Context: an optimization exercise on an open-source flow, tuned for small area and a short achievable clock period. The choices shown serve that exercise and are no tape-out recipe.
Only simulation tests tie the RTL to the original design; equivalence was not proved.
Not every run is shown, and edits may drop behaviour that the tests do not exercise.

run_1/layer_met1.png
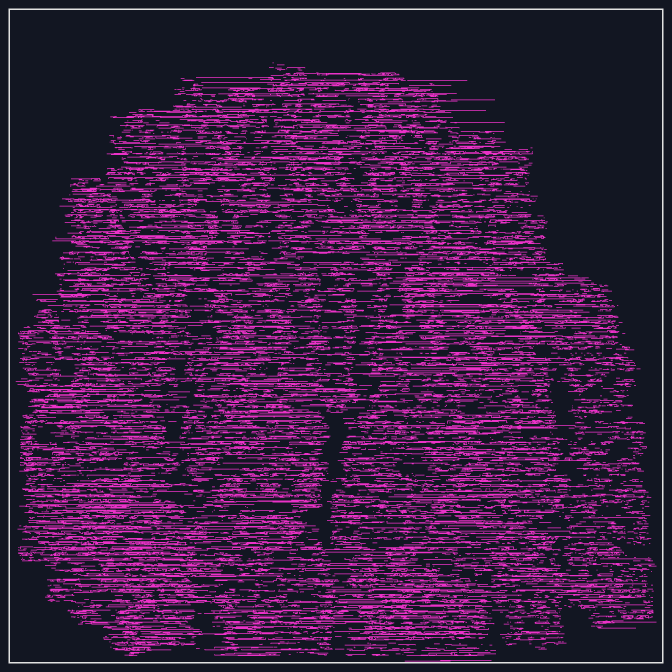
run_1/layer_met2.png
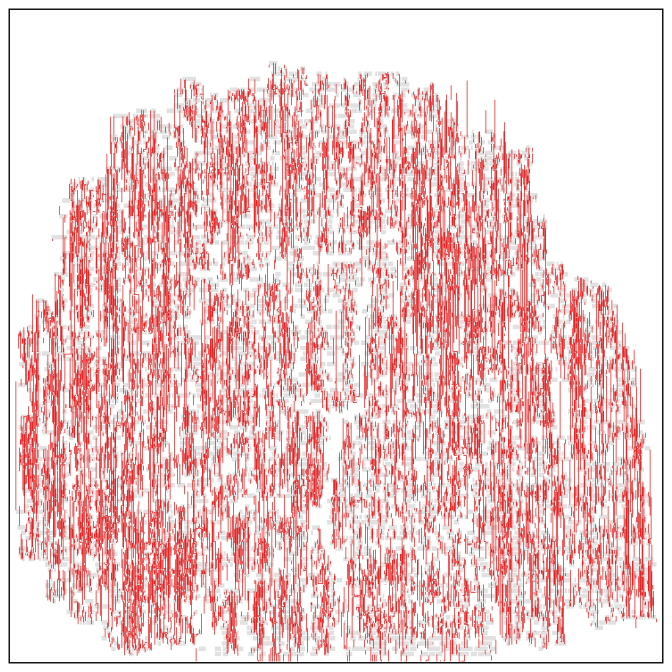
run_1/layer_met3.png
The bar under the picture is 100 µm long.
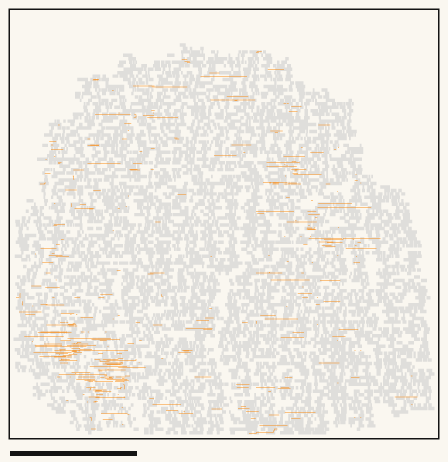
run_1/layer_met4.png
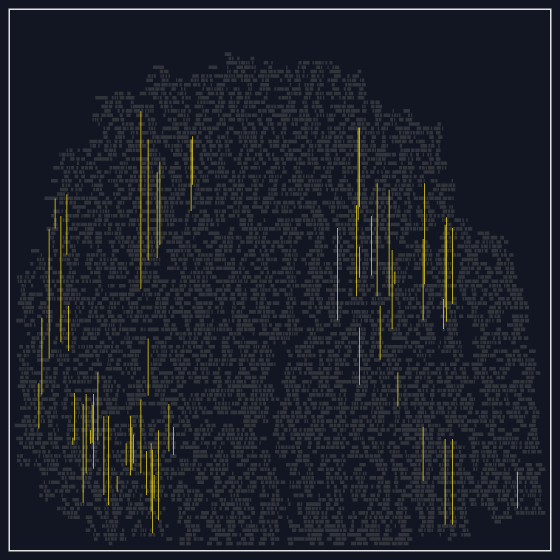
--- flow/config.mk ---
export PLATFORM = sky130hd
export DESIGN_NAME = saw2sin
export DESIGN_NICKNAME = saw2sin
export VERILOG_FILES = /design/flow/design.v
export SDC_FILE = /design/flow/constraint.sdc
export NUM_CORES = 4
export LEC_CHECK = 0
export CAP_MARGIN = 20
export CORE_MARGIN = 2
export CORE_UTILIZATION = 40
export SLEW_MARGIN = 20
--- flow/constraint.sdc ---
create_clock -name core_clock -period 70.0 [get_ports {i_clk}]
set_input_delay 14.0000 -clock core_clock [delete_from_list [all_inputs] [get_ports {i_clk}]]
set_output_delay 14.0000 -clock core_clock [all_outputs]
set_load 0.01 [all_outputs]
--- flow/design.v ---
`default_nettype none
module cordic
( input  var [15:0] i_qph  
, output var [15:0] o_sin  
);
logic [15:0] i_x;
logic [15:0] i_y;
always_comb i_x = i_qph[15] ? 16'h0000 : 16'hDBD9;
always_comb i_y = i_qph[15] ? 16'hDBD9 : 16'h0000;
logic [22:0] cordic_angle [0:18];
always_comb cordic_angle[ 0] = 23'h25C80A;  
always_comb cordic_angle[ 1] = 23'h13F670;  
always_comb cordic_angle[ 2] = 23'h0A2223;  
always_comb cordic_angle[ 3] = 23'h05161A;  
always_comb cordic_angle[ 4] = 23'h028BAF;  
always_comb cordic_angle[ 5] = 23'h0145EC;  
always_comb cordic_angle[ 6] = 23'h00A2F8;  
always_comb cordic_angle[ 7] = 23'h00517C;  
always_comb cordic_angle[ 8] = 23'h0028BE;  
always_comb cordic_angle[ 9] = 23'h00145F;  
always_comb cordic_angle[10] = 23'h000A2F;  
always_comb cordic_angle[11] = 23'h000517;  
always_comb cordic_angle[12] = 23'h00028B;  
always_comb cordic_angle[13] = 23'h000145;  
always_comb cordic_angle[14] = 23'h0000A2;  
always_comb cordic_angle[15] = 23'h000051;  
always_comb cordic_angle[16] = 23'h000028;  
always_comb cordic_angle[17] = 23'h000014;  
always_comb cordic_angle[18] = 23'h00000A;  
/*verilator lint_off UNOPTFLAT*/
logic [18:0] x [0:19];
logic [18:0] y [0:19];
logic [22:0] p [0:19];
/*verilator lint_on UNOPTFLAT*/
always_comb x[0] = {1'b0, i_x, {2{1'b0}}};
always_comb y[0] = {1'b0, i_y, {2{1'b0}}};
always_comb p[0] = {i_qph, {7{1'b0}}};
/*verilator lint_off ALWCOMBORDER*/
for (genvar i = 0; i < 19; i = i + 1) begin: l_cordic_steps
  always_comb
    if (p[i][22]) begin
      x[i+1] = x[i] + (y[i] >>> (i+1));
      y[i+1] = y[i] - (x[i] >>> (i+1));
      p[i+1] = p[i] + cordic_angle[i];
    end else begin
      x[i+1] = x[i] - (y[i] >>> (i+1));
      y[i+1] = y[i] + (x[i] >>> (i+1));
      p[i+1] = p[i] - cordic_angle[i];
    end
end
/*verilator lint_on ALWCOMBORDER*/
always_comb
  if (i_qph > 16'd65508)   o_sin = 16'hFFFE;
  else if (i_qph < 16'd32) o_sin = i_qph + (i_qph >> 1);
  else                     o_sin = y[19][17:2];
endmodule
`default_nettype none
module saw2sin
( input  var        i_clk
, input  var [15:0] i_saw
, output var [15:0] o_sin
);
logic invert;
always_comb invert = i_saw[15];
logic reverse;
always_comb reverse = i_saw[14];
logic [15:0] qsaw;
always_comb qsaw = reverse
  ? {~i_saw[13:0], 2'b11}  
  : {i_saw[13:0], 2'b01};  
logic [15:0] qsin;
cordic cordic
( .i_qph (qsaw)
, .o_sin (qsin)
);
logic [16:0] sin;
always_ff @(posedge i_clk) sin <= reverse
  ? (invert ? ~{1'b1, qsin[15:0]}           
            : {1'b1, qsin[15:0]} + 17'd1)   
  : (invert ? ~{1'b1, qsin[15:0]} + 17'd2   
            : {1'b1, qsin[15:0]} + 17'd0);  
always_comb o_sin = sin[16:1];
endmodule
--- flow/run.sh ---
#!/bin/bash
# synth_recipe.tcl (not shown) runs the flow's synth.tcl, then flattens the netlist and writes it again
# the make line also repeats each setting of config.mk as NAME=value (left out here)
make -C /OpenROAD-flow-scripts/flow DESIGN_CONFIG=/design/flow/config.mk WORK_HOME=/design/flow/orfs CLKGATE_MAP_FILE= SYNTH_SCRIPT=/design/flow/synth_recipe.tcl finish
==> metrics.log, run 1 <==
INFO  metric avgSynthCellArea = 7.28 µm²
INFO  metric worst-path-stages = 293
INFO  metric ant_nets = 0
INFO  metric largest_registers = sin: 16 flops
INFO  metric run_status = complete, no violations
INFO  metric die_height = 336 µm
INFO  metric timing_worst_setup_path_type = in -> reg
INFO  metric synth_compound_area_share = 29.1%
INFO  metric fill_cells = 11129
INFO  metric io_buffers = 32
INFO  metric synth_largest_type_area_fraction = 26.4%
INFO  metric mappedNetlistNets = 7046
INFO  metric area.growth.synth_to_final = 11.8%
INFO  metric synth-seq-cells = 16
INFO  metric setup.worst_path.end = sin[15]
INFO  metric slowest_delay = 540 ps
INFO  metric largest_register_ffs = 16
INFO  metric die_width = 336 µm
INFO  metric layout_setup_ws = 3400 ps
INFO  metric cts_tree = yes
INFO  metric ys_flop_type = sky130_fd_sc_hd__dfxtp_1
INFO  metric grt_first_pass_wirelength = 200000 µm
INFO  metric drtPass1Iterations = 5
INFO  metric dp_hpwl = 106000 µm
INFO  metric antenna_cells_inserted = 0
INFO  metric postCtsResizedCells = 38
INFO  metric yosys-mux-area-fraction = 0.760%
INFO  metric drt-vias-per-instance = 5.52
INFO  metric initial_antenna_violation_count = 0
INFO  metric placeableCoreArea = 109000 µm²
INFO  metric number_of_buffers_created_by_cts = 3
INFO  metric boundaryPins = 33
INFO  metric end_kind = flop
INFO  metric fin_hold_ws = 14340 ps
INFO  metric worst_slew_pin_slew = 923 ps
INFO  metric synth_simple_gate_area_share = 15.8%
INFO  metric critical_path_required = 70170 ps
INFO  metric synth_cell_type_count = 126
INFO  metric synth_most_common_cell = sky130_fd_sc_hd__ha_1
INFO  metric h-tree-depth = 1
INFO  metric post_synthesis_sequential_area_ratio = 0.726%
INFO  metric grt_pass1_vias = 39791
INFO  metric finalHoldViolCount = 0
INFO  metric maxCapViolCount = 0
INFO  metric grt_overflow_total = 0
INFO  metric ys_warn_count = 6
INFO  metric largest-register = sin
INFO  metric final_core_utilization = 45.2%
INFO  metric fmax = 15.0 MHz
INFO  metric mostFrequentLayoutCell = sky130_fd_sc_hd__ha_1
INFO  metric synth_area_leader_cell = sky130_fd_sc_hd__ha_1
INFO  metric relSlewSlack = 38.0%
INFO  metric seq_area = 320 µm²
INFO  metric synth_edf_count = 0
INFO  metric critical_path_s_top_delay_family = compound AO/OA/AOI/OAI gates
INFO  metric grt_use_total = 21.0%
INFO  metric number_of_standard_cells_in_the_final_layout_excluding_fillers = 7676
INFO  metric numClockSinks = 16
INFO  metric multiInputGateArea = 42800 µm²
INFO  metric critical_path.max_fanout = 23
INFO  metric post_route_cells_drive_above_1_share = 10.7%
INFO  metric cts_root_buf = sky130_fd_sc_hd__clkbuf_16
INFO  metric period_minus_slack = 66600 ps
INFO  metric ys_async_rst_share = 0%
INFO  metric hp-class = in -> reg
INFO  metric period_share = 95.1%
INFO  metric drt_drc_violations_left = 0
INFO  metric hold_buffers = 0
INFO  metric start_kind = primary input
INFO  metric rows = 121
INFO  metric place_worst_setup_slack = -2120 ps
INFO  metric setup.worst_path.start = i_saw[6]
INFO  metric avgRoutedWirePerCell = 16.3 µm
INFO  metric combinational_family_with_the_most_area_after_synthesis = compound AO/OA/AOI/OAI gates
INFO  metric dpl_cell_area = 46700 µm²
INFO  metric drt_iter0_drc = 2139
INFO  metric ctsLongestPathBuffers = 2
INFO  metric place.gp.congestion = 0.959
INFO  metric die-area = 113000 µm²
INFO  metric post_cts_buffers = 6
INFO  metric pin_count_of_the_biggest_net_entering_global_routing = 44
INFO  metric synth.top_cells.by_area = sky130_fd_sc_hd__ha_1 26%, sky130_fd_sc_hd__xnor2_1 12%, sky130_fd_sc_hd__a21oi_1 7.2%, sky130_fd_sc_hd__xor2_1 5.7%, sky130_fd_sc_hd__inv_1 4.9%
INFO  metric timing_max_transition_violations_final = 0
INFO  metric clk_pin_slew_worst_paths = 40 ps
INFO  metric cp_data_arrival_time = 66770 ps
INFO  metric num-nets-final = 7187
INFO  metric cp.buffers_inverters = 17
INFO  metric final_design_area_no_fill = 49300 µm²
INFO  metric synth.top_cells.by_count = 933 x sky130_fd_sc_hd__ha_1, 639 x sky130_fd_sc_hd__a21oi_1, 624 x sky130_fd_sc_hd__xnor2_1, 577 x sky130_fd_sc_hd__inv_1, 473 x sky130_fd_sc_hd__nor2_1
INFO  metric synth.cell_area = 44100 µm²
INFO  metric slowest_stage = sky130_fd_sc_hd__or4_1
INFO  metric synth_adder_area_share = 28.2%
INFO  metric report.final.setup_viol = 0
INFO  metric synthesis.instances = 6061
INFO  metric initial_utilization = 40.4%
INFO  metric synth-xor-area-share = 19.2%
INFO  metric post-place-cells = 7582
INFO  metric mostFrequentLayoutCells = 916 x sky130_fd_sc_hd__ha_1, 577 x sky130_fd_sc_hd__xnor2_1, 568 x sky130_fd_sc_hd__inv_1, 510 x sky130_fd_sc_hd__a21oi_1, 464 x sky130_fd_sc_hd__nor2_1
INFO  metric total_negative_slack_for_setup_checks = 0 ps
-- layer_met1.png (at the start) --
- longest straight run: 77.3 µm
- nets with wire on the layer: 6940
- share of all routed wire: 48%
met1 track utilization from global routing: 28.2%
Total Wirelength: 125000 µm
Via Count: 42392

-- layer_met2.png (at the start) --
- nets with wire on the layer: 6123
- main direction: vertical
- longest straight run: 86.0 µm
- wire length on this layer: 60.2 mm
GRT met2 Usage: 37.7%

-- layer_met3.png (at the start) --
- share of all routed wire: 2.2%
- nets with wire on the layer: 267
global-route track usage on met3: 0.311%

-- layer_met4.png (at the start) --
- nets with wire on the layer: 57
- share of all routed wire: 2.0%
- longest straight run: 110 µm
- main direction: vertical

run 1: layout make-up:
cell class                      instances  share of cell area (%)
Multi-Input combinational cell       5352                    86.8
Inverter                              589                    4.55
Timing Repair Buffer                  238                    4.10
Tap cell                             1476                    3.74
Sequential cell                        16                   0.649
Clock buffer                            3                   0.152
Timing Repair inverter                  2                  0.0203
run 1: how the worst min path moves through the flow:
stage | start | to | slack, ps | cells after the start
floorplan | i_saw[15] | sin[2] | 14230 | 2
global placement | i_saw[14] | sin[1] | 14670 | 3
detailed placement | i_saw[14] | sin[1] | 14670 | 3
CTS | i_saw[14] | sin[1] | 14440 | 3
global route | i_saw[14] | sin[1] | 14350 | 3
finish | i_saw[14] | sin[1] | 14340 | 3
run 1: routing by layer:
metal | track usage (%) | vias to the layer above | wire length (µm)
met2 | 37.7 | 614 | 60200
met5 | 0 | - | 0
met3 | 0.311 | 124 | 2730
met4 | 3.70 | 0 | 2480
li1 | - | 21878 | -
met1 | 28.2 | 19776 | 59700
## Run 2: files that changed since run 1, shown whole
==> flow/design.v <==
`default_nettype none
module sin_rom
( input  wire [5:0] m
, output logic [16:0] c0
, output logic [7:0] c1
);
always_comb
  case (m)
    6'd0: begin c0 = 17'd129946; c1 = 8'd201; end
    6'd1: begin c0 = 17'd2088; c1 = 8'd201; end
    6'd2: begin c0 = 17'd5301; c1 = 8'd201; end
    6'd3: begin c0 = 17'd8509; c1 = 8'd200; end
    6'd4: begin c0 = 17'd11710; c1 = 8'd200; end
    6'd5: begin c0 = 17'd14903; c1 = 8'd199; end
    6'd6: begin c0 = 17'd18086; c1 = 8'd199; end
    6'd7: begin c0 = 17'd21255; c1 = 8'd198; end
    6'd8: begin c0 = 17'd24410; c1 = 8'd197; end
    6'd9: begin c0 = 17'd27549; c1 = 8'd196; end
    6'd10: begin c0 = 17'd30670; c1 = 8'd194; end
    6'd11: begin c0 = 17'd33770; c1 = 8'd193; end
    6'd12: begin c0 = 17'd36848; c1 = 8'd192; end
    6'd13: begin c0 = 17'd39902; c1 = 8'd190; end
    6'd14: begin c0 = 17'd42931; c1 = 8'd188; end
    6'd15: begin c0 = 17'd45933; c1 = 8'd187; end
    6'd16: begin c0 = 17'd48905; c1 = 8'd185; end
    6'd17: begin c0 = 17'd51846; c1 = 8'd183; end
    6'd18: begin c0 = 17'd54754; c1 = 8'd181; end
    6'd19: begin c0 = 17'd57627; c1 = 8'd178; end
    6'd20: begin c0 = 17'd60464; c1 = 8'd176; end
    6'd21: begin c0 = 17'd63263; c1 = 8'd174; end
    6'd22: begin c0 = 17'd66022; c1 = 8'd171; end
    6'd23: begin c0 = 17'd68740; c1 = 8'd169; end
    6'd24: begin c0 = 17'd71415; c1 = 8'd166; end
    6'd25: begin c0 = 17'd74045; c1 = 8'd163; end
    6'd26: begin c0 = 17'd76629; c1 = 8'd160; end
    6'd27: begin c0 = 17'd79165; c1 = 8'd157; end
    6'd28: begin c0 = 17'd81652; c1 = 8'd154; end
    6'd29: begin c0 = 17'd84088; c1 = 8'd151; end
    6'd30: begin c0 = 17'd86471; c1 = 8'd147; end
    6'd31: begin c0 = 17'd88801; c1 = 8'd144; end
    6'd32: begin c0 = 17'd91076; c1 = 8'd140; end
    6'd33: begin c0 = 17'd93294; c1 = 8'd137; end
    6'd34: begin c0 = 17'd95454; c1 = 8'd133; end
    6'd35: begin c0 = 17'd97556; c1 = 8'd129; end
    6'd36: begin c0 = 17'd99596; c1 = 8'd126; end
    6'd37: begin c0 = 17'd101575; c1 = 8'd122; end
    6'd38: begin c0 = 17'd103492; c1 = 8'd118; end
    6'd39: begin c0 = 17'd105344; c1 = 8'd114; end
    6'd40: begin c0 = 17'd107131; c1 = 8'd110; end
    6'd41: begin c0 = 17'd108852; c1 = 8'd105; end
    6'd42: begin c0 = 17'd110506; c1 = 8'd101; end
    6'd43: begin c0 = 17'd112092; c1 = 8'd97; end
    6'd44: begin c0 = 17'd113608; c1 = 8'd93; end
    6'd45: begin c0 = 17'd115055; c1 = 8'd88; end
    6'd46: begin c0 = 17'd116430; c1 = 8'd84; end
    6'd47: begin c0 = 17'd117734; c1 = 8'd79; end
    6'd48: begin c0 = 17'd118964; c1 = 8'd75; end
    6'd49: begin c0 = 17'd120122; c1 = 8'd70; end
    6'd50: begin c0 = 17'd121206; c1 = 8'd65; end
    6'd51: begin c0 = 17'd122215; c1 = 8'd61; end
    6'd52: begin c0 = 17'd123149; c1 = 8'd56; end
    6'd53: begin c0 = 17'd124007; c1 = 8'd51; end
    6'd54: begin c0 = 17'd124788; c1 = 8'd46; end
    6'd55: begin c0 = 17'd125493; c1 = 8'd42; end
    6'd56: begin c0 = 17'd126121; c1 = 8'd37; end
    6'd57: begin c0 = 17'd126671; c1 = 8'd32; end
    6'd58: begin c0 = 17'd127143; c1 = 8'd27; end
    6'd59: begin c0 = 17'd127537; c1 = 8'd22; end
    6'd60: begin c0 = 17'd127852; c1 = 8'd17; end
    6'd61: begin c0 = 17'd128089; c1 = 8'd12; end
    6'd62: begin c0 = 17'd128246; c1 = 8'd7; end
    6'd63: begin c0 = 17'd128325; c1 = 8'd2; end
    default: begin c0 = 'x; c1 = 'x; end
  endcase
endmodule
module sin_qrom
( input  wire [2:0] mq
, input  wire [2:0] aq
, output logic [3:0] qn
);
always_comb
  case ({mq, aq})
    6'd0: qn = 4'd15;
    6'd1: qn = 4'd15;
    6'd2: qn = 4'd15;
    6'd3: qn = 4'd15;
    6'd4: qn = 4'd15;
    6'd5: qn = 4'd15;
    6'd6: qn = 4'd14;
    6'd7: qn = 4'd14;
    6'd8: qn = 4'd15;
    6'd9: qn = 4'd15;
    6'd10: qn = 4'd15;
    6'd11: qn = 4'd14;
    6'd12: qn = 4'd14;
    6'd13: qn = 4'd14;
    6'd14: qn = 4'd13;
    6'd15: qn = 4'd12;
    6'd16: qn = 4'd15;
    6'd17: qn = 4'd15;
    6'd18: qn = 4'd15;
    6'd19: qn = 4'd14;
    6'd20: qn = 4'd14;
    6'd21: qn = 4'd13;
    6'd22: qn = 4'd12;
    6'd23: qn = 4'd11;
    6'd24: qn = 4'd15;
    6'd25: qn = 4'd15;
    6'd26: qn = 4'd14;
    6'd27: qn = 4'd14;
    6'd28: qn = 4'd13;
    6'd29: qn = 4'd12;
    6'd30: qn = 4'd11;
    6'd31: qn = 4'd9;
    6'd32: qn = 4'd15;
    6'd33: qn = 4'd15;
    6'd34: qn = 4'd14;
    6'd35: qn = 4'd14;
    6'd36: qn = 4'd13;
    6'd37: qn = 4'd11;
    6'd38: qn = 4'd10;
    6'd39: qn = 4'd8;
    6'd40: qn = 4'd15;
    6'd41: qn = 4'd15;
    6'd42: qn = 4'd14;
    6'd43: qn = 4'd13;
    6'd44: qn = 4'd12;
    6'd45: qn = 4'd11;
    6'd46: qn = 4'd9;
    6'd47: qn = 4'd7;
    6'd48: qn = 4'd15;
    6'd49: qn = 4'd15;
    6'd50: qn = 4'd14;
    6'd51: qn = 4'd13;
    6'd52: qn = 4'd12;
    6'd53: qn = 4'd11;
    6'd54: qn = 4'd9;
    6'd55: qn = 4'd7;
    6'd56: qn = 4'd15;
    6'd57: qn = 4'd15;
    6'd58: qn = 4'd14;
    6'd59: qn = 4'd13;
    6'd60: qn = 4'd12;
    6'd61: qn = 4'd10;
    6'd62: qn = 4'd9;
    6'd63: qn = 4'd6;
    default: qn = 'x;
  endcase
endmodule
`default_nettype none
module saw2sin
( input  wire        i_clk
, input  wire [15:0] i_saw
, output logic [15:0] o_sin
);
wire inv = i_saw[15];
wire rev = i_saw[14];
wire [13:0] v = i_saw[13:0] ^ {14{rev}};
wire [5:0] m = v[13:8];
wire [7:0] tb = {~v[7], v[6:0]};
wire [6:0] a = tb[7] ? ~tb[6:0] : tb[6:0];
wire [16:0] c0;
wire [7:0] c1;
sin_rom rom (.m(m), .c0(c0), .c1(c1));
wire [3:0] qn;
sin_qrom qrom (.mq(m[5:3]), .aq(a[6:4]), .qn(qn));
wire [3:0] bneg, bone, btwo;
assign bneg[0] = tb[1];
assign bone[0] = tb[0] ^ rev;
assign btwo[0] = (tb[1] & ~tb[0] & ~rev) | (~tb[1] & tb[0] & rev);
assign bneg[1] = tb[3];
assign bone[1] = tb[2] ^ tb[1];
assign btwo[1] = (tb[3] & ~tb[2] & ~tb[1]) | (~tb[3] & tb[2] & tb[1]);
assign bneg[2] = tb[5];
assign bone[2] = tb[4] ^ tb[3];
assign btwo[2] = (tb[5] & ~tb[4] & ~tb[3]) | (~tb[5] & tb[4] & tb[3]);
assign bneg[3] = tb[7];
assign bone[3] = tb[6] ^ tb[5];
assign btwo[3] = (tb[7] & ~tb[6] & ~tb[5]) | (~tb[7] & tb[6] & tb[5]);
wire b_pp0_4 = (((bone[0] & c1[4]) | (btwo[0] & c1[3])) ^ bneg[0]);
wire b_pp0_5 = (((bone[0] & c1[5]) | (btwo[0] & c1[4])) ^ bneg[0]);
wire b_pp0_6 = (((bone[0] & c1[6]) | (btwo[0] & c1[5])) ^ bneg[0]);
wire b_pp0_7 = (((bone[0] & c1[7]) | (btwo[0] & c1[6])) ^ bneg[0]);
wire b_pp0_8 = ((btwo[0] & c1[7]) ^ bneg[0]);
wire b_nneg0 = ~bneg[0];
wire b_pp1_2 = (((bone[1] & c1[2]) | (btwo[1] & c1[1])) ^ bneg[1]);
wire b_pp1_3 = (((bone[1] & c1[3]) | (btwo[1] & c1[2])) ^ bneg[1]);
wire b_pp1_4 = (((bone[1] & c1[4]) | (btwo[1] & c1[3])) ^ bneg[1]);
wire b_pp1_5 = (((bone[1] & c1[5]) | (btwo[1] & c1[4])) ^ bneg[1]);
wire b_pp1_6 = (((bone[1] & c1[6]) | (btwo[1] & c1[5])) ^ bneg[1]);
wire b_pp1_7 = (((bone[1] & c1[7]) | (btwo[1] & c1[6])) ^ bneg[1]);
wire b_pp1_8 = ((btwo[1] & c1[7]) ^ bneg[1]);
wire b_nneg1 = ~bneg[1];
wire b_pp2_0 = ((bone[2] & c1[0]) ^ bneg[2]);
wire b_pp2_1 = (((bone[2] & c1[1]) | (btwo[2] & c1[0])) ^ bneg[2]);
wire b_pp2_2 = (((bone[2] & c1[2]) | (btwo[2] & c1[1])) ^ bneg[2]);
wire b_pp2_3 = (((bone[2] & c1[3]) | (btwo[2] & c1[2])) ^ bneg[2]);
wire b_pp2_4 = (((bone[2] & c1[4]) | (btwo[2] & c1[3])) ^ bneg[2]);
wire b_pp2_5 = (((bone[2] & c1[5]) | (btwo[2] & c1[4])) ^ bneg[2]);
wire b_pp2_6 = (((bone[2] & c1[6]) | (btwo[2] & c1[5])) ^ bneg[2]);
wire b_pp2_7 = (((bone[2] & c1[7]) | (btwo[2] & c1[6])) ^ bneg[2]);
wire b_pp2_8 = ((btwo[2] & c1[7]) ^ bneg[2]);
wire b_nneg2 = ~bneg[2];
wire b_neg2 = bneg[2];
wire b_pp3_0 = ((bone[3] & c1[0]) ^ bneg[3]);
wire b_pp3_1 = (((bone[3] & c1[1]) | (btwo[3] & c1[0])) ^ bneg[3]);
wire b_pp3_2 = (((bone[3] & c1[2]) | (btwo[3] & c1[1])) ^ bneg[3]);
wire b_pp3_3 = (((bone[3] & c1[3]) | (btwo[3] & c1[2])) ^ bneg[3]);
wire b_pp3_4 = (((bone[3] & c1[4]) | (btwo[3] & c1[3])) ^ bneg[3]);
wire b_pp3_5 = (((bone[3] & c1[5]) | (btwo[3] & c1[4])) ^ bneg[3]);
wire b_pp3_6 = (((bone[3] & c1[6]) | (btwo[3] & c1[5])) ^ bneg[3]);
wire b_pp3_7 = (((bone[3] & c1[7]) | (btwo[3] & c1[6])) ^ bneg[3]);
wire b_pp3_8 = ((btwo[3] & c1[7]) ^ bneg[3]);
wire b_nneg3 = ~bneg[3];
wire b_neg3 = bneg[3];
wire b_q0 = qn[0];
wire b_q1 = qn[1];
wire b_q2 = qn[2];
wire b_q3 = qn[3];
wire b_ninv = ~inv;
wire fs1 = b_pp0_6 ^ b_pp1_4 ^ b_pp2_2;
wire fc2 = (b_pp0_6 & b_pp1_4) | (b_pp0_6 & b_pp2_2) | (b_pp1_4 & b_pp2_2);
wire hs3 = b_pp0_7 ^ b_pp1_5;
wire hc4 = b_pp0_7 & b_pp1_5;
wire fs5 = b_pp0_4 ^ b_pp1_2 ^ b_pp2_0;
wire fc6 = (b_pp0_4 & b_pp1_2) | (b_pp0_4 & b_pp2_0) | (b_pp1_2 & b_pp2_0);
wire fs7 = b_pp0_5 ^ b_pp1_3 ^ b_pp2_1;
wire fc8 = (b_pp0_5 & b_pp1_3) | (b_pp0_5 & b_pp2_1) | (b_pp1_3 & b_pp2_1);
wire fs9 = fs1 ^ b_pp3_0 ^ b_neg3;
wire fc10 = (fs1 & b_pp3_0) | (fs1 & b_neg3) | (b_pp3_0 & b_neg3);
wire hs11 = b_q2 ^ b_ninv;
wire hc12 = b_q2 & b_ninv;
wire fs13 = hs3 ^ b_pp2_3 ^ b_pp3_1;
wire fc14 = (hs3 & b_pp2_3) | (hs3 & b_pp3_1) | (b_pp2_3 & b_pp3_1);
wire fs15 = b_q3 ^ c0[3] ^ fc2;
wire fc16 = (b_q3 & c0[3]) | (b_q3 & fc2) | (c0[3] & fc2);
wire fs17 = b_pp0_8 ^ b_pp1_6 ^ b_pp2_4;
wire fc18 = (b_pp0_8 & b_pp1_6) | (b_pp0_8 & b_pp2_4) | (b_pp1_6 & b_pp2_4);
wire fs19 = b_pp3_2 ^ c0[4] ^ hc4;
wire fc20 = (b_pp3_2 & c0[4]) | (b_pp3_2 & hc4) | (c0[4] & hc4);
wire fs21 = b_nneg0 ^ b_pp1_7 ^ b_pp2_5;
wire fc22 = (b_nneg0 & b_pp1_7) | (b_nneg0 & b_pp2_5) | (b_pp1_7 & b_pp2_5);
wire hs23 = b_pp3_3 ^ c0[5];
wire hc24 = b_pp3_3 & c0[5];
wire fs25 = b_pp1_8 ^ b_pp2_6 ^ b_pp3_4;
wire fc26 = (b_pp1_8 & b_pp2_6) | (b_pp1_8 & b_pp3_4) | (b_pp2_6 & b_pp3_4);
wire hs27 = b_nneg1 ^ b_pp2_7;
wire hc28 = b_nneg1 & b_pp2_7;
wire hs29 = fs5 ^ b_neg2;
wire hc30 = fs5 & b_neg2;
wire fs31 = fs7 ^ b_q1 ^ c0[1];
wire fc32 = (fs7 & b_q1) | (fs7 & c0[1]) | (b_q1 & c0[1]);
wire fs33 = fs9 ^ hs11 ^ c0[2];
wire fc34 = (fs9 & hs11) | (fs9 & c0[2]) | (hs11 & c0[2]);
wire fs35 = fs13 ^ fs15 ^ fc10;
wire fc36 = (fs13 & fs15) | (fs13 & fc10) | (fs15 & fc10);
wire fs37 = fs17 ^ fs19 ^ fc14;
wire fc38 = (fs17 & fs19) | (fs17 & fc14) | (fs19 & fc14);
wire fs39 = fs21 ^ hs23 ^ fc18;
wire fc40 = (fs21 & hs23) | (fs21 & fc18) | (hs23 & fc18);
wire fs41 = fs25 ^ c0[6] ^ fc22;
wire fc42 = (fs25 & c0[6]) | (fs25 & fc22) | (c0[6] & fc22);
wire fs43 = hs27 ^ b_pp3_5 ^ c0[7];
wire fc44 = (hs27 & b_pp3_5) | (hs27 & c0[7]) | (b_pp3_5 & c0[7]);
wire fs45 = b_pp2_8 ^ b_pp3_6 ^ c0[8];
wire fc46 = (b_pp2_8 & b_pp3_6) | (b_pp2_8 & c0[8]) | (b_pp3_6 & c0[8]);
wire hs47 = b_nneg2 ^ b_pp3_7;
wire hc48 = b_nneg2 & b_pp3_7;
wire hs49 = hs29 ^ b_q0;
wire hc50 = hs29 & b_q0;
wire fs51 = fs31 ^ fc6 ^ hc30;
wire fc52 = (fs31 & fc6) | (fs31 & hc30) | (fc6 & hc30);
wire fs53 = fs33 ^ fc8 ^ fc32;
wire fc54 = (fs33 & fc8) | (fs33 & fc32) | (fc8 & fc32);
wire fs55 = fs35 ^ hc12 ^ fc34;
wire fc56 = (fs35 & hc12) | (fs35 & fc34) | (hc12 & fc34);
wire fs57 = fs37 ^ fc16 ^ fc36;
wire fc58 = (fs37 & fc16) | (fs37 & fc36) | (fc16 & fc36);
wire fs59 = fs39 ^ fc20 ^ fc38;
wire fc60 = (fs39 & fc20) | (fs39 & fc38) | (fc20 & fc38);
wire fs61 = fs41 ^ hc24 ^ fc40;
wire fc62 = (fs41 & hc24) | (fs41 & fc40) | (hc24 & fc40);
wire fs63 = fs43 ^ fc26 ^ fc42;
wire fc64 = (fs43 & fc26) | (fs43 & fc42) | (fc26 & fc42);
wire fs65 = fs45 ^ hc28 ^ fc44;
wire fc66 = (fs45 & hc28) | (fs45 & fc44) | (hc28 & fc44);
wire fs67 = hs47 ^ c0[9] ^ fc46;
wire fc68 = (hs47 & c0[9]) | (hs47 & fc46) | (c0[9] & fc46);
wire fs69 = b_pp3_8 ^ c0[10] ^ hc48;
wire fc70 = (b_pp3_8 & c0[10]) | (b_pp3_8 & hc48) | (c0[10] & hc48);
wire hs71 = b_nneg3 ^ c0[11];
wire hc72 = b_nneg3 & c0[11];
wire [16:0] ra = {c0[16], c0[15], c0[14], c0[13], c0[12], hs71, fs69, fs67, fs65, fs63, fs61, fs59, fs57, fs55, fs53, fs51, hs49};
wire [16:0] rb = {1'b0, 1'b0, 1'b0, 1'b0, hc72, fc70, fc68, fc66, fc64, fc62, fc60, fc58, fc56, fc54, fc52, hc50, c0[0]};
wire [16:0] z = ra + rb;
wire [14:0] zi = z[16:2];
logic [15:0] sin_q;
always_ff @(posedge i_clk) sin_q <= {~inv, zi ^ {15{inv}}};
always_comb o_sin = sin_q;
endmodule
==> metrics.log, run 2 <==
INFO  metric run_status = complete, no violations
INFO  metric critical_path_required = 70180 ps
INFO  metric mappedNetlistNets = 892
INFO  metric grt_use_total = 24.7%
INFO  metric cp_data_arrival_time = 22030 ps
INFO  metric start_kind = primary input
INFO  metric ctsLongestPathBuffers = 2
INFO  metric avgRoutedWirePerCell = 19.6 µm
INFO  metric die_width = 124 µm
INFO  metric synth-seq-cells = 16
INFO  metric mostFrequentLayoutCell = sky130_fd_sc_hd__nand2_1
INFO  metric synth_edf_count = 0
INFO  metric drtPass1Iterations = 7
INFO  metric post-place-cells = 956
INFO  metric end_kind = flop
INFO  metric ant_nets = 0
INFO  metric synth-xor-area-share = 14.3%
INFO  metric drt_iter0_drc = 922
INFO  metric area.growth.synth_to_final = 5.48%
INFO  metric critical_path.max_fanout = 51
INFO  metric slowest_delay = 1020 ps
INFO  metric place.gp.congestion = 0.941
INFO  metric ys_flop_type = sky130_fd_sc_hd__dfxtp_1
INFO  metric maxCapViolCount = 0
INFO  metric antenna_cells_inserted = 0
INFO  metric synth_cell_type_count = 85
INFO  metric synth.cell_area = 5750 µm²
INFO  metric fmax = 45.8 MHz
INFO  metric largest_register_ffs = 16
INFO  metric timing_max_transition_violations_final = 0
INFO  metric drt-vias-per-instance = 6.21
INFO  metric synth_area_leader_cell = sky130_fd_sc_hd__fa_1
INFO  metric grt_first_pass_wirelength = 29800 µm
INFO  metric relSlewSlack = 37.2%
INFO  metric placeableCoreArea = 13900 µm²
INFO  metric fill_cells = 1428
INFO  metric setup.worst_path.start = i_saw[11]
INFO  metric place_worst_setup_slack = 47960 ps
INFO  metric period_share = 31.2%
INFO  metric layout_setup_ws = 48150 ps
INFO  metric number_of_standard_cells_in_the_final_layout_excluding_fillers = 960
INFO  metric synth_simple_gate_area_share = 19.9%
INFO  metric yosys-mux-area-fraction = 1.44%
INFO  metric ys_warn_count = 3
INFO  metric worst-path-stages = 27
INFO  metric timing_worst_setup_path_type = in -> reg
INFO  metric finalHoldViolCount = 0
INFO  metric largest-register = sin_q
INFO  metric post_synthesis_sequential_area_ratio = 5.57%
INFO  metric synth_compound_area_share = 31.3%
INFO  metric timing.hold.worst_endpoint = sin_q[0]
INFO  metric grt_overflow_total = 0
INFO  metric pin_count_of_the_biggest_net_entering_global_routing = 60
INFO  metric worst_slew_pin_slew = 941 ps
INFO  metric avgSynthCellArea = 7.08 µm²
INFO  metric die_height = 124 µm
INFO  metric synth_most_common_cell = sky130_fd_sc_hd__nand2_1
INFO  metric clk_pin_slew_worst_paths = 50 ps
INFO  metric largest_registers = sin_q: 16 flops
INFO  metric post_route_cells_drive_above_1_share = 5.77%
INFO  metric dpl_cell_area = 5980 µm²
INFO  metric hp-class = in -> reg
INFO  metric report.final.setup_viol = 0
INFO  metric cts_tree = yes
INFO  metric synthesis.instances = 812
INFO  metric synth.top_cells.by_count = 93 x sky130_fd_sc_hd__nand2_1, 74 x sky130_fd_sc_hd__a21oi_1, 70 x sky130_fd_sc_hd__nor2_1, 53 x sky130_fd_sc_hd__xnor2_1, 52 x sky130_fd_sc_hd__o21ai_0
==> run 2: cells by family after synthesis <==
logic type,Yosys count
adders and majority gates,67
DFF,16
xor gates and xnor gates,82
AOI/OAI and AO/OA,270
buffers and inverters,122
and+or+nand+nor,247
muxes,8
==> run 2: per-layer routing <==
layer / GRT usage, % / part of all wire, %
met1: 36.1 / 45
met2: 36.7 / 43
met3: 1.92 / 8.4
met4: 11.2 / 4.4
met5: 0 / 0
==> run 2: tightest hold or removal path, stage by stage <==
cell,delay [ps]
sky130_fd_sc_hd__clkdlybuf4s50_1,770
sky130_fd_sc_hd__xnor2_1,280
sky130_fd_sc_hd__xnor2_1,120
==> run 2: cell type report <==
cell class | count | area [µm²] | area share, %
multi-input combinational | 674 | 4890 | 80.6
clock buffer | 4 | 88.8 | 1.46
timing repair buffer | 38 | 360 | 5.94
tap | 180 | 225 | 3.71
sequential | 16 | 320 | 5.28
inverter | 48 | 180 | 2.97
run_2/layer_met2.png
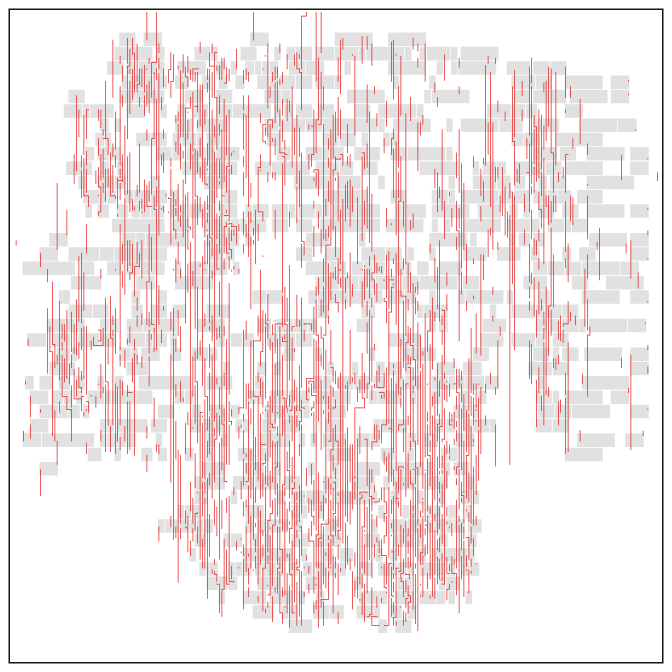
- wire length on this layer: 8010 µm
- longest straight run: 65.3 µm
GRT met2 Usage: 36.7%
Total Wirelength: 18800 µm
Via Count: 5961

run_2/layer_met3.png
The bar under the picture is 20 µm long.
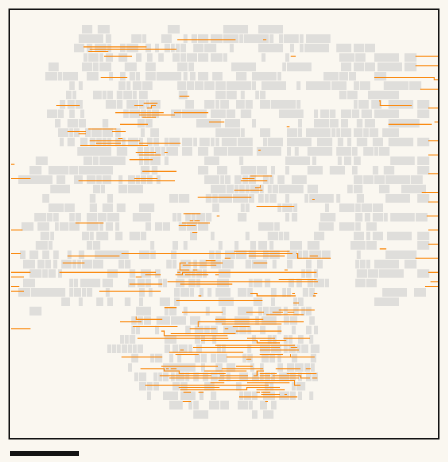
- nets with wire on the layer: 128
- share of all routed wire: 8.4%
- longest straight run: 49.2 µm
- main direction: horizontal
- wire length on this layer: 1590 µm
global-route track usage on met3: 1.92%

run_2/clocks.png
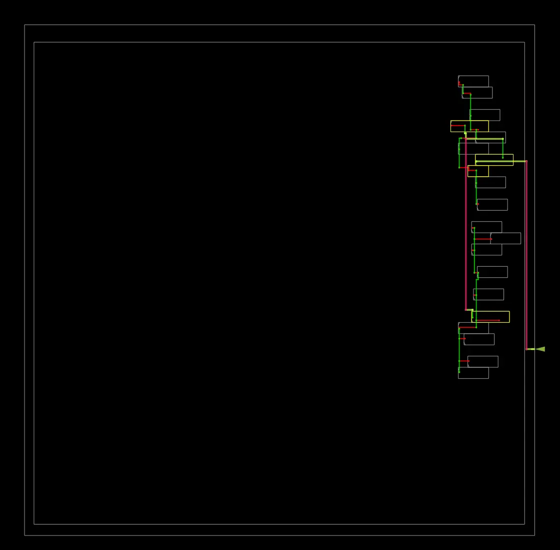
number of buffers created by CTS: 3
clock buffers: 4
FF+latch count: 16
clock sinks: 16

## Run 3: what changed since run 2
--- a/flow/config.mk
+++ b/flow/config.mk
@@ -6,4 +6,5 @@
 export NUM_CORES = 4
 export LEC_CHECK = 0
+export ABC_AREA = 1
 export CAP_MARGIN = 20
 export CORE_MARGIN = 2
run_3/clocks.png
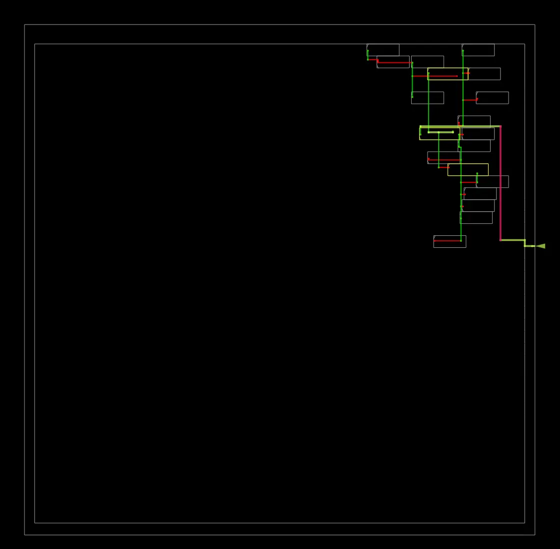
clock buffers: 3

run_3/layer_met3.png
The bar under the picture is 20 µm long.
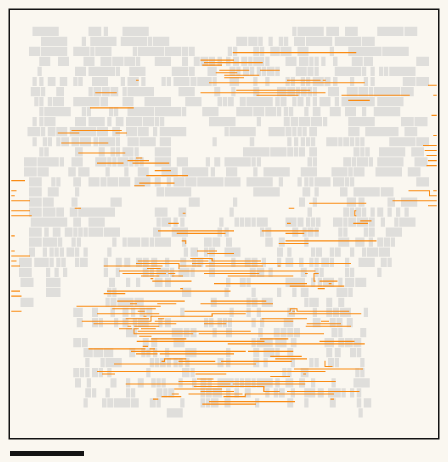
- wire length on this layer: 1940 µm
- nets with wire on the layer: 132
- share of all routed wire: 11%
Total Wirelength: 18400 µm
global-route track usage on met3: 5.49%
Via Count: 5440

run_3/layer_met1.png
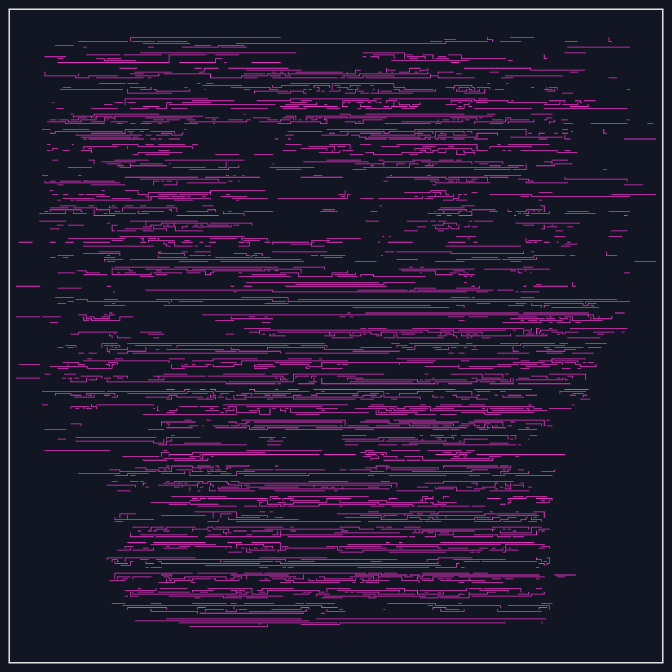
- longest straight run: 69.5 µm
- share of all routed wire: 45%
- main direction: horizontal
met1 track utilization from global routing: 40.2%

==> metrics.log, run 3 <==
INFO  metric placeableCoreArea = 12100 µm²
INFO  metric run_status = complete, no violations
INFO  metric hp-class = in -> reg
INFO  metric synth_cell_type_count = 56
INFO  metric post-place-cells = 947
INFO  metric layout_setup_ws = 49900 ps
INFO  metric largest_registers = sin_q: 16 flops
INFO  metric avgSynthCellArea = 6.50 µm²
INFO  metric largest_register_ffs = 16
INFO  metric final_design_area_no_fill = 5450 µm²
INFO  metric synth_most_common_cell = sky130_fd_sc_hd__nand2_1
INFO  metric ys_flop_type = sky130_fd_sc_hd__dfxtp_1
INFO  metric critical_path.most_common_cell = sky130_fd_sc_hd__nand2_1
INFO  metric ant_nets = 0
INFO  metric dr_wl_met2 = 7540 µm
INFO  metric clk_pin_slew_worst_paths = 40 ps
INFO  metric timing_worst_setup_path_type = in -> reg
INFO  metric grt-busiest-layer = met2
INFO  metric cp.buffers_inverters = 4
INFO  metric fmax = 49.8 MHz
INFO  metric grt_first_pass_wirelength = 28600 µm
INFO  metric end_kind = flop
INFO  metric initial_antenna_violation_count = 1
INFO  metric cts_tree = yes
INFO  metric synth.cell_area = 5010 µm²
INFO  metric die-area = 13400 µm²
INFO  metric drt_drc_violations_left = 0
INFO  metric synth_largest_type_area_fraction = 13.4%
INFO  metric drt_iter0_drc = 544
INFO  metric finalHoldViolCount = 0
INFO  metric slowest_delay = 630 ps
INFO  metric h-tree-depth = 1
INFO  metric critical_path_s_top_delay_family = adder cells
INFO  metric dp_hpwl = 14700 µm
INFO  metric grt_met2_usage = 41.2%
INFO  metric die_height = 116 µm
INFO  metric mostFrequentLayoutCell = sky130_fd_sc_hd__nand2_1
INFO  metric final_core_utilization = 45.0%
INFO  metric grt_pass1_vias = 5137
INFO  metric rsz0062_at_grt = false
INFO  metric grt_overflow_total = 0
INFO  metric seq_area = 320 µm²
INFO  metric ctsLongestPathBuffers = 2
INFO  metric synth-seq-cells = 16
INFO  metric mappedNetlistNets = 851
INFO  metric postCtsResizedCells = 0
INFO  metric place.gp.congestion = 1.03
INFO  metric number_of_buffers_created_by_cts = 3
INFO  metric ys_async_rst_share = 0%
INFO  metric period_share = 28.7%
INFO  metric post_route_cells_drive_above_1_share = 8.95%
INFO  metric largest-register = sin_q
INFO  metric initial_utilization = 41.4%
INFO  metric grt_use_total = 27.7%
INFO  metric pin_count_of_the_biggest_net_entering_global_routing = 52
INFO  metric fin_hold_ws = 14960 ps
INFO  metric synth_area_leader_cell = sky130_fd_sc_hd__nand2_1
INFO  metric rows = 40
INFO  metric multiInputGateArea = 4040 µm²
INFO  metric number_of_standard_cells_in_the_final_layout_excluding_fillers = 950
INFO  metric worst_slew_pin_slew = 826 ps
INFO  metric highest-signal-layer = met4
INFO  metric place_worst_setup_slack = 49010 ps
INFO  metric total_negative_slack_for_setup_checks = 0 ps
INFO  metric avgRoutedWirePerCell = 19.3 µm
INFO  metric hold_buffers = 0
INFO  metric numClockSinks = 16
INFO  metric met3RoutedLength = 1940 µm
INFO  metric mostFrequentLayoutCells = 179 x sky130_fd_sc_hd__nand2_1, 110 x sky130_fd_sc_hd__inv_1, 51 x sky130_fd_sc_hd__xor2_1, 51 x sky130_fd_sc_hd__nand3_1, 48 x sky130_fd_sc_hd__nor2_1
INFO  metric post_synthesis_sequential_area_ratio = 6.39%
INFO  metric synthesis.instances = 771
INFO  metric drtPass1Iterations = 6
INFO  metric post_cts_buffers = 0
INFO  metric synth_edf_count = 0
INFO  metric antenna_cells_inserted = 0
INFO  metric relSlewSlack = 44.8%
INFO  metric ys_warn_count = 3
INFO  metric area.growth.synth_to_final = 8.71%
INFO  metric cp_data_arrival_time = 20230 ps
INFO  metric synth.top_cells.by_area = sky130_fd_sc_hd__nand2_1 13%, sky130_fd_sc_hd__fa_1 11%, sky130_fd_sc_hd__ha_1 9.0%, sky130_fd_sc_hd__xor2_1 8.9%, sky130_fd_sc_hd__inv_1 8.2%
INFO  metric maxCapViolCount = 0
INFO  metric timing_max_transition_violations_final = 0
INFO  metric drt-vias-per-instance = 5.73
INFO  metric dpl_cell_area = 5380 µm²
INFO  metric io_buffers = 32
INFO  metric num-nets-final = 864
INFO  metric period_minus_slack = 20100 ps
INFO  metric slowest_stage = sky130_fd_sc_hd__nand2_1
INFO  metric detail_route.wirelength.met1 = 8300 µm
INFO  metric synth.top_cells.by_count = 179 x sky130_fd_sc_hd__nand2_1, 110 x sky130_fd_sc_hd__inv_1, 51 x sky130_fd_sc_hd__nand3_1, 51 x sky130_fd_sc_hd__xor2_1, 48 x sky130_fd_sc_hd__nor2_1
INFO  metric start_kind = primary input
INFO  metric die_width = 116 µm
INFO  metric fill_cells = 1353
INFO  metric cts_root_buf = sky130_fd_sc_hd__clkbuf_16
INFO  metric report.final.setup_viol = 0
INFO  metric critical_path.max_fanout = 20
INFO  metric boundaryPins = 33
INFO  metric critical_path_required = 70140 ps
-- run 3: worst paths after layout --
path / cells after the start / slack [ps] / from / endpoint
setup / recovery: 26 / 49900 / i_saw[10] / sin_q[13]
hold / removal: 3 / 14960 / i_saw[15] / sin_q[0]
-- run 3: final cells by class --
| type | count | share of cell area [%] |
|---|---|---|
| Timing Repair Buffer | 34 | 6.06 |
| Sequential cell | 16 | 5.88 |
| Tap cell | 168 | 3.86 |
| Multi-Input combinational cell | 605 | 74.2 |
| Clock buffer | 3 | 1.38 |
| Inverter | 124 | 8.64 |
-- run 3: cell families (layout without fill, tap and decap cells) --
kind of cell / after synthesis / count (layout) / synth area share, %
and+or+nand+nor: 328 / 328 / 29.1
AOI/OAI and AO/OA: 153 / 153 / 20.2
buffers and inverters: 150 / 161 / 13.0
adders and majority gates: 63 / 63 / 19.8
xor gates and xnor gates: 61 / 61 / 11.6
DFF: 16 / 16 / 6.39
## Run 4: what changed since run 3
--- a/flow/config.mk
+++ b/flow/config.mk
@@ -9,4 +9,4 @@
 export CAP_MARGIN = 20
 export CORE_MARGIN = 2
-export CORE_UTILIZATION = 40
+export CORE_UTILIZATION = 65
 export SLEW_MARGIN = 20
run_4/layer_met3.png
The bar under the picture is 20 µm long.
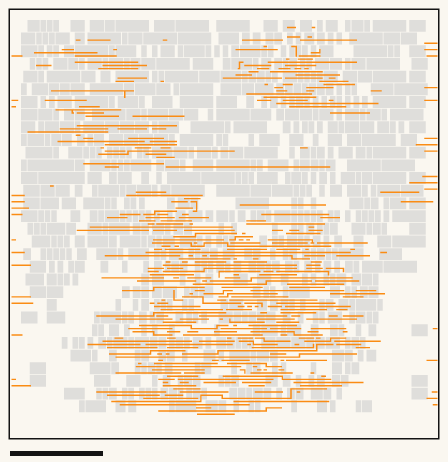
- main direction: horizontal
- share of all routed wire: 15%
global-route track usage on met3: 9.20%
Total Wirelength: 16900 µm
Via Count: 5798

run_4/layer_met2.png
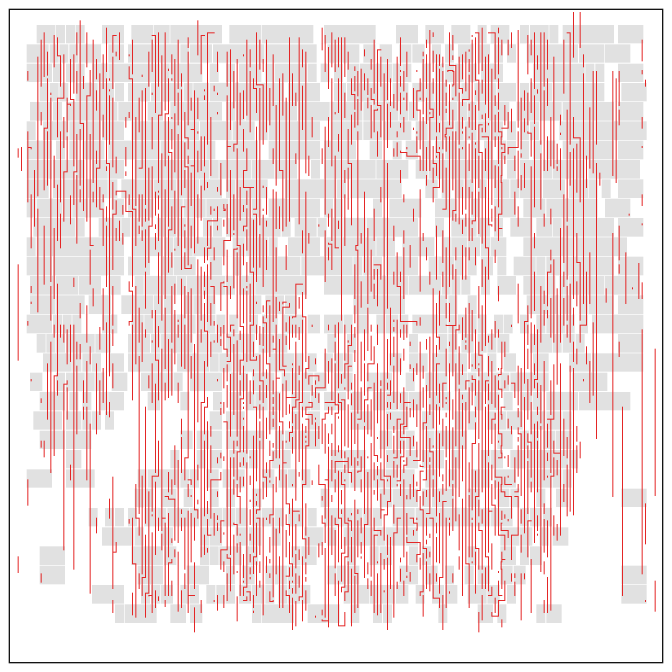
- wire length on this layer: 7130 µm
- longest straight run: 56.6 µm
- share of all routed wire: 42%
- main direction: vertical
- nets with wire on the layer: 719
GRT met2 Usage: 61.1%

run_4/clocks.png
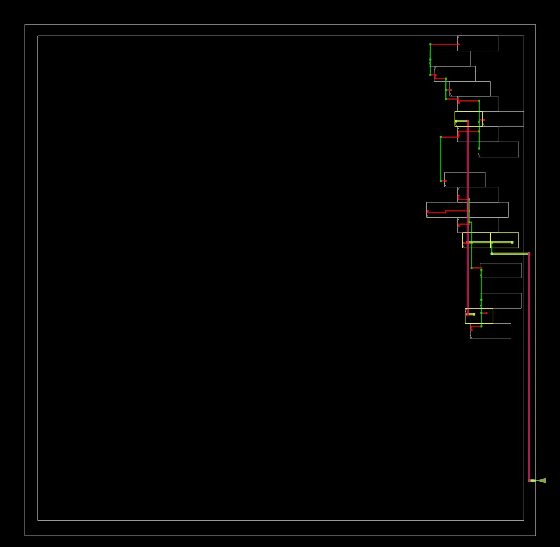
clock buffers: 4

==> metrics.log, run 4 <==
INFO  metric run_status = complete, no violations
INFO  metric synth_largest_type_area_fraction = 13.4%
INFO  metric grt-busiest-layer = met2
INFO  metric numClockSinks = 16
INFO  metric mostFrequentLayoutCells = 179 x sky130_fd_sc_hd__nand2_1, 110 x sky130_fd_sc_hd__inv_1, 51 x sky130_fd_sc_hd__xor2_1, 51 x sky130_fd_sc_hd__nand3_1, 48 x sky130_fd_sc_hd__nor2_1
INFO  metric grt_use_total = 39.2%
INFO  metric timing_max_transition_violations_final = 0
INFO  metric fmax = 49.9 MHz
INFO  metric total_negative_slack_for_setup_checks = 0 ps
INFO  metric dp_hpwl = 13000 µm
INFO  metric drtPass1Iterations = 19
INFO  metric ys_flop_type = sky130_fd_sc_hd__dfxtp_1
INFO  metric ys_warn_count = 3
INFO  metric top_area_cell_class = multi-input combinational cells
INFO  metric cp_data_arrival_time = 20180 ps
INFO  metric synth_most_common_cell = sky130_fd_sc_hd__nand2_1
INFO  metric avgRoutedWirePerCell = 19.1 µm
INFO  metric start_kind = primary input
INFO  metric synth_edf_count = 0
INFO  metric largest_registers = sin_q: 16 flops
INFO  metric hp-class = in -> reg
INFO  metric area.growth.synth_to_final = 6.37%
INFO  metric critical_path.most_common_cell = sky130_fd_sc_hd__nand2_1
INFO  metric yosys-mux-area-fraction = 0%
INFO  metric non_clock_buffer_count = 32
INFO  metric critical_path_s_top_delay_family = simple AND/OR/NAND/NOR gates
INFO  metric largest_register_ffs = 16
INFO  metric post_cts_buffers = 0
INFO  metric timing.hold.worst.start = i_saw[15]
INFO  metric taps_inserted = 102
INFO  metric post_synthesis_sequential_area_ratio = 6.39%
INFO  metric clock_area_share = 1.03%
INFO  metric synth-seq-cells = 16
INFO  metric signal_buffer_area_fraction = 5.92%
INFO  metric maxCapViolCount = 0
INFO  metric num-nets-final = 862
INFO  metric die-area = 8430 µm²
INFO  metric fill_cells = 631
INFO  metric timing.hold.worst_endpoint = sin_q[0]
INFO  metric slowest_stage = sky130_fd_sc_hd__nand2_1
INFO  metric hold_buffers = 0
INFO  metric h-tree-depth = 1
INFO  metric period_minus_slack = 20040 ps
INFO  metric synth_compound_area_share = 20.2%
INFO  metric layout_setup_ws = 49960 ps
INFO  metric multiInputGateArea = 4040 µm²
INFO  metric place.gp.congestion = 1.13
INFO  metric synth.cell_area = 5010 µm²
INFO  metric rsz0062_at_grt = false
INFO  metric mostFrequentLayoutCell = sky130_fd_sc_hd__nand2_1
INFO  metric seq_area_share = 6.01%
INFO  metric placeableCoreArea = 7610 µm²
INFO  metric report.final.setup_viol = 0
INFO  metric critical_path.max_fanout = 20
INFO  metric place_worst_setup_slack = 49120 ps
INFO  metric synth_simple_gate_area_share = 29.1%
INFO  metric final_core_utilization = 70.1%
INFO  metric clk_pin_slew_worst_paths = 60 ps
INFO  metric ys_async_rst_share = 0%
INFO  metric antenna_cells_inserted = 0
INFO  metric cp.buffers_inverters = 4
INFO  metric ff_latch_count = 16
INFO  metric slowest_delay = 590 ps
INFO  metric grt_util_met1 = 51.7%
INFO  metric relSlewSlack = 36.3%
INFO  metric initial_antenna_violation_count = 0
INFO  metric min_path_cells = 3
INFO  metric rows = 32
INFO  metric period_share = 28.6%
INFO  metric seq_area = 320 µm²
INFO  metric end_kind = flop
INFO  metric cts_tree = yes
INFO  metric pin_count_of_the_biggest_net_entering_global_routing = 52
INFO  metric largest-register = sin_q
INFO  metric die_width = 91.8 µm
INFO  metric synth_area_leader_cell = sky130_fd_sc_hd__nand2_1
INFO  metric multi_input_gates = 605
INFO  metric timing_worst_setup_path_type = in -> reg
INFO  metric grt_pass1_vias = 5226
INFO  metric mappedNetlistNets = 851
INFO  metric synthesis.instances = 771
INFO  metric post_route_cells_drive_above_1_share = 8.83%
INFO  metric inv_count = 124
INFO  metric drt_iter0_drc = 1115
INFO  metric initial_utilization = 65.9%
INFO  metric die_height = 91.8 µm
INFO  metric drt-vias-per-instance = 6.57
INFO  metric ant_nets = 0
INFO  metric synth-xor-area-share = 11.6%
INFO  metric ctsLongestPathBuffers = 2
INFO  metric finalHoldViolCount = 0
INFO  metric synth.top_cells.by_area = sky130_fd_sc_hd__nand2_1 13%, sky130_fd_sc_hd__fa_1 11%, sky130_fd_sc_hd__ha_1 9.0%, sky130_fd_sc_hd__xor2_1 8.9%, sky130_fd_sc_hd__inv_1 8.2%
INFO  metric synth_cell_type_count = 56
INFO  metric boundaryPins = 33
INFO  metric avgSynthCellArea = 6.50 µm²
INFO  metric cts_root_buf = sky130_fd_sc_hd__clkbuf_8
INFO  metric io_buffers = 32
INFO  metric critical_path_required = 70150 ps
INFO  metric grt_first_pass_wirelength = 26300 µm
INFO  metric drt_drc_violations_left = 0
INFO  metric number_of_buffers_created_by_cts = 3
INFO  metric worst_slew_pin_slew = 952 ps
INFO  metric postCtsResizedCells = 0
INFO  metric grt_overflow_total = 0
INFO  metric synth_adder_area_share = 19.8%
INFO  metric multi_input_area_share = 75.8%
INFO  metric synth.top_cells.by_count = 179 x sky130_fd_sc_hd__nand2_1, 110 x sky130_fd_sc_hd__inv_1, 51 x sky130_fd_sc_hd__nand3_1, 51 x sky130_fd_sc_hd__xor2_1, 48 x sky130_fd_sc_hd__nor2_1
INFO  metric combinational_family_with_the_most_area_after_synthesis = simple AND/OR/NAND/NOR gates
-- run 4: stage by stage --
stage / instances / hold slack (ps) / cell area (µm²)
final: 883 / 14950 / 5330
after global routing: 883 / 15020 / 5330
after CTS: 883 / 14940 / 5340
after detailed placement: 879 / 14730 / 5280
after global placement: 879 / 14740 / 5280
after floorplan: 771 / 14300 / 5010
-- run 4: metal layers --
metal / wire length (µm) / up-vias
li1: - / 2547
met5: 0 / -
met4: 1090 / 0
met2: 7130 / 586
met1: 6160 / 2535
met3: 2510 / 130
-- run 4: how the worst max path moves through the flow --
stage | start | cells past startpoint | endpoint | slack, ps
floorplan | i_saw[14] | 27 | sin_q[13] | 51020
global placement | i_saw[14] | 25 | sin_q[13] | 49280
detailed placement | i_saw[14] | 27 | sin_q[7] | 49120
CTS | i_saw[14] | 27 | sin_q[7] | 49360
global route | i_saw[14] | 27 | sin_q[7] | 49690
finish | i_saw[10] | 26 | sin_q[7] | 49960
==> run 5: too many edits to list; what changed since run 4 <==
flow/design.v: 300 -> 936 lines; modules unchanged: 0
  sin_rom: edited, 74 -> 680 lines
  sin_qrom: edited, 74 -> 45 lines
  saw2sin: edited, 150 -> 209 lines
==> module saw2sin as of run 5 <==
module saw2sin
( input  wire        i_clk
, input  wire [15:0] i_saw
, output logic [15:0] o_sin
);
wire inv = i_saw[15];
wire rev = i_saw[14];
wire [13:0] v = i_saw[13:0] ^ {14{rev}};
wire [5:0] m = v[13:8];
wire [7:0] tb = {~v[7], v[6:0]};
wire [6:0] a = tb[7] ? ~tb[6:0] : tb[6:0];
wire [15:0] c0;
wire [7:0] c1;
sin_rom rom (.m(m), .c0(c0), .c1(c1));
wire [2:0] qn;
sin_qrom qrom (.mq(m[5:4]), .aq(a[6:4]), .qn(qn));
wire [3:0] bneg, bone, btwo;
assign bneg[0] = tb[1];
assign bone[0] = tb[0] ^ rev;
assign btwo[0] = (tb[1] & ~tb[0] & ~rev) | (~tb[1] & tb[0] & rev);
assign bneg[1] = tb[3];
assign bone[1] = tb[2] ^ tb[1];
assign btwo[1] = (tb[3] & ~tb[2] & ~tb[1]) | (~tb[3] & tb[2] & tb[1]);
assign bneg[2] = tb[5];
assign bone[2] = tb[4] ^ tb[3];
assign btwo[2] = (tb[5] & ~tb[4] & ~tb[3]) | (~tb[5] & tb[4] & tb[3]);
assign bneg[3] = tb[7];
assign bone[3] = tb[6] ^ tb[5];
assign btwo[3] = (tb[7] & ~tb[6] & ~tb[5]) | (~tb[7] & tb[6] & tb[5]);
wire b_pp0_5 = (((bone[0] & c1[5]) | (btwo[0] & c1[4])) ^ bneg[0]);
wire b_pp0_6 = (((bone[0] & c1[6]) | (btwo[0] & c1[5])) ^ bneg[0]);
wire b_pp0_7 = (((bone[0] & c1[7]) | (btwo[0] & c1[6])) ^ bneg[0]);
wire b_pp0_8 = ((btwo[0] & c1[7]) ^ bneg[0]);
wire b_nneg0 = ~bneg[0];
wire b_pp1_3 = (((bone[1] & c1[3]) | (btwo[1] & c1[2])) ^ bneg[1]);
wire b_pp1_4 = (((bone[1] & c1[4]) | (btwo[1] & c1[3])) ^ bneg[1]);
wire b_pp1_5 = (((bone[1] & c1[5]) | (btwo[1] & c1[4])) ^ bneg[1]);
wire b_pp1_6 = (((bone[1] & c1[6]) | (btwo[1] & c1[5])) ^ bneg[1]);
wire b_pp1_7 = (((bone[1] & c1[7]) | (btwo[1] & c1[6])) ^ bneg[1]);
wire b_pp1_8 = ((btwo[1] & c1[7]) ^ bneg[1]);
wire b_nneg1 = ~bneg[1];
wire b_pp2_1 = (((bone[2] & c1[1]) | (btwo[2] & c1[0])) ^ bneg[2]);
wire b_pp2_2 = (((bone[2] & c1[2]) | (btwo[2] & c1[1])) ^ bneg[2]);
wire b_pp2_3 = (((bone[2] & c1[3]) | (btwo[2] & c1[2])) ^ bneg[2]);
wire b_pp2_4 = (((bone[2] & c1[4]) | (btwo[2] & c1[3])) ^ bneg[2]);
wire b_pp2_5 = (((bone[2] & c1[5]) | (btwo[2] & c1[4])) ^ bneg[2]);
wire b_pp2_6 = (((bone[2] & c1[6]) | (btwo[2] & c1[5])) ^ bneg[2]);
wire b_pp2_7 = (((bone[2] & c1[7]) | (btwo[2] & c1[6])) ^ bneg[2]);
wire b_pp2_8 = ((btwo[2] & c1[7]) ^ bneg[2]);
wire b_nneg2 = ~bneg[2];
wire b_pp3_0 = ((bone[3] & c1[0]) ^ bneg[3]);
wire b_pp3_1 = (((bone[3] & c1[1]) | (btwo[3] & c1[0])) ^ bneg[3]);
wire b_pp3_2 = (((bone[3] & c1[2]) | (btwo[3] & c1[1])) ^ bneg[3]);
wire b_pp3_3 = (((bone[3] & c1[3]) | (btwo[3] & c1[2])) ^ bneg[3]);
wire b_pp3_4 = (((bone[3] & c1[4]) | (btwo[3] & c1[3])) ^ bneg[3]);
wire b_pp3_5 = (((bone[3] & c1[5]) | (btwo[3] & c1[4])) ^ bneg[3]);
wire b_pp3_6 = (((bone[3] & c1[6]) | (btwo[3] & c1[5])) ^ bneg[3]);
wire b_pp3_7 = (((bone[3] & c1[7]) | (btwo[3] & c1[6])) ^ bneg[3]);
wire b_pp3_8 = ((btwo[3] & c1[7]) ^ bneg[3]);
wire b_nneg3 = ~bneg[3];
wire b_neg3 = bneg[3];
wire b_q0 = qn[0];
wire b_q1 = qn[1];
wire b_q2 = qn[2];
wire b_ninv = ~inv;
wire fs1 = b_pp0_6 ^ b_pp1_4 ^ b_pp2_2;
wire fc2 = (b_pp0_6 & b_pp1_4) | (b_pp0_6 & b_pp2_2) | (b_pp1_4 & b_pp2_2);
wire hs3 = b_pp0_7 ^ b_pp1_5;
wire hc4 = b_pp0_7 & b_pp1_5;
wire hs5 = b_pp0_5 ^ b_pp1_3;
wire hc6 = b_pp0_5 & b_pp1_3;
wire fs7 = fs1 ^ b_pp3_0 ^ b_neg3;
wire fc8 = (fs1 & b_pp3_0) | (fs1 & b_neg3) | (b_pp3_0 & b_neg3);
wire hs9 = b_q1 ^ b_ninv;
wire hc10 = b_q1 & b_ninv;
wire fs11 = hs3 ^ b_pp2_3 ^ b_pp3_1;
wire fc12 = (hs3 & b_pp2_3) | (hs3 & b_pp3_1) | (b_pp2_3 & b_pp3_1);
wire fs13 = b_q2 ^ c0[2] ^ fc2;
wire fc14 = (b_q2 & c0[2]) | (b_q2 & fc2) | (c0[2] & fc2);
wire fs15 = b_pp0_8 ^ b_pp1_6 ^ b_pp2_4;
wire fc16 = (b_pp0_8 & b_pp1_6) | (b_pp0_8 & b_pp2_4) | (b_pp1_6 & b_pp2_4);
wire fs17 = b_pp3_2 ^ c0[3] ^ hc4;
wire fc18 = (b_pp3_2 & c0[3]) | (b_pp3_2 & hc4) | (c0[3] & hc4);
wire fs19 = b_nneg0 ^ b_pp1_7 ^ b_pp2_5;
wire fc20 = (b_nneg0 & b_pp1_7) | (b_nneg0 & b_pp2_5) | (b_pp1_7 & b_pp2_5);
wire hs21 = b_pp3_3 ^ c0[4];
wire hc22 = b_pp3_3 & c0[4];
wire fs23 = b_pp1_8 ^ b_pp2_6 ^ b_pp3_4;
wire fc24 = (b_pp1_8 & b_pp2_6) | (b_pp1_8 & b_pp3_4) | (b_pp2_6 & b_pp3_4);
wire hs25 = b_nneg1 ^ b_pp2_7;
wire hc26 = b_nneg1 & b_pp2_7;
wire hs27 = hs5 ^ b_pp2_1;
wire hc28 = hs5 & b_pp2_1;
wire fs29 = fs7 ^ hs9 ^ c0[1];
wire fc30 = (fs7 & hs9) | (fs7 & c0[1]) | (hs9 & c0[1]);
wire fs31 = fs11 ^ fs13 ^ fc8;
wire fc32 = (fs11 & fs13) | (fs11 & fc8) | (fs13 & fc8);
wire fs33 = fs15 ^ fs17 ^ fc12;
wire fc34 = (fs15 & fs17) | (fs15 & fc12) | (fs17 & fc12);
wire fs35 = fs19 ^ hs21 ^ fc16;
wire fc36 = (fs19 & hs21) | (fs19 & fc16) | (hs21 & fc16);
wire fs37 = fs23 ^ c0[5] ^ fc20;
wire fc38 = (fs23 & c0[5]) | (fs23 & fc20) | (c0[5] & fc20);
wire fs39 = hs25 ^ b_pp3_5 ^ c0[6];
wire fc40 = (hs25 & b_pp3_5) | (hs25 & c0[6]) | (b_pp3_5 & c0[6]);
wire fs41 = b_pp2_8 ^ b_pp3_6 ^ c0[7];
wire fc42 = (b_pp2_8 & b_pp3_6) | (b_pp2_8 & c0[7]) | (b_pp3_6 & c0[7]);
wire hs43 = b_nneg2 ^ b_pp3_7;
wire hc44 = b_nneg2 & b_pp3_7;
wire hs45 = hs27 ^ b_q0;
wire hc46 = hs27 & b_q0;
wire fs47 = fs29 ^ hc6 ^ hc28;
wire fc48 = (fs29 & hc6) | (fs29 & hc28) | (hc6 & hc28);
wire fs49 = fs31 ^ hc10 ^ fc30;
wire fc50 = (fs31 & hc10) | (fs31 & fc30) | (hc10 & fc30);
wire fs51 = fs33 ^ fc14 ^ fc32;
wire fc52 = (fs33 & fc14) | (fs33 & fc32) | (fc14 & fc32);
wire fs53 = fs35 ^ fc18 ^ fc34;
wire fc54 = (fs35 & fc18) | (fs35 & fc34) | (fc18 & fc34);
wire fs55 = fs37 ^ hc22 ^ fc36;
wire fc56 = (fs37 & hc22) | (fs37 & fc36) | (hc22 & fc36);
wire fs57 = fs39 ^ fc24 ^ fc38;
wire fc58 = (fs39 & fc24) | (fs39 & fc38) | (fc24 & fc38);
wire fs59 = fs41 ^ hc26 ^ fc40;
wire fc60 = (fs41 & hc26) | (fs41 & fc40) | (hc26 & fc40);
wire fs61 = hs43 ^ c0[8] ^ fc42;
wire fc62 = (hs43 & c0[8]) | (hs43 & fc42) | (c0[8] & fc42);
wire fs63 = b_pp3_8 ^ c0[9] ^ hc44;
wire fc64 = (b_pp3_8 & c0[9]) | (b_pp3_8 & hc44) | (c0[9] & hc44);
wire hs65 = b_nneg3 ^ c0[10];
wire hc66 = b_nneg3 & c0[10];
wire [15:0] ra = {c0[15], c0[14], c0[13], c0[12], c0[11], hs65, fs63, fs61, fs59, fs57, fs55, fs53, fs51, fs49, fs47, hs45};
wire [15:0] rb = {1'b0, 1'b0, 1'b0, 1'b0, hc66, fc64, fc62, fc60, fc58, fc56, fc54, fc52, fc50, fc48, hc46, c0[0]};
wire [15:0] z;
wire [15:0] pg_g0 = ra & rb;
wire [15:0] pg_p0 = ra ^ rb;
wire pfx_g1 = pg_g0[1] | (pg_p0[1] & pg_g0[0]);
wire pfx_p1 = pg_p0[1] & pg_p0[0];
wire pfx_g2 = pg_g0[3] | (pg_p0[3] & pg_g0[2]);
wire pfx_p2 = pg_p0[3] & pg_p0[2];
wire pfx_g3 = pg_g0[5] | (pg_p0[5] & pg_g0[4]);
wire pfx_p3 = pg_p0[5] & pg_p0[4];
wire pfx_g4 = pg_g0[7] | (pg_p0[7] & pg_g0[6]);
wire pfx_p4 = pg_p0[7] & pg_p0[6];
wire pfx_g5 = pg_g0[9] | (pg_p0[9] & pg_g0[8]);
wire pfx_p5 = pg_p0[9] & pg_p0[8];
wire pfx_g6 = pg_g0[11] | (pg_p0[11] & pg_g0[10]);
wire pfx_p6 = pg_p0[11] & pg_p0[10];
wire pfx_g7 = pg_g0[13] | (pg_p0[13] & pg_g0[12]);
wire pfx_p7 = pg_p0[13] & pg_p0[12];
wire pfx_g8 = pg_g0[15] | (pg_p0[15] & pg_g0[14]);
wire pfx_p8 = pg_p0[15] & pg_p0[14];
wire pfx_g9 = pfx_g2 | (pfx_p2 & pfx_g1);
wire pfx_p9 = pfx_p2 & pfx_p1;
wire pfx_g10 = pfx_g4 | (pfx_p4 & pfx_g3);
wire pfx_p10 = pfx_p4 & pfx_p3;
wire pfx_g11 = pfx_g6 | (pfx_p6 & pfx_g5);
wire pfx_p11 = pfx_p6 & pfx_p5;
wire pfx_g12 = pfx_g8 | (pfx_p8 & pfx_g7);
wire pfx_p12 = pfx_p8 & pfx_p7;
wire pfx_g13 = pfx_g10 | (pfx_p10 & pfx_g9);
wire pfx_p13 = pfx_p10 & pfx_p9;
wire pfx_g14 = pfx_g12 | (pfx_p12 & pfx_g11);
wire pfx_p14 = pfx_p12 & pfx_p11;
wire pfx_g15 = pfx_g14 | (pfx_p14 & pfx_g13);
wire pfx_p15 = pfx_p14 & pfx_p13;
wire pfx_g16 = pfx_g11 | (pfx_p11 & pfx_g13);
wire pfx_p16 = pfx_p11 & pfx_p13;
wire pfx_g17 = pfx_g3 | (pfx_p3 & pfx_g9);
wire pfx_p17 = pfx_p3 & pfx_p9;
wire pfx_g18 = pfx_g5 | (pfx_p5 & pfx_g13);
wire pfx_p18 = pfx_p5 & pfx_p13;
wire pfx_g19 = pfx_g7 | (pfx_p7 & pfx_g16);
wire pfx_p19 = pfx_p7 & pfx_p16;
wire pfx_g20 = pg_g0[2] | (pg_p0[2] & pfx_g1);
wire pfx_p20 = pg_p0[2] & pfx_p1;
wire pfx_g21 = pg_g0[4] | (pg_p0[4] & pfx_g9);
wire pfx_p21 = pg_p0[4] & pfx_p9;
wire pfx_g22 = pg_g0[6] | (pg_p0[6] & pfx_g17);
wire pfx_p22 = pg_p0[6] & pfx_p17;
wire pfx_g23 = pg_g0[8] | (pg_p0[8] & pfx_g13);
wire pfx_p23 = pg_p0[8] & pfx_p13;
wire pfx_g24 = pg_g0[10] | (pg_p0[10] & pfx_g18);
wire pfx_p24 = pg_p0[10] & pfx_p18;
wire pfx_g25 = pg_g0[12] | (pg_p0[12] & pfx_g16);
wire pfx_p25 = pg_p0[12] & pfx_p16;
wire pfx_g26 = pg_g0[14] | (pg_p0[14] & pfx_g19);
wire pfx_p26 = pg_p0[14] & pfx_p19;
assign z[0] = pg_p0[0];
assign z[1] = pg_p0[1] ^ pg_g0[0];
assign z[2] = pg_p0[2] ^ pfx_g1;
assign z[3] = pg_p0[3] ^ pfx_g20;
assign z[4] = pg_p0[4] ^ pfx_g9;
assign z[5] = pg_p0[5] ^ pfx_g21;
assign z[6] = pg_p0[6] ^ pfx_g17;
assign z[7] = pg_p0[7] ^ pfx_g22;
assign z[8] = pg_p0[8] ^ pfx_g13;
assign z[9] = pg_p0[9] ^ pfx_g23;
assign z[10] = pg_p0[10] ^ pfx_g18;
assign z[11] = pg_p0[11] ^ pfx_g24;
assign z[12] = pg_p0[12] ^ pfx_g16;
assign z[13] = pg_p0[13] ^ pfx_g25;
assign z[14] = pg_p0[14] ^ pfx_g19;
assign z[15] = pg_p0[15] ^ pfx_g26;
wire [14:0] zi = z[15:1];
logic [15:0] sin_q;
always_ff @(posedge i_clk) sin_q <= {~inv, zi ^ {15{inv}}};
always_comb o_sin = sin_q;
endmodule
==> module sin_qrom as of run 5 <==
module sin_qrom(mq, aq, qn);
  input [1:0] mq;
  wire [1:0] mq;
  input [2:0] aq;
  wire [2:0] aq;
  output [2:0] qn;
  wire [2:0] qn;
  wire _00_;
  wire _01_;
  wire _02_;
  wire _03_;
  wire _04_;
  wire _05_;
  wire _06_;
  wire _07_;
  wire _08_;
  wire _09_;
  wire _10_;
  wire _11_;
  wire _12_;
  wire _13_;
  wire _14_;
  wire _15_;
  wire _16_;
  assign _16_ = ~aq[2];
  assign _00_ = ~(mq[0] | mq[1]);
  assign _01_ = _00_ & ~(aq[1]);
  assign _02_ = _01_ | _16_;
  assign _03_ = ~(aq[0] | mq[0]);
  assign _04_ = mq[1] & ~(_03_);
  assign _05_ = aq[1] & ~(_00_);
  assign _06_ = _05_ | _04_;
  assign _07_ = ~aq[0];
  assign _08_ = ~(aq[1] & mq[1]);
  assign _09_ = _08_ | _16_;
  assign qn[2] = _09_ | _07_;
  assign _10_ = ~(qn[2] & _06_);
  assign qn[1] = _10_ | _02_;
  assign _11_ = _06_ | _02_;
  assign _12_ = aq[2] | ~(aq[0]);
  assign _13_ = _05_ & ~(_12_);
  assign _14_ = _07_ & ~(_09_);
  assign _15_ = _14_ | _13_;
  assign qn[0] = _11_ & ~(_15_);
endmodule
==> flow/flow/run.sh (new file) <==
#!/bin/bash
# Own flow: the standard layout, with one change to synthesis: ABC maps the
# combinational logic with flow/abc_area.script (area-first mapping, then
# sizing) instead of ORFS's abc_area.script.  Everything else, including
# synth_recipe.tcl (-nofsm -noshare, flatten, rename), is the standard flow.
set -euo pipefail
rm -rf scripts_abc
cp -r "$FLOW_HOME/scripts" scripts_abc
cp flow/abc_area.script scripts_abc/abc_area.script
bash standard.sh SCRIPTS_DIR="$PWD/scripts_abc" synth > synth.log 2>&1
bash standard.sh finish > layout.log 2>&1
==> flow/flow/abc_area.script (new file) <==
strash
dch
map -a
topo
dnsize -c
==> flow/standard.sh (new file) <==
#!/bin/bash
# synth_recipe.tcl (not shown) runs the flow's synth.tcl, then flattens the netlist and writes it again
# the make line also repeats each setting of config.mk as NAME=value (left out here)
make -C /OpenROAD-flow-scripts/flow DESIGN_CONFIG=/design/flow/config.mk WORK_HOME=/design/flow/orfs CLKGATE_MAP_FILE= SYNTH_SCRIPT=/design/flow/synth_recipe.tcl "${@:-finish}"
--- a/flow/config.mk
+++ b/flow/config.mk
@@ -9,4 +9,4 @@
 export CAP_MARGIN = 20
 export CORE_MARGIN = 2
-export CORE_UTILIZATION = 65
+export CORE_UTILIZATION = 40
 export SLEW_MARGIN = 20
removed: flow/run.sh
run_5/layer_met3.png
The bar under the picture is 20 µm long.
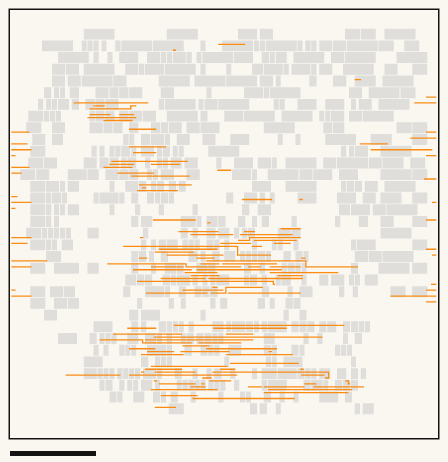
- nets with wire on the layer: 113
- main direction: horizontal
- share of all routed wire: 10%
- longest straight run: 39.3 µm
global-route track usage on met3: 3.09%
Via Count: 3898
Total Wirelength: 11900 µm

run_5/clocks.png
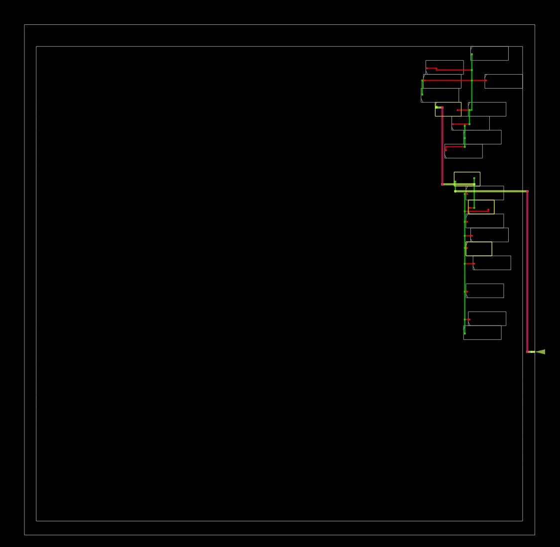

==> metrics.log, run 5 <==
INFO  metric slowest_delay = 830 ps
INFO  metric ys_warn_count = 1
INFO  metric drt_iter0_drc = 442
INFO  metric timing.hold.worst_endpoint = sin_q[7]
INFO  metric post_route_cells_drive_above_1_share = 3.16%
INFO  metric die_height = 99.5 µm
INFO  metric avgRoutedWirePerCell = 17.5 µm
INFO  metric area.growth.synth_to_final = 16.3%
INFO  metric synth-seq-cells = 16
INFO  metric rsz0062_at_grt = false
INFO  metric largest_registers = sin_q: 16 flops
INFO  metric finalHoldViolCount = 0
INFO  metric post_cts_buffers = 0
INFO  metric clk_pin_slew_worst_paths = 60 ps
INFO  metric h-tree-depth = 1
INFO  metric initial_antenna_violation_count = 0
INFO  metric ys_flop_type = sky130_fd_sc_hd__dfxtp_1
INFO  metric fmax = 43.4 MHz
INFO  metric worst_slew_pin_slew = 963 ps
INFO  metric timing_max_transition_violations_final = 0
INFO  metric number_of_standard_cells_in_the_final_layout_excluding_fillers = 678
INFO  metric dp_hpwl = 9800 µm
INFO  metric hold_buffers = 0
INFO  metric grt_first_pass_wirelength = 18400 µm
INFO  metric critical_path_required = 70130 ps
INFO  metric grt_pass1_vias = 3556
INFO  metric start_kind = primary input
INFO  metric ant_nets = 0
INFO  metric total_negative_slack_for_setup_checks = 0 ps
INFO  metric ys_async_rst_share = 0%
INFO  metric run_status = complete, no violations
INFO  metric mostFrequentLayoutCell = sky130_fd_sc_hd__clkinv_1
INFO  metric die_width = 99.5 µm
INFO  metric hp-class = in -> reg
INFO  metric post_synthesis_sequential_area_ratio = 8.79%
INFO  metric synth_most_common_cell = sky130_fd_sc_hd__clkinv_1
INFO  metric drt_drc_violations_left = 0
INFO  metric met3RoutedLength = 1240 µm
INFO  metric min_path_cells = 2
INFO  metric avgSynthCellArea = 6.96 µm²
INFO  metric rows = 34
INFO  metric synth_cell_type_count = 33
INFO  metric grt_use_total = 23.6%
INFO  metric fin_hold_ws = 14890 ps
INFO  metric postCtsResizedCells = 0
INFO  metric critical_path.max_fanout = 13
INFO  metric grt-busiest-layer = met2
INFO  metric maxCapViolCount = 0
INFO  metric cts_tree = yes
INFO  metric num-nets-final = 651
INFO  metric synth_largest_type_area_fraction = 15.9%
INFO  metric synth.top_cells.by_area = sky130_fd_sc_hd__fa_1 16%, sky130_fd_sc_hd__ha_1 12%, sky130_fd_sc_hd__clkinv_1 11%, sky130_fd_sc_hd__dfxtp_1 8.8%, sky130_fd_sc_hd__xor2_1 8.2%
INFO  metric drt-vias-per-instance = 5.75
INFO  metric period_share = 32.9%
INFO  metric cp_data_arrival_time = 23140 ps
INFO  metric highest-signal-layer = met4
INFO  metric timing.hold.worst.start = i_saw[15]
INFO  metric slowest_stage = sky130_fd_sc_hd__xnor2_1
INFO  metric mappedNetlistNets = 604
INFO  metric critical_path.most_common_cell = sky130_fd_sc_hd__clkinv_1
INFO  metric report.final.setup_viol = 0
INFO  metric placeableCoreArea = 8760 µm²
INFO  metric grt_overflow_total = 0
INFO  metric io_buffers = 32
INFO  metric timing_worst_setup_path_type = in -> reg
INFO  metric synthesis.instances = 524
INFO  metric die-area = 9890 µm²
INFO  metric ctsLongestPathBuffers = 2
INFO  metric drtPass1Iterations = 5
INFO  metric grt_met2_usage = 35.7%
INFO  metric end_kind = flop
INFO  metric synth.cell_area = 3640 µm²
INFO  metric largest_register_ffs = 16
INFO  metric dpl_cell_area = 4180 µm²
INFO  metric post-place-cells = 674
INFO  metric relSlewSlack = 35.3%
INFO  metric number_of_buffers_created_by_cts = 3
INFO  metric initial_utilization = 41.6%
INFO  metric mostFrequentLayoutCells = 104 x sky130_fd_sc_hd__clkinv_1, 76 x sky130_fd_sc_hd__nor2_1, 49 x sky130_fd_sc_hd__nand2_1, 38 x sky130_fd_sc_hd__a21oi_1
INFO  metric largest-register = sin_q
INFO  metric final_design_area_no_fill = 4240 µm²
INFO  metric numClockSinks = 16
INFO  metric setup.worst_path.start = i_saw[14]
INFO  metric synth.top_cells.by_count = 104 x sky130_fd_sc_hd__clkinv_1, 76 x sky130_fd_sc_hd__nor2_1, 49 x sky130_fd_sc_hd__nand2_1, 38 x sky130_fd_sc_hd__a21oi_1
INFO  metric synth_area_leader_cell = sky130_fd_sc_hd__fa_1
INFO  metric cts_root_buf = sky130_fd_sc_hd__clkbuf_8
INFO  metric place.gp.congestion = 1.02
INFO  metric synth_edf_count = 0
INFO  metric pin_count_of_the_biggest_net_entering_global_routing = 28
INFO  metric period_minus_slack = 23020 ps
INFO  metric boundaryPins = 33
INFO  metric antenna_cells_inserted = 0
INFO  metric dr_wl_met2 = 4930 µm
INFO  metric detail_route.wirelength.met1 = 5280 µm
run_5/layer_met1.png
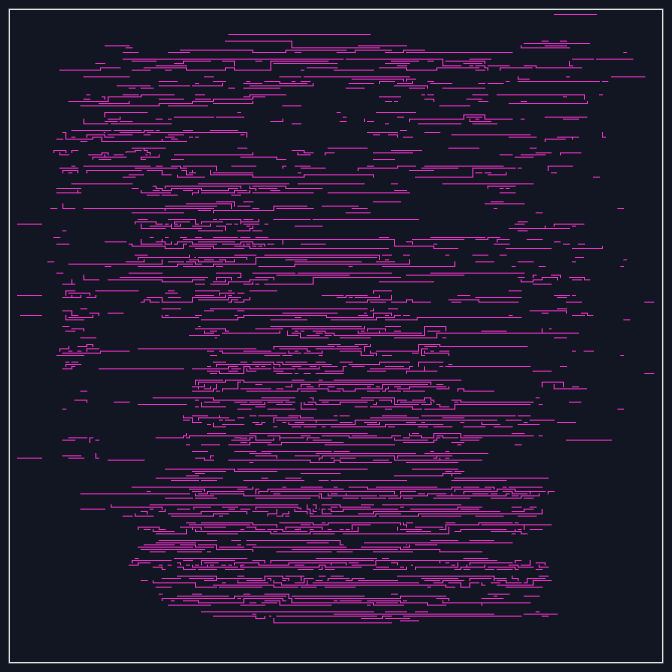
- wire length on this layer: 5280 µm
- main direction: horizontal
- longest straight run: 33.6 µm
- nets with wire on the layer: 577
met1 track utilization from global routing: 34.3%

==> run 5: per-stage QoR <==
stage,setup WS [ps],utilization [%]
floorplan,48430,-
finish,46980,48.4
detailed placement,46830,47.7
CTS,47060,48.4
global route,46220,48.4
global placement,47120,47.7
==> run 5: cell type report <==
cell class,count,area [µm²]
clock buffer,4,55.1
tap,108,135
inverter,104,390
sequential,16,320
timing repair buffer,42,395
fill,885,4530
multi-input combinational,404,2940
==> run 5: worst max-delay path, delay by kind of cell <==
kind                     cells  cell delay [ps]
AND/OR/NAND/NOR              8             1200
adder cells (fa/ha/maj)      7             2610
XOR/XNOR                     4             1350
buffers and inverters        8             1940
AO/OA/AOI/OAI                9             2050
==> run 5: how the worst max path moves through the flow <==
stage               slack (ps)         to
floorplan                48430  sin_q[14]
global placement         47120  sin_q[14]
detailed placement       46830  sin_q[14]
CTS                      47060  sin_q[14]
global route             46220  sin_q[14]
finish                   46980  sin_q[14]
==> run 5: cells by family after synthesis <==
family / after synthesis / share of synthesized area [%]
buf+inv: 104 / 10.7
xor+xnor: 60 / 14.4
compound gates: 129 / 21.7
fa+ha+maj: 63 / 27.6
flops: 16 / 8.79
simple gates: 152 / 16.8
## Run 6: what changed since run 5
==> flow/flow/abc_area.script (replaced) <==
strash
dch
map -a
topo
stime -c
buffer -c
upsize -c
dnsize -c
run_6/layer_met3.png
The bar under the picture is 20 µm long.
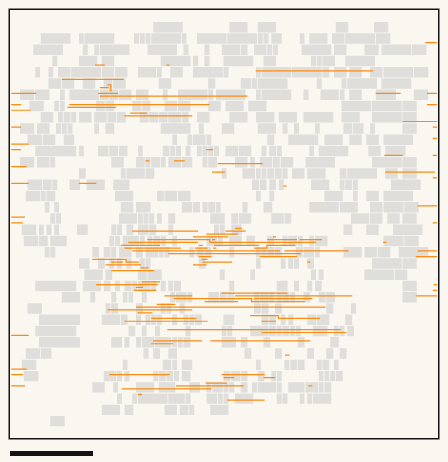
- wire length on this layer: 1010 µm
- longest straight run: 45.5 µm
- nets with wire on the layer: 96
- share of all routed wire: 8.2%
- main direction: horizontal
Total Wirelength: 12400 µm
Via Count: 3830

run_6/layer_met4.png
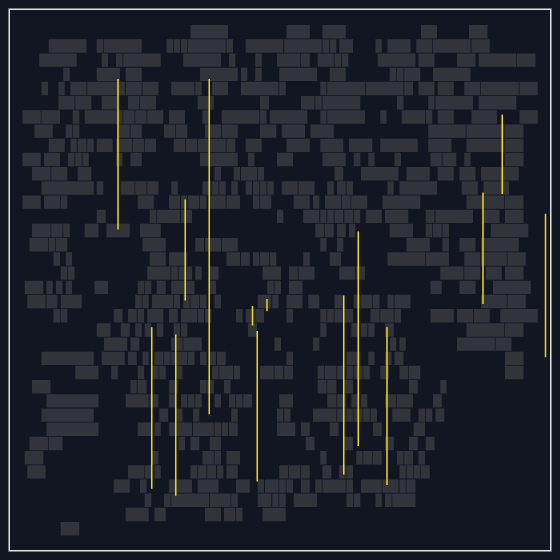
- nets with wire on the layer: 13
- longest straight run: 63.9 µm
- main direction: vertical

==> metrics.log, run 6 <==
INFO  metric clk_pin_slew_worst_paths = 60 ps
INFO  metric initial_antenna_violation_count = 0
INFO  metric grt_overflow_total = 0
INFO  metric synth_cell_type_count = 55
INFO  metric end_kind = flop
INFO  metric die_height = 103 µm
INFO  metric place_worst_setup_slack = 48160 ps
INFO  metric timing_worst_setup_path_type = in -> reg
INFO  metric critical_path_required = 70130 ps
INFO  metric number_of_standard_cells_in_the_final_layout_excluding_fillers = 697
INFO  metric drtPass1Iterations = 7
INFO  metric cp.buffers_inverters = 7
INFO  metric hold_buffers = 0
INFO  metric synth_edf_count = 0
INFO  metric mostFrequentLayoutCell = sky130_fd_sc_hd__inv_1
INFO  metric total_negative_slack_for_setup_checks = 0 ps
INFO  metric die-area = 10700 µm²
INFO  metric maxCapViolCount = 0
INFO  metric timing_max_transition_violations_final = 0
INFO  metric grt_use_total = 24.4%
INFO  metric ant_nets = 0
INFO  metric final_design_area_no_fill = 4440 µm²
INFO  metric postCtsResizedCells = 0
INFO  metric io_buffers = 32
INFO  metric hp-class = in -> reg
INFO  metric worst-path-stages = 32
INFO  metric grt_first_pass_wirelength = 19800 µm
INFO  metric setup.worst_path.start = i_saw[14]
INFO  metric largest_register_ffs = 16
INFO  metric layout_setup_ws = 48420 ps
INFO  metric die_width = 103 µm
INFO  metric mostFrequentLayoutCells = 87 x sky130_fd_sc_hd__inv_1, 62 x sky130_fd_sc_hd__nor2_1, 48 x sky130_fd_sc_hd__nand2_1, 36 x sky130_fd_sc_hd__a21oi_1
INFO  metric report.final.setup_viol = 0
INFO  metric worst_slew_pin_slew = 750 ps
INFO  metric synth-seq-cells = 16
INFO  metric boundaryPins = 33
INFO  metric fin_hold_ws = 14850 ps
INFO  metric finalHoldViolCount = 0
INFO  metric period_share = 30.8%
INFO  metric largest_registers = sin_q: 16 flops
INFO  metric rsz0062_at_grt = false
INFO  metric cts_root_buf = sky130_fd_sc_hd__clkbuf_8
INFO  metric avgSynthCellArea = 7.34 µm²
INFO  metric slowest_stage = sky130_fd_sc_hd__fa_1
INFO  metric initial_utilization = 40.9%
INFO  metric ys_warn_count = 1
INFO  metric slowest_delay = 550 ps
INFO  metric ctsLongestPathBuffers = 2
INFO  metric drt_drc_violations_left = 0
INFO  metric grt_pass1_vias = 3770
INFO  metric ys_async_rst_share = 0%
INFO  metric post_synthesis_sequential_area_ratio = 8.10%
INFO  metric critical_path.max_fanout = 13
INFO  metric min_path_cells = 2
INFO  metric ys_flop_type = sky130_fd_sc_hd__dfxtp_1
INFO  metric synth_area_leader_cell = sky130_fd_sc_hd__fa_1
INFO  metric setup.worst_path.end = sin_q[14]
INFO  metric synth.cell_area = 3960 µm²
INFO  metric h-tree-depth = 1
INFO  metric timing.hold.worst.start = i_saw[15]
INFO  metric pin_count_of_the_biggest_net_entering_global_routing = 28
INFO  metric antenna_cells_inserted = 0
INFO  metric avgRoutedWirePerCell = 17.8 µm
INFO  metric synth.top_cells.by_count = 87 x sky130_fd_sc_hd__inv_1, 62 x sky130_fd_sc_hd__nor2_1, 48 x sky130_fd_sc_hd__nand2_1, 36 x sky130_fd_sc_hd__a21oi_1
INFO  metric placeableCoreArea = 9680 µm²
INFO  metric cts_tree = yes
INFO  metric final_core_utilization = 45.9%
INFO  metric place.gp.congestion = 1.00
INFO  metric critical_path_s_top_delay_family = adder cells
INFO  metric drt_iter0_drc = 379
INFO  metric start_kind = primary input
INFO  metric largest-register = sin_q
INFO  metric timing.hold.worst_endpoint = sin_q[7]
INFO  metric area.growth.synth_to_final = 12.2%
INFO  metric mappedNetlistNets = 619
INFO  metric run_status = complete, no violations
INFO  metric dpl_cell_area = 4390 µm²
INFO  metric post_cts_buffers = 0
INFO  metric rows = 36
INFO  metric synthesis.instances = 539
INFO  metric drt-vias-per-instance = 5.49
INFO  metric numClockSinks = 16
INFO  metric synth.top_cells.by_area = sky130_fd_sc_hd__fa_1 15%, sky130_fd_sc_hd__ha_1 11%, sky130_fd_sc_hd__inv_1 8.3%, sky130_fd_sc_hd__dfxtp_1 8.1%, sky130_fd_sc_hd__xor2_1 7.5%
INFO  metric fmax = 46.3 MHz
INFO  metric period_minus_slack = 21580 ps
INFO  metric synth_most_common_cell = sky130_fd_sc_hd__inv_1
INFO  metric cp_data_arrival_time = 21710 ps
INFO  metric number_of_buffers_created_by_cts = 3
INFO  metric post_route_cells_drive_above_1_share = 9.40%
INFO  metric dp_hpwl = 10300 µm
INFO  metric relSlewSlack = 49.9%
run_6/clocks.png
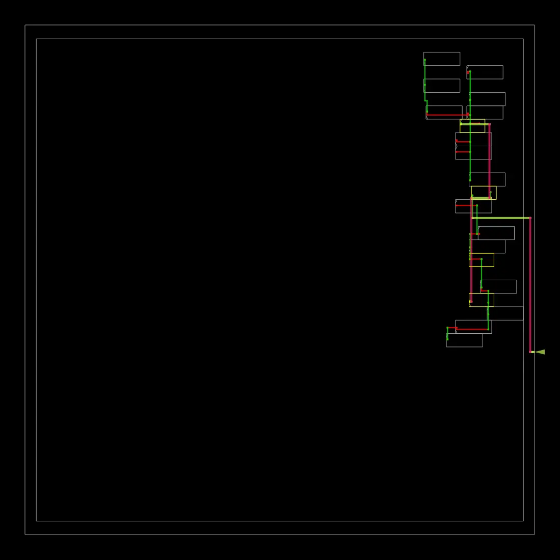

[run 6: cell type report]
class                   instances  area, µm²
clock buffers                   4       55.1
fillers                      1004       5240
well taps                     133        166
inverters                     104        403
flip-flops and latches         16        320
multi-input cells             404       3150
repair buffers                 36        350
[run 6: cell families after synthesis]
logic type / count (synthesis) / share of synthesized area [%]
compound gates: 129 / 20.6
buf+inv: 119 / 12.4
simple gates: 152 / 17.9
flops: 16 / 8.10
xor+xnor: 60 / 15.7
fa+ha+maj: 63 / 25.4
[run 6: metal layers]
| layer | part of all wire, % | vias to the layer above | wire (µm) | track usage [%] |
|---|---|---|---|---|
| met1 | 44 | 1790 | 5500 | 34.0 |
| met4 | 3.0 | 0 | 374 | 8.20 |
| met5 | 0 | - | 0 | 0 |
| met3 | 8.2 | 28 | 1010 | 4.10 |
| met2 | 44 | 192 | 5500 | 38.1 |
| li1 | - | 1820 | - | - |
## Run 7: what changed since run 6
--- a/flow/config.mk
+++ b/flow/config.mk
@@ -10,3 +10,4 @@
 export CORE_MARGIN = 2
 export CORE_UTILIZATION = 40
+export GPL_TIMING_DRIVEN = 1
 export SLEW_MARGIN = 20
==> metrics.log, run 7 <==
INFO  metric hold_buffers = 0
INFO  metric die_height = 103 µm
INFO  metric num_vias = 3830
INFO  metric antenna_cells_inserted = 0
INFO  metric relSlewSlack = 49.9%
INFO  metric largest-register = sin_q
INFO  metric synth_area_leader_cell = sky130_fd_sc_hd__fa_1
INFO  metric post_synthesis_sequential_area_ratio = 8.10%
INFO  metric fin_hold_ws = 14850 ps
INFO  metric taps_inserted = 133
INFO  metric avgRoutedWirePerCell = 17.8 µm
INFO  metric period_minus_slack = 21580 ps
INFO  metric layout_setup_ws = 48420 ps
INFO  metric area.growth.synth_to_final = 12.2%
INFO  metric timing_worst_setup_path_type = in -> reg
INFO  metric synth.cell_area = 3960 µm²
INFO  metric drt_iter0_drc = 379
INFO  metric critical_path_required = 70130 ps
INFO  metric ys_warn_count = 1
INFO  metric end_kind = flop
INFO  metric final_design_area_no_fill = 4440 µm²
INFO  metric inv_count = 104
INFO  metric signal_buffer_area_fraction = 7.89%
INFO  metric hp-class = in -> reg
INFO  metric drt-vias-per-instance = 5.49
INFO  metric finalHoldViolCount = 0
INFO  metric grt_pass1_vias = 3770
INFO  metric rsz0062_at_grt = false
INFO  metric die-area = 10700 µm²
INFO  metric slowest_stage = sky130_fd_sc_hd__fa_1
INFO  metric grt_use_total = 24.4%
INFO  metric num-nets-final = 645
INFO  metric number_of_buffers_created_by_cts = 3
INFO  metric run_status = complete, no violations
INFO  metric synth-xor-area-share = 15.7%
INFO  metric place.gp.congestion = 1.00
INFO  metric start_kind = primary input
INFO  metric cp_data_arrival_time = 21710 ps
INFO  metric grt_first_pass_wirelength = 19800 µm
INFO  metric synthesis.instances = 539
INFO  metric clk_pin_slew_worst_paths = 60 ps
INFO  metric ff_latch_count = 16
INFO  metric post-place-cells = 693
INFO  metric yosys-mux-area-fraction = 0%
INFO  metric cts_root_buf = sky130_fd_sc_hd__clkbuf_8
INFO  metric fmax = 46.3 MHz
INFO  metric final_core_utilization = 45.9%
INFO  metric dpl_cell_area = 4390 µm²
INFO  metric ant_nets = 0
INFO  metric synth_simple_gate_area_share = 17.9%
INFO  metric avgSynthCellArea = 7.34 µm²
INFO  metric synth.top_cells.by_count = 87 x sky130_fd_sc_hd__inv_1, 62 x sky130_fd_sc_hd__nor2_1, 48 x sky130_fd_sc_hd__nand2_1, 36 x sky130_fd_sc_hd__a21oi_1
INFO  metric mappedNetlistNets = 619
INFO  metric place_worst_setup_slack = 48160 ps
INFO  metric non_clock_buffer_count = 36
INFO  metric numClockSinks = 16
INFO  metric postCtsResizedCells = 0
INFO  metric post_route_cells_drive_above_1_share = 9.40%
INFO  metric timing_max_transition_violations_final = 0
INFO  metric die_width = 103 µm
INFO  metric placeableCoreArea = 9680 µm²
INFO  metric ys_async_rst_share = 0%
INFO  metric synth_largest_type_area_fraction = 14.7%
INFO  metric cts_tree = yes
INFO  metric multi_input_area_share = 70.8%
INFO  metric h-tree-depth = 1
INFO  metric boundaryPins = 33
INFO  metric slowest_delay = 550 ps
INFO  metric synth_cell_type_count = 55
INFO  metric drtPass1Iterations = 7
INFO  metric io_buffers = 32
INFO  metric post_cts_buffers = 0
INFO  metric synth_adder_area_share = 25.4%
INFO  metric seq_area_share = 7.21%
INFO  metric mostFrequentLayoutCells = 87 x sky130_fd_sc_hd__inv_1, 62 x sky130_fd_sc_hd__nor2_1, 48 x sky130_fd_sc_hd__nand2_1, 36 x sky130_fd_sc_hd__a21oi_1
INFO  metric top_area_cell_class = multi-input combinational cells
INFO  metric mostFrequentLayoutCell = sky130_fd_sc_hd__inv_1
INFO  metric initial_antenna_violation_count = 0
INFO  metric period_share = 30.8%
INFO  metric combinational_family_with_the_most_area_after_synthesis = adder cells
INFO  metric grt_overflow_total = 0
INFO  metric fill_cells = 1004
INFO  metric layout.clock_buffers = 4
INFO  metric multi_input_gates = 404
INFO  metric synth_edf_count = 0
INFO  metric initial_utilization = 40.9%
INFO  metric multiInputGateArea = 3150 µm²
INFO  metric critical_path.max_fanout = 13
INFO  metric synth_most_common_cell = sky130_fd_sc_hd__inv_1
INFO  metric ctsLongestPathBuffers = 2
INFO  metric worst_slew_pin_slew = 750 ps
INFO  metric synth-seq-cells = 16
INFO  metric ys_flop_type = sky130_fd_sc_hd__dfxtp_1
INFO  metric report.final.setup_viol = 0
INFO  metric number_of_standard_cells_in_the_final_layout_excluding_fillers = 697
INFO  metric routed_wl = 12400 µm
INFO  metric drt_drc_violations_left = 0
INFO  metric total_negative_slack_for_setup_checks = 0 ps
INFO  metric dp_hpwl = 10300 µm
INFO  metric pin_count_of_the_biggest_net_entering_global_routing = 28
INFO  metric maxCapViolCount = 0
INFO  metric seq_area = 320 µm²
INFO  metric clock_area_share = 1.24%
INFO  metric rows = 36
INFO  metric largest_registers = sin_q: 16 flops
INFO  metric synth_compound_area_share = 20.6%
INFO  metric largest_register_ffs = 16
INFO  metric synth.top_cells.by_area = sky130_fd_sc_hd__fa_1 15%, sky130_fd_sc_hd__ha_1 11%, sky130_fd_sc_hd__inv_1 8.3%, sky130_fd_sc_hd__dfxtp_1 8.1%, sky130_fd_sc_hd__xor2_1 7.5%
-- run 7: worst paths after layout --
check / start / end / slack (ps) / cells after the start
worst max-delay path: i_saw[14] / sin_q[14] / 48420 / 32
worst min-delay path: i_saw[15] / sin_q[7] / 14850 / 2
-- run 7: worst max-delay path, delay by kind of cell --
family | cells | cell delay [ps]
compound gates | 7 | 1540
xor+xnor | 4 | 980
fa+ha+maj | 7 | 2750
buf+inv | 7 | 1310
simple gates | 7 | 1120
-- run 7: metal layers --
metal	share of wire, %	global-route usage (%)	wire (µm)
met4	3.0	8.20	374
met5	0	0	0
met3	8.2	4.10	1010
met2	44	38.1	5500
met1	44	34.0	5500
run_7/layer_met2.png
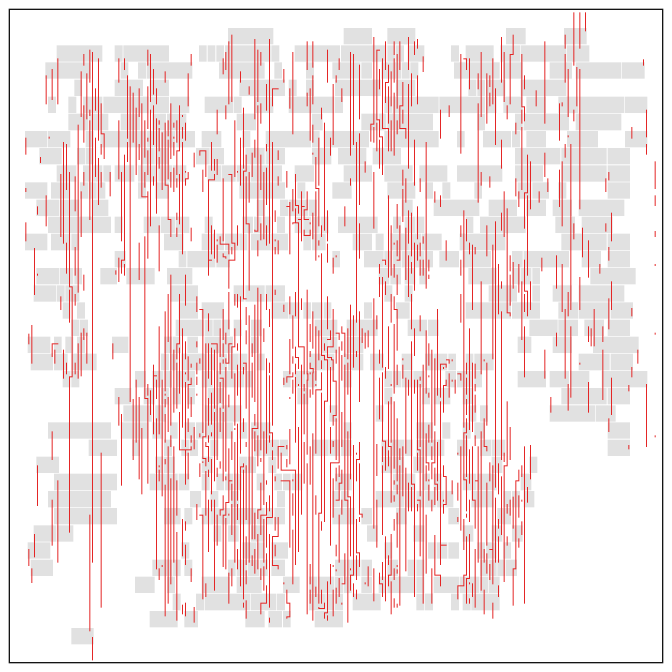
- wire length on this layer: 5500 µm
- main direction: vertical
GRT met2 Usage: 38.1%

run_7/layer_met1.png
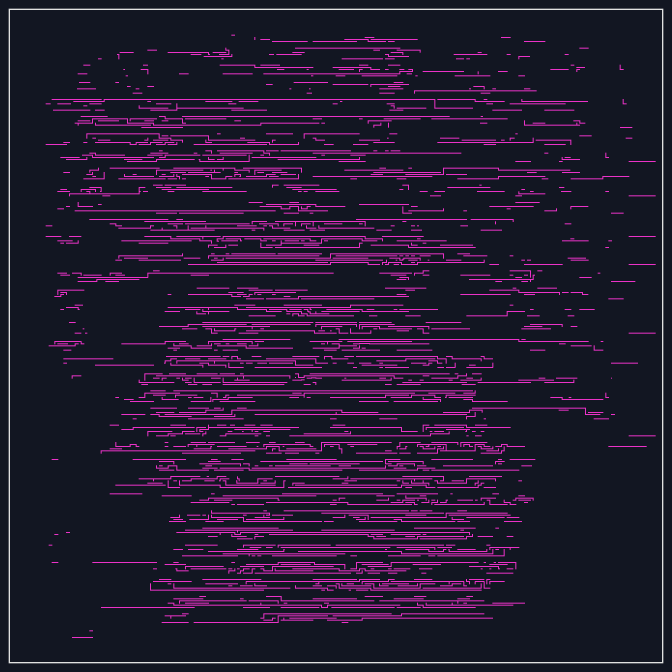
- share of all routed wire: 44%
- main direction: horizontal
- nets with wire on the layer: 583
- wire length on this layer: 5500 µm
- longest straight run: 52.4 µm
met1 track utilization from global routing: 34.0%

## Run 8: what changed since run 7
--- a/flow/flow/run.sh
+++ b/flow/flow/run.sh
@@ -9,3 +9,3 @@
 cp flow/abc_area.script scripts_abc/abc_area.script
 bash standard.sh SCRIPTS_DIR="$PWD/scripts_abc" synth > synth.log 2>&1
-bash standard.sh finish > layout.log 2>&1
+bash standard.sh "BUFFER_PORTS_ARGS=-buffer_cell sky130_fd_sc_hd__buf_2" finish > layout.log 2>&1
--- a/flow/config.mk
+++ b/flow/config.mk
@@ -10,4 +10,3 @@
 export CORE_MARGIN = 2
 export CORE_UTILIZATION = 40
-export GPL_TIMING_DRIVEN = 1
 export SLEW_MARGIN = 20
run_8/clocks.png
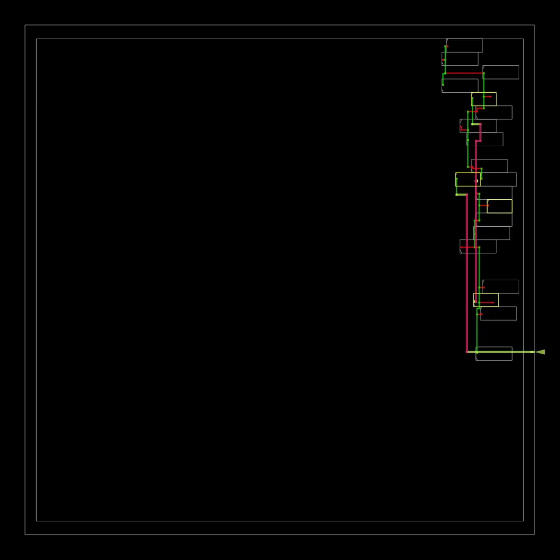

run_8/layer_met4.png
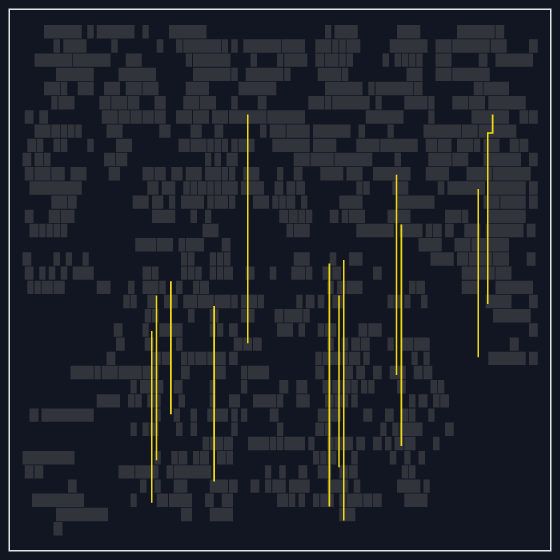
- share of all routed wire: 3.5%
- nets with wire on the layer: 12
- longest straight run: 49.6 µm
Total Wirelength: 12600 µm
Via Count: 3832

run_8/layer_met1.png
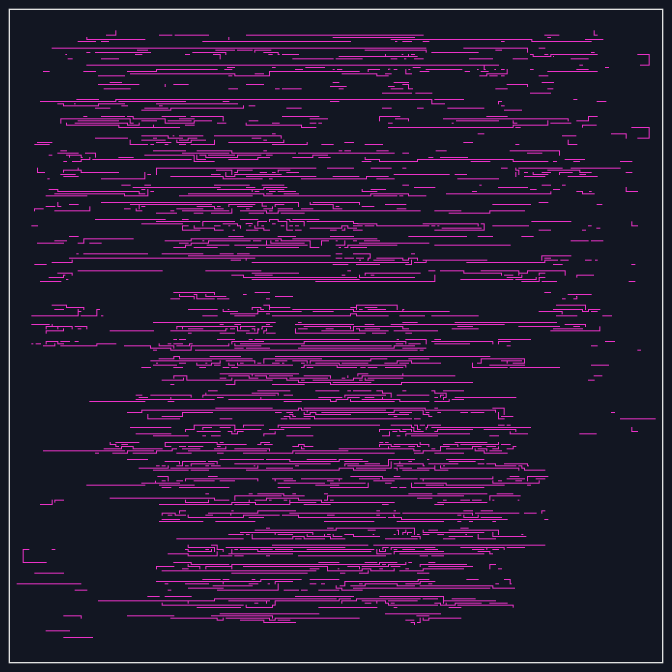
- wire length on this layer: 5680 µm
- nets with wire on the layer: 574
- longest straight run: 65.3 µm
- share of all routed wire: 45%
met1 track utilization from global routing: 35.6%

==> metrics.log, run 8 <==
INFO  metric worst-path-stages = 35
INFO  metric period_share = 30.5%
INFO  metric number_of_buffers_created_by_cts = 3
INFO  metric grtUsageMet3 = 2.69%
INFO  metric ctsLongestPathBuffers = 2
INFO  metric inv_count = 104
INFO  metric avgSynthCellArea = 7.34 µm²
INFO  metric synth.cell_area = 3960 µm²
INFO  metric grt_use_total = 24.2%
INFO  metric cp_data_arrival_time = 21500 ps
INFO  metric area.growth.synth_to_final = 7.81%
INFO  metric grt_pass1_vias = 3518
INFO  metric post-place-cells = 691
INFO  metric synth-seq-cells = 16
INFO  metric grt_met2_usage = 36.4%
INFO  metric synth_area_leader_cell = sky130_fd_sc_hd__fa_1
INFO  metric rsz0062_at_grt = false
INFO  metric signal_buffer_area_fraction = 4.11%
INFO  metric largest_registers = sin_q: 16 flops
INFO  metric seq_area_share = 7.51%
INFO  metric non_clock_buffer_count = 34
INFO  metric multi_input_gates = 404
INFO  metric cp.buffers_inverters = 9
INFO  metric grt_first_pass_wirelength = 19500 µm
INFO  metric timing_worst_setup_path_type = in -> reg
INFO  metric timing.hold.worst_endpoint = sin_q[0]
INFO  metric num-nets-final = 643
INFO  metric placeableCoreArea = 9680 µm²
INFO  metric layout_setup_ws = 48630 ps
INFO  metric synth_cell_type_count = 55
INFO  metric number_of_standard_cells_in_the_final_layout_excluding_fillers = 695
INFO  metric grt-busiest-layer = met2
INFO  metric mappedNetlistNets = 619
INFO  metric rows = 36
INFO  metric highest-signal-layer = met4
INFO  metric ff_latch_count = 16
INFO  metric ys_async_rst_share = 0%
INFO  metric critical_path.max_fanout = 25
INFO  metric min_path_cells = 2
INFO  metric cts_tree = yes
INFO  metric post_synthesis_sequential_area_ratio = 8.10%
INFO  metric largest-register = sin_q
INFO  metric fill_cells = 1037
INFO  metric place.gp.congestion = 0.985
INFO  metric relSlewSlack = 42.8%
INFO  metric ant_nets = 0
INFO  metric antenna_cells_inserted = 0
INFO  metric report.final.setup_viol = 0
INFO  metric total_negative_slack_for_setup_checks = 0 ps
INFO  metric hp-class = in -> reg
INFO  metric drt_iter0_drc = 266
INFO  metric die_height = 103 µm
INFO  metric synth_most_common_cell = sky130_fd_sc_hd__inv_1
INFO  metric drtPass1Iterations = 5
INFO  metric top_area_cell_class = multi-input combinational cells
INFO  metric h-tree-depth = 1
INFO  metric ys_warn_count = 1
INFO  metric grt_overflow_total = 0
INFO  metric synth_largest_type_area_fraction = 14.7%
INFO  metric met3RoutedLength = 1030 µm
INFO  metric multi_input_area_share = 73.7%
INFO  metric postCtsResizedCells = 0
INFO  metric largest_register_ffs = 16
INFO  metric start_kind = primary input
INFO  metric setup.worst_path.start = i_saw[14]
INFO  metric setup.worst_path.end = sin_q[14]
INFO  metric io_buffers = 32
INFO  metric initial_antenna_violation_count = 0
INFO  metric synth.top_cells.by_count = 87 x sky130_fd_sc_hd__inv_1, 62 x sky130_fd_sc_hd__nor2_1, 48 x sky130_fd_sc_hd__nand2_1, 36 x sky130_fd_sc_hd__a21oi_1
INFO  metric drt_drc_violations_left = 0
INFO  metric initial_utilization = 40.9%
INFO  metric timing_max_transition_violations_final = 0
INFO  metric dr_wl_met2 = 5450 µm
INFO  metric layout.clock_buffers = 4
INFO  metric slowest_stage = sky130_fd_sc_hd__fa_1
INFO  metric synthesis.instances = 539
INFO  metric run_status = complete, no violations
INFO  metric end_kind = flop
INFO  metric finalHoldViolCount = 0
INFO  metric synth_edf_count = 0
INFO  metric worst_slew_pin_slew = 859 ps
INFO  metric place_worst_setup_slack = 48350 ps
INFO  metric maxCapViolCount = 0
INFO  metric period_minus_slack = 21370 ps
INFO  metric slowest_delay = 510 ps
INFO  metric critical_path_s_top_delay_family = adder cells
INFO  metric dp_hpwl = 10400 µm
INFO  metric ys_flop_type = sky130_fd_sc_hd__dfxtp_1
INFO  metric final_core_utilization = 44.0%
INFO  metric drt-vias-per-instance = 5.51
INFO  metric mostFrequentLayoutCell = sky130_fd_sc_hd__inv_1
INFO  metric post_route_cells_drive_above_1_share = 14.8%
INFO  metric fmax = 46.8 MHz
INFO  metric pin_count_of_the_biggest_net_entering_global_routing = 28
INFO  metric clock_area_share = 1.29%
INFO  metric synth.top_cells.by_area = sky130_fd_sc_hd__fa_1 15%, sky130_fd_sc_hd__ha_1 11%, sky130_fd_sc_hd__inv_1 8.3%, sky130_fd_sc_hd__dfxtp_1 8.1%, sky130_fd_sc_hd__xor2_1 7.5%
INFO  metric timing.hold.worst.start = i_saw[15]
INFO  metric hold_buffers = 0
INFO  metric multiInputGateArea = 3150 µm²
INFO  metric die-area = 10700 µm²
[run 8: per-stage QoR]
| stage | area [µm²] |
|---|---|
| 3_5_place_dp | 4210 |
| 6_report | 4270 |
| 3_3_place_gp | 4210 |
| 2_1_floorplan | 3960 |
| 4_1_cts | 4270 |
| 5_1_grt | 4270 |
[run 8: cell families (layout without fill, tap and decap cells)]
group	count (synthesis)	count (layout)	share of synthesized area, %
AND/OR/NAND/NOR	152	152	17.9
adder cells (fa/ha/maj)	63	63	25.4
XOR/XNOR	60	60	15.7
AO/OA/AOI/OAI	129	129	20.6
buffers and inverters	119	142	12.4
flip-flops	16	16	8.10
run_8/layer_met3.png
The bar under the picture is 20 µm long.
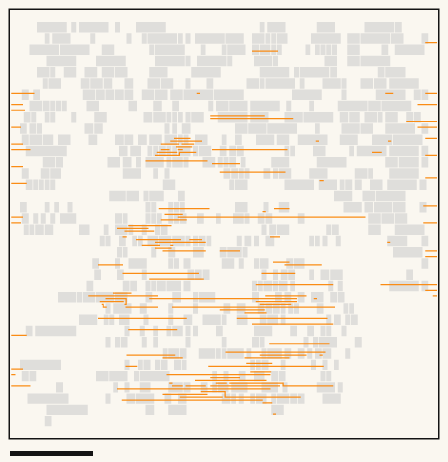

## Run 9: what changed since run 8
--- a/flow/flow/run.sh
+++ b/flow/flow/run.sh
@@ -9,3 +9,3 @@
 cp flow/abc_area.script scripts_abc/abc_area.script
 bash standard.sh SCRIPTS_DIR="$PWD/scripts_abc" synth > synth.log 2>&1
-bash standard.sh "BUFFER_PORTS_ARGS=-buffer_cell sky130_fd_sc_hd__buf_2" finish > layout.log 2>&1
+bash standard.sh "BUFFER_PORTS_ARGS=-buffer_cell sky130_fd_sc_hd__buf_1" finish > layout.log 2>&1
run_9/layer_met3.png
The bar under the picture is 20 µm long.
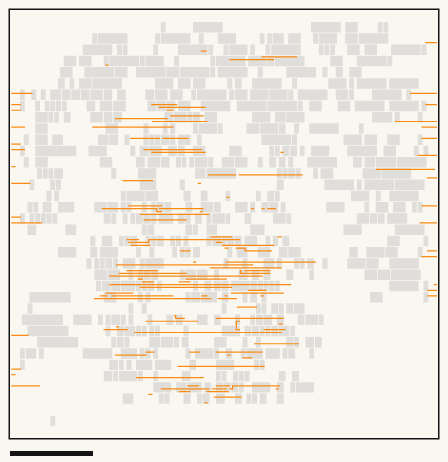
- share of all routed wire: 7.6%
- main direction: horizontal
- wire length on this layer: 908 µm
Total Wirelength: 11900 µm
Via Count: 3854

run_9/clocks.png
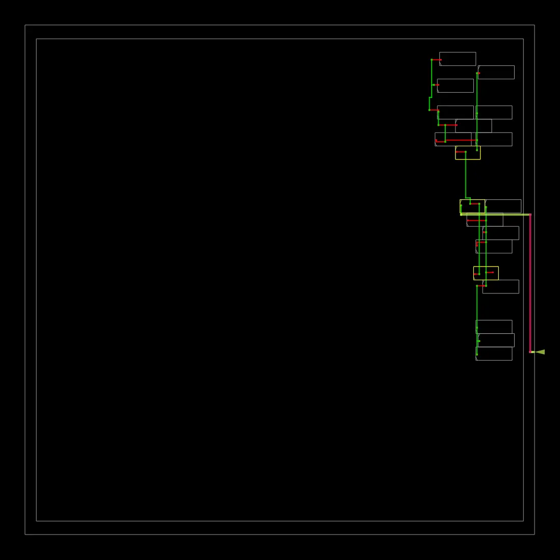
clock buffers: 3

==> metrics.log, run 9 <==
INFO  metric synth.top_cells.by_count = 87 x sky130_fd_sc_hd__inv_1, 62 x sky130_fd_sc_hd__nor2_1, 48 x sky130_fd_sc_hd__nand2_1, 36 x sky130_fd_sc_hd__a21oi_1
INFO  metric die-area = 10700 µm²
INFO  metric mostFrequentLayoutCells = 87 x sky130_fd_sc_hd__inv_1, 62 x sky130_fd_sc_hd__nor2_1, 48 x sky130_fd_sc_hd__nand2_1, 36 x sky130_fd_sc_hd__a21oi_1
INFO  metric boundaryPins = 33
INFO  metric rsz0062_at_grt = false
INFO  metric synth_most_common_cell = sky130_fd_sc_hd__inv_1
INFO  metric placeableCoreArea = 9680 µm²
INFO  metric fill_cells = 1033
INFO  metric synth_cell_type_count = 55
INFO  metric timing_worst_setup_path_type = in -> reg
INFO  metric ant_nets = 0
INFO  metric period_minus_slack = 21390 ps
INFO  metric maxCapViolCount = 0
INFO  metric mappedNetlistNets = 619
INFO  metric pin_count_of_the_biggest_net_entering_global_routing = 28
INFO  metric largest_registers = sin_q: 16 flops
INFO  metric dr_wl_met2 = 5040 µm
INFO  metric fmax = 46.8 MHz
INFO  metric finalHoldViolCount = 0
INFO  metric ys_warn_count = 1
INFO  metric largest-register = sin_q
INFO  metric postCtsResizedCells = 0
INFO  metric die_height = 103 µm
INFO  metric rows = 36
INFO  metric post_synthesis_sequential_area_ratio = 8.10%
INFO  metric worst_slew_pin_slew = 945 ps
INFO  metric cts_root_buf = sky130_fd_sc_hd__clkbuf_8
INFO  metric synthesis.instances = 539
INFO  metric post_route_cells_drive_above_1_share = 9.07%
INFO  metric drt_iter0_drc = 338
INFO  metric critical_path_required = 70120 ps
INFO  metric critical_path.max_fanout = 13
INFO  metric avgSynthCellArea = 7.34 µm²
INFO  metric timing_max_transition_violations_final = 0
INFO  metric drtPass1Iterations = 5
INFO  metric start_kind = primary input
INFO  metric h-tree-depth = 1
INFO  metric grt_met2_usage = 34.9%
INFO  metric initial_utilization = 40.9%
INFO  metric grt_first_pass_wirelength = 18600 µm
INFO  metric final_core_utilization = 43.6%
INFO  metric total_negative_slack_for_setup_checks = 0 ps
INFO  metric end_kind = flop
INFO  metric clk_pin_slew_worst_paths = 50 ps
INFO  metric grt_pass1_vias = 3604
INFO  metric antenna_cells_inserted = 0
INFO  metric num-nets-final = 644
INFO  metric synth_area_leader_cell = sky130_fd_sc_hd__fa_1
INFO  metric detail_route.wirelength.met1 = 5380 µm
INFO  metric cp_data_arrival_time = 21510 ps
INFO  metric final_design_area_no_fill = 4220 µm²
INFO  metric grtUsageMet3 = 1.01%
INFO  metric io_buffers = 32
INFO  metric ys_flop_type = sky130_fd_sc_hd__dfxtp_1
INFO  metric drt-vias-per-instance = 5.55
INFO  metric synth.top_cells.by_area = sky130_fd_sc_hd__fa_1 15%, sky130_fd_sc_hd__ha_1 11%, sky130_fd_sc_hd__inv_1 8.3%, sky130_fd_sc_hd__dfxtp_1 8.1%, sky130_fd_sc_hd__xor2_1 7.5%
INFO  metric avgRoutedWirePerCell = 17.1 µm
INFO  metric slowest_delay = 530 ps
INFO  metric highest-signal-layer = met4
INFO  metric ctsLongestPathBuffers = 2
INFO  metric synth_edf_count = 0
INFO  metric place.gp.congestion = 1.08
INFO  metric synth_largest_type_area_fraction = 14.7%
INFO  metric largest_register_ffs = 16
INFO  metric hp-class = in -> reg
INFO  metric run_status = complete, no violations
run_9/layer_met4.png
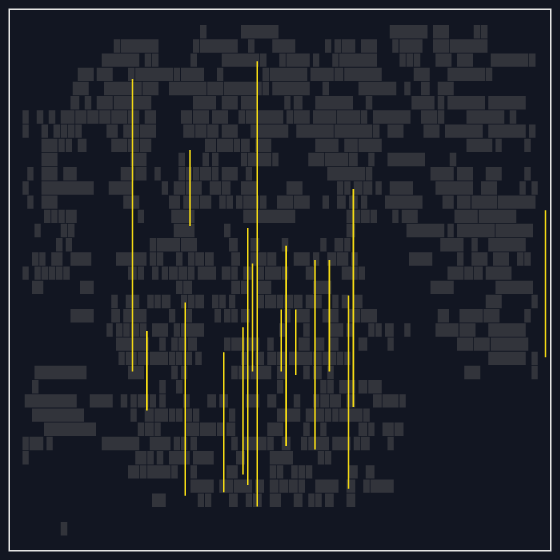
- share of all routed wire: 4.7%
- main direction: vertical
- nets with wire on the layer: 17

## run 9: metrics by stage
stage,hold slack [ps],setup WS (ps),std cells
after floorplan,14300,49510,539
after global placement,14390,48440,692
after detailed placement,14390,48380,692
after CTS,14440,48630,695
after global routing,14500,48090,695
final,14430,48610,695
## run 9: layout make-up
type | instances | area (µm²) | share of cell area, %
multi-input cells | 404 | 3150 | 74.6
flip-flops and latches | 16 | 320 | 7.59
inverters | 104 | 403 | 9.55
clock buffers | 3 | 41.3 | 0.979
repair buffers | 35 | 143 | 3.38
well taps | 133 | 166 | 3.94
## run 9: logic make-up (layout without fill, tap and decap cells)
kind of cell    after synthesis  after routing  share of synthesized area [%]
flops                        16             16                           8.10
xor+xnor                     60             60                           15.7
compound gates              129            129                           20.6
simple gates                152            152                           17.9
buf+inv                     119            142                           12.4
fa+ha+maj                    63             63                           25.4
## run 9: worst paths after layout
path	start	endpoint	slack (ps)	depth (start not counted)
worst max-delay path	i_saw[14]	sin_q[14]	48610	36
worst min-delay path	i_saw[15]	sin_q[7]	14430	2
## run 9: worst max-delay path: cells and delay by family
family	cells	cell delay [ps]
fa+ha+maj	7	2700
compound gates	9	1840
xor+xnor	4	1020
simple gates	8	990
buf+inv	8	930
## Run 10: what changed since run 9
==> flow/run.sh (new file) <==
#!/bin/bash
# synth_recipe.tcl (not shown) runs the flow's synth.tcl, then flattens the netlist and writes it again
# the make line also repeats each setting of config.mk as NAME=value (left out here)
make -C /OpenROAD-flow-scripts/flow DESIGN_CONFIG=/design/flow/config.mk WORK_HOME=/design/flow/orfs CLKGATE_MAP_FILE= SYNTH_SCRIPT=/design/flow/synth_recipe.tcl finish
removed: flow/flow/run.sh
removed: flow/flow/abc_area.script
removed: flow/standard.sh
run_10/layer_met4.png
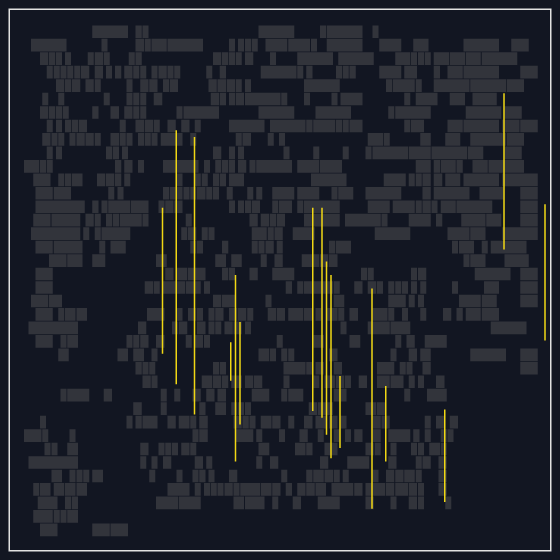
- main direction: vertical
- wire length on this layer: 506 µm
- share of all routed wire: 3.4%
Via Count: 4583
Total Wirelength: 14800 µm

run_10/layer_met2.png
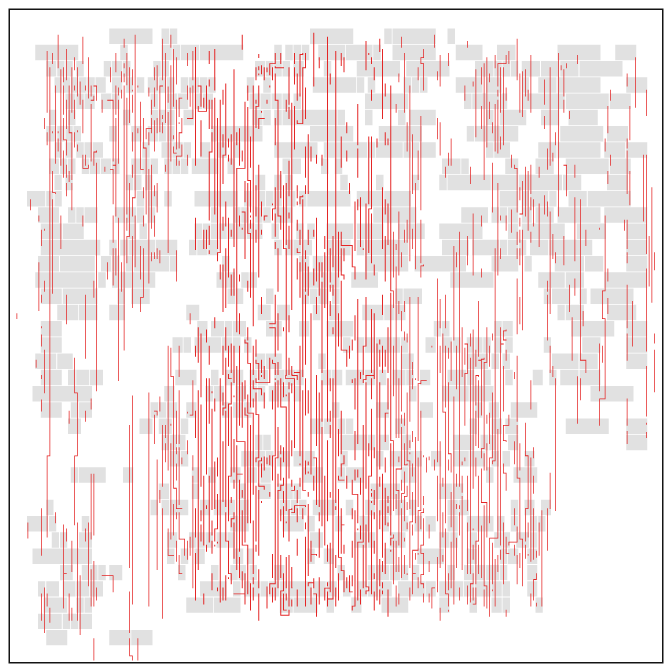
- longest straight run: 75.5 µm
- nets with wire on the layer: 620
- wire length on this layer: 6480 µm
- share of all routed wire: 44%
GRT met2 Usage: 38.7%

==> metrics.log, run 10 <==
INFO  metric avgRoutedWirePerCell = 17.6 µm
INFO  metric ant_nets = 0
INFO  metric cts_tree = yes
INFO  metric combinational_family_with_the_most_area_after_synthesis = simple AND/OR/NAND/NOR gates
INFO  metric die-area = 11900 µm²
INFO  metric drt-vias-per-instance = 5.46
INFO  metric synth_compound_area_share = 10.1%
INFO  metric largest_registers = sin_q: 16 flops
INFO  metric setup.worst_path.end = sin_q[10]
INFO  metric drt_iter0_drc = 536
INFO  metric run_status = complete, no violations
INFO  metric hp-class = in -> reg
INFO  metric drtPass1Iterations = 6
INFO  metric ctsLongestPathBuffers = 2
INFO  metric worst-path-stages = 26
INFO  metric ff_latch_count = 16
INFO  metric critical_path_s_top_delay_family = adder cells
INFO  metric multi_input_area_share = 74.3%
INFO  metric worst_slew_pin_slew = 784 ps
INFO  metric h-tree-depth = 1
INFO  metric ys_warn_count = 1
INFO  metric layout.clock_buffers = 4
INFO  metric number_of_standard_cells_in_the_final_layout_excluding_fillers = 839
INFO  metric grt-busiest-layer = met2
INFO  metric postCtsResizedCells = 0
INFO  metric grt_overflow_total = 0
INFO  metric post_synthesis_sequential_area_ratio = 7.25%
INFO  metric final_core_utilization = 44.7%
INFO  metric rsz0062_at_grt = false
INFO  metric synth-seq-cells = 16
INFO  metric dp_hpwl = 11900 µm
INFO  metric mostFrequentLayoutCells = 207 x sky130_fd_sc_hd__nand2_1, 85 x sky130_fd_sc_hd__nand3_1, 83 x sky130_fd_sc_hd__inv_1, 34 x sky130_fd_sc_hd__ha_1, 32 x sky130_fd_sc_hd__clkdlybuf4s50_1
INFO  metric yosys-mux-area-fraction = 0.227%
INFO  metric largest-register = sin_q
INFO  metric signal_buffer_area_fraction = 7.11%
INFO  metric synth-xor-area-share = 9.34%
INFO  metric boundaryPins = 33
INFO  metric taps_inserted = 140
INFO  metric drt_drc_violations_left = 0
INFO  metric hold_buffers = 0
INFO  metric grtUsageMet3 = 2.33%
INFO  metric highest-signal-layer = met4
INFO  metric final_design_area_no_fill = 4820 µm²
INFO  metric start_kind = primary input
INFO  metric fill_cells = 1155
INFO  metric top_area_cell_class = multi-input combinational cells
INFO  metric finalHoldViolCount = 0
INFO  metric detail_route.wirelength.met1 = 6690 µm
INFO  metric period_minus_slack = 20820 ps
INFO  metric synth_most_common_cell = sky130_fd_sc_hd__nand2_1
INFO  metric post-place-cells = 835
INFO  metric num-nets-final = 780
INFO  metric area.growth.synth_to_final = 9.15%
INFO  metric critical_path_required = 70130 ps
INFO  metric post_route_cells_drive_above_1_share = 9.30%
INFO  metric synth_largest_type_area_fraction = 17.6%
INFO  metric mappedNetlistNets = 761
INFO  metric synth_area_leader_cell = sky130_fd_sc_hd__nand2_1
INFO  metric ys_flop_type = sky130_fd_sc_hd__dfxtp_1
INFO  metric layout_setup_ws = 49180 ps
INFO  metric largest_register_ffs = 16
INFO  metric mostFrequentLayoutCell = sky130_fd_sc_hd__nand2_1
INFO  metric cp_data_arrival_time = 20960 ps
run_10/layer_met1.png
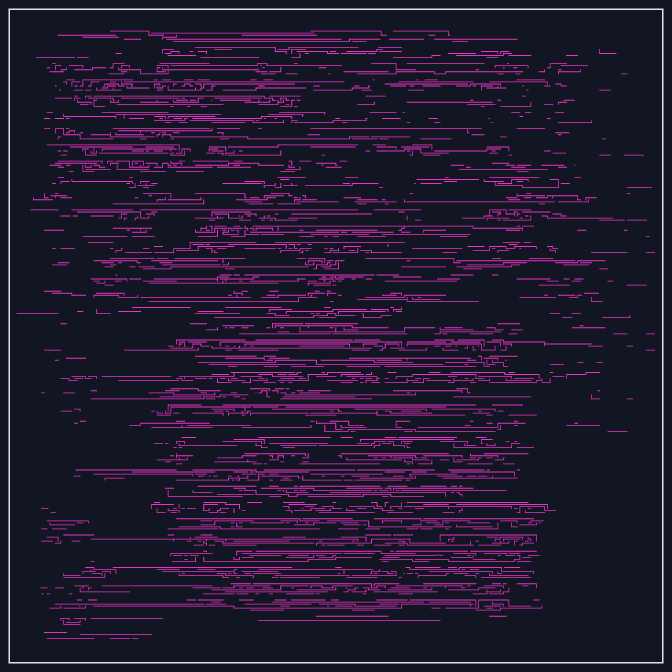
- nets with wire on the layer: 714
- longest straight run: 44.6 µm
met1 track utilization from global routing: 36.8%

run 10: changes by cell type after synthesis, sizes merged, moves of 12 or more:
| cell | delta |
|---|---|
| nand2 | +187 |
| nor2 | -41 |
| o22ai | -19 |
| xor2 | -15 |
| a21oi | -12 |
| nand3 | +82 |
| inv | -12 |
run 10: worst min-delay path by stage:
stage | endpoint | start | slack, ps | cells past startpoint
detailed placement | o_sin[12] | sin_q[12] | 14740 | 1
global route | sin_q[2] | i_saw[15] | 14970 | 2
finish | sin_q[0] | i_saw[15] | 14840 | 2
global placement | o_sin[3] | sin_q[3] | 14740 | 1
floorplan | o_sin[0] | sin_q[0] | 14300 | 0
CTS | sin_q[0] | i_saw[15] | 14850 | 2

[re-timing with driven ports]
Ports are ideal in the flow. The routed layouts listed here were re-timed in OpenROAD. Step 1 sets driving cells, clkbuf_16 on the clock port and buf_2 on the other inputs (assumed; they add their load-dependent delay and slew). Step 2 also shifts input and output timing later by t, the mid clock arrival at the registers, as if the neighbouring blocks saw the same clock. Three values: no drivers, after step 1, after step 2; two values: the first two.
run	t, ns	setup slack, ns	worst data-port slew with drivers (ns)	pins driven straight from the clock port
run 1	0.262	3.403 / 3.409 / 3.147	0.05	1
run 2	0.273	48.148 / 48.153 / 47.880	0.04	1
run 3	0.266	49.904 / 49.912 / 49.646	0.05	1
run 4	0.275	49.963 / 49.967 / 49.692	0.03	1
run 5	0.263	46.984 / 46.981 / 46.718	0.03	1
run 6	0.267	48.415 / 48.416 / 48.149	0.03	1
run 7	0.267	48.415 / 48.416 / 48.149	0.03	1
run 8	0.269	48.632 / 48.635 / 48.366	0.03	1
run 9	0.259	48.612 / 48.615 / 48.357	0.03	1
run 10	0.269	49.178 / 49.180 / 48.911	0.03	1
After both steps setup and hold are still met in every run listed. The setup slack of run 4, which loses most, moves by +0.004 ns with the drivers and by -0.271 ns with both steps.
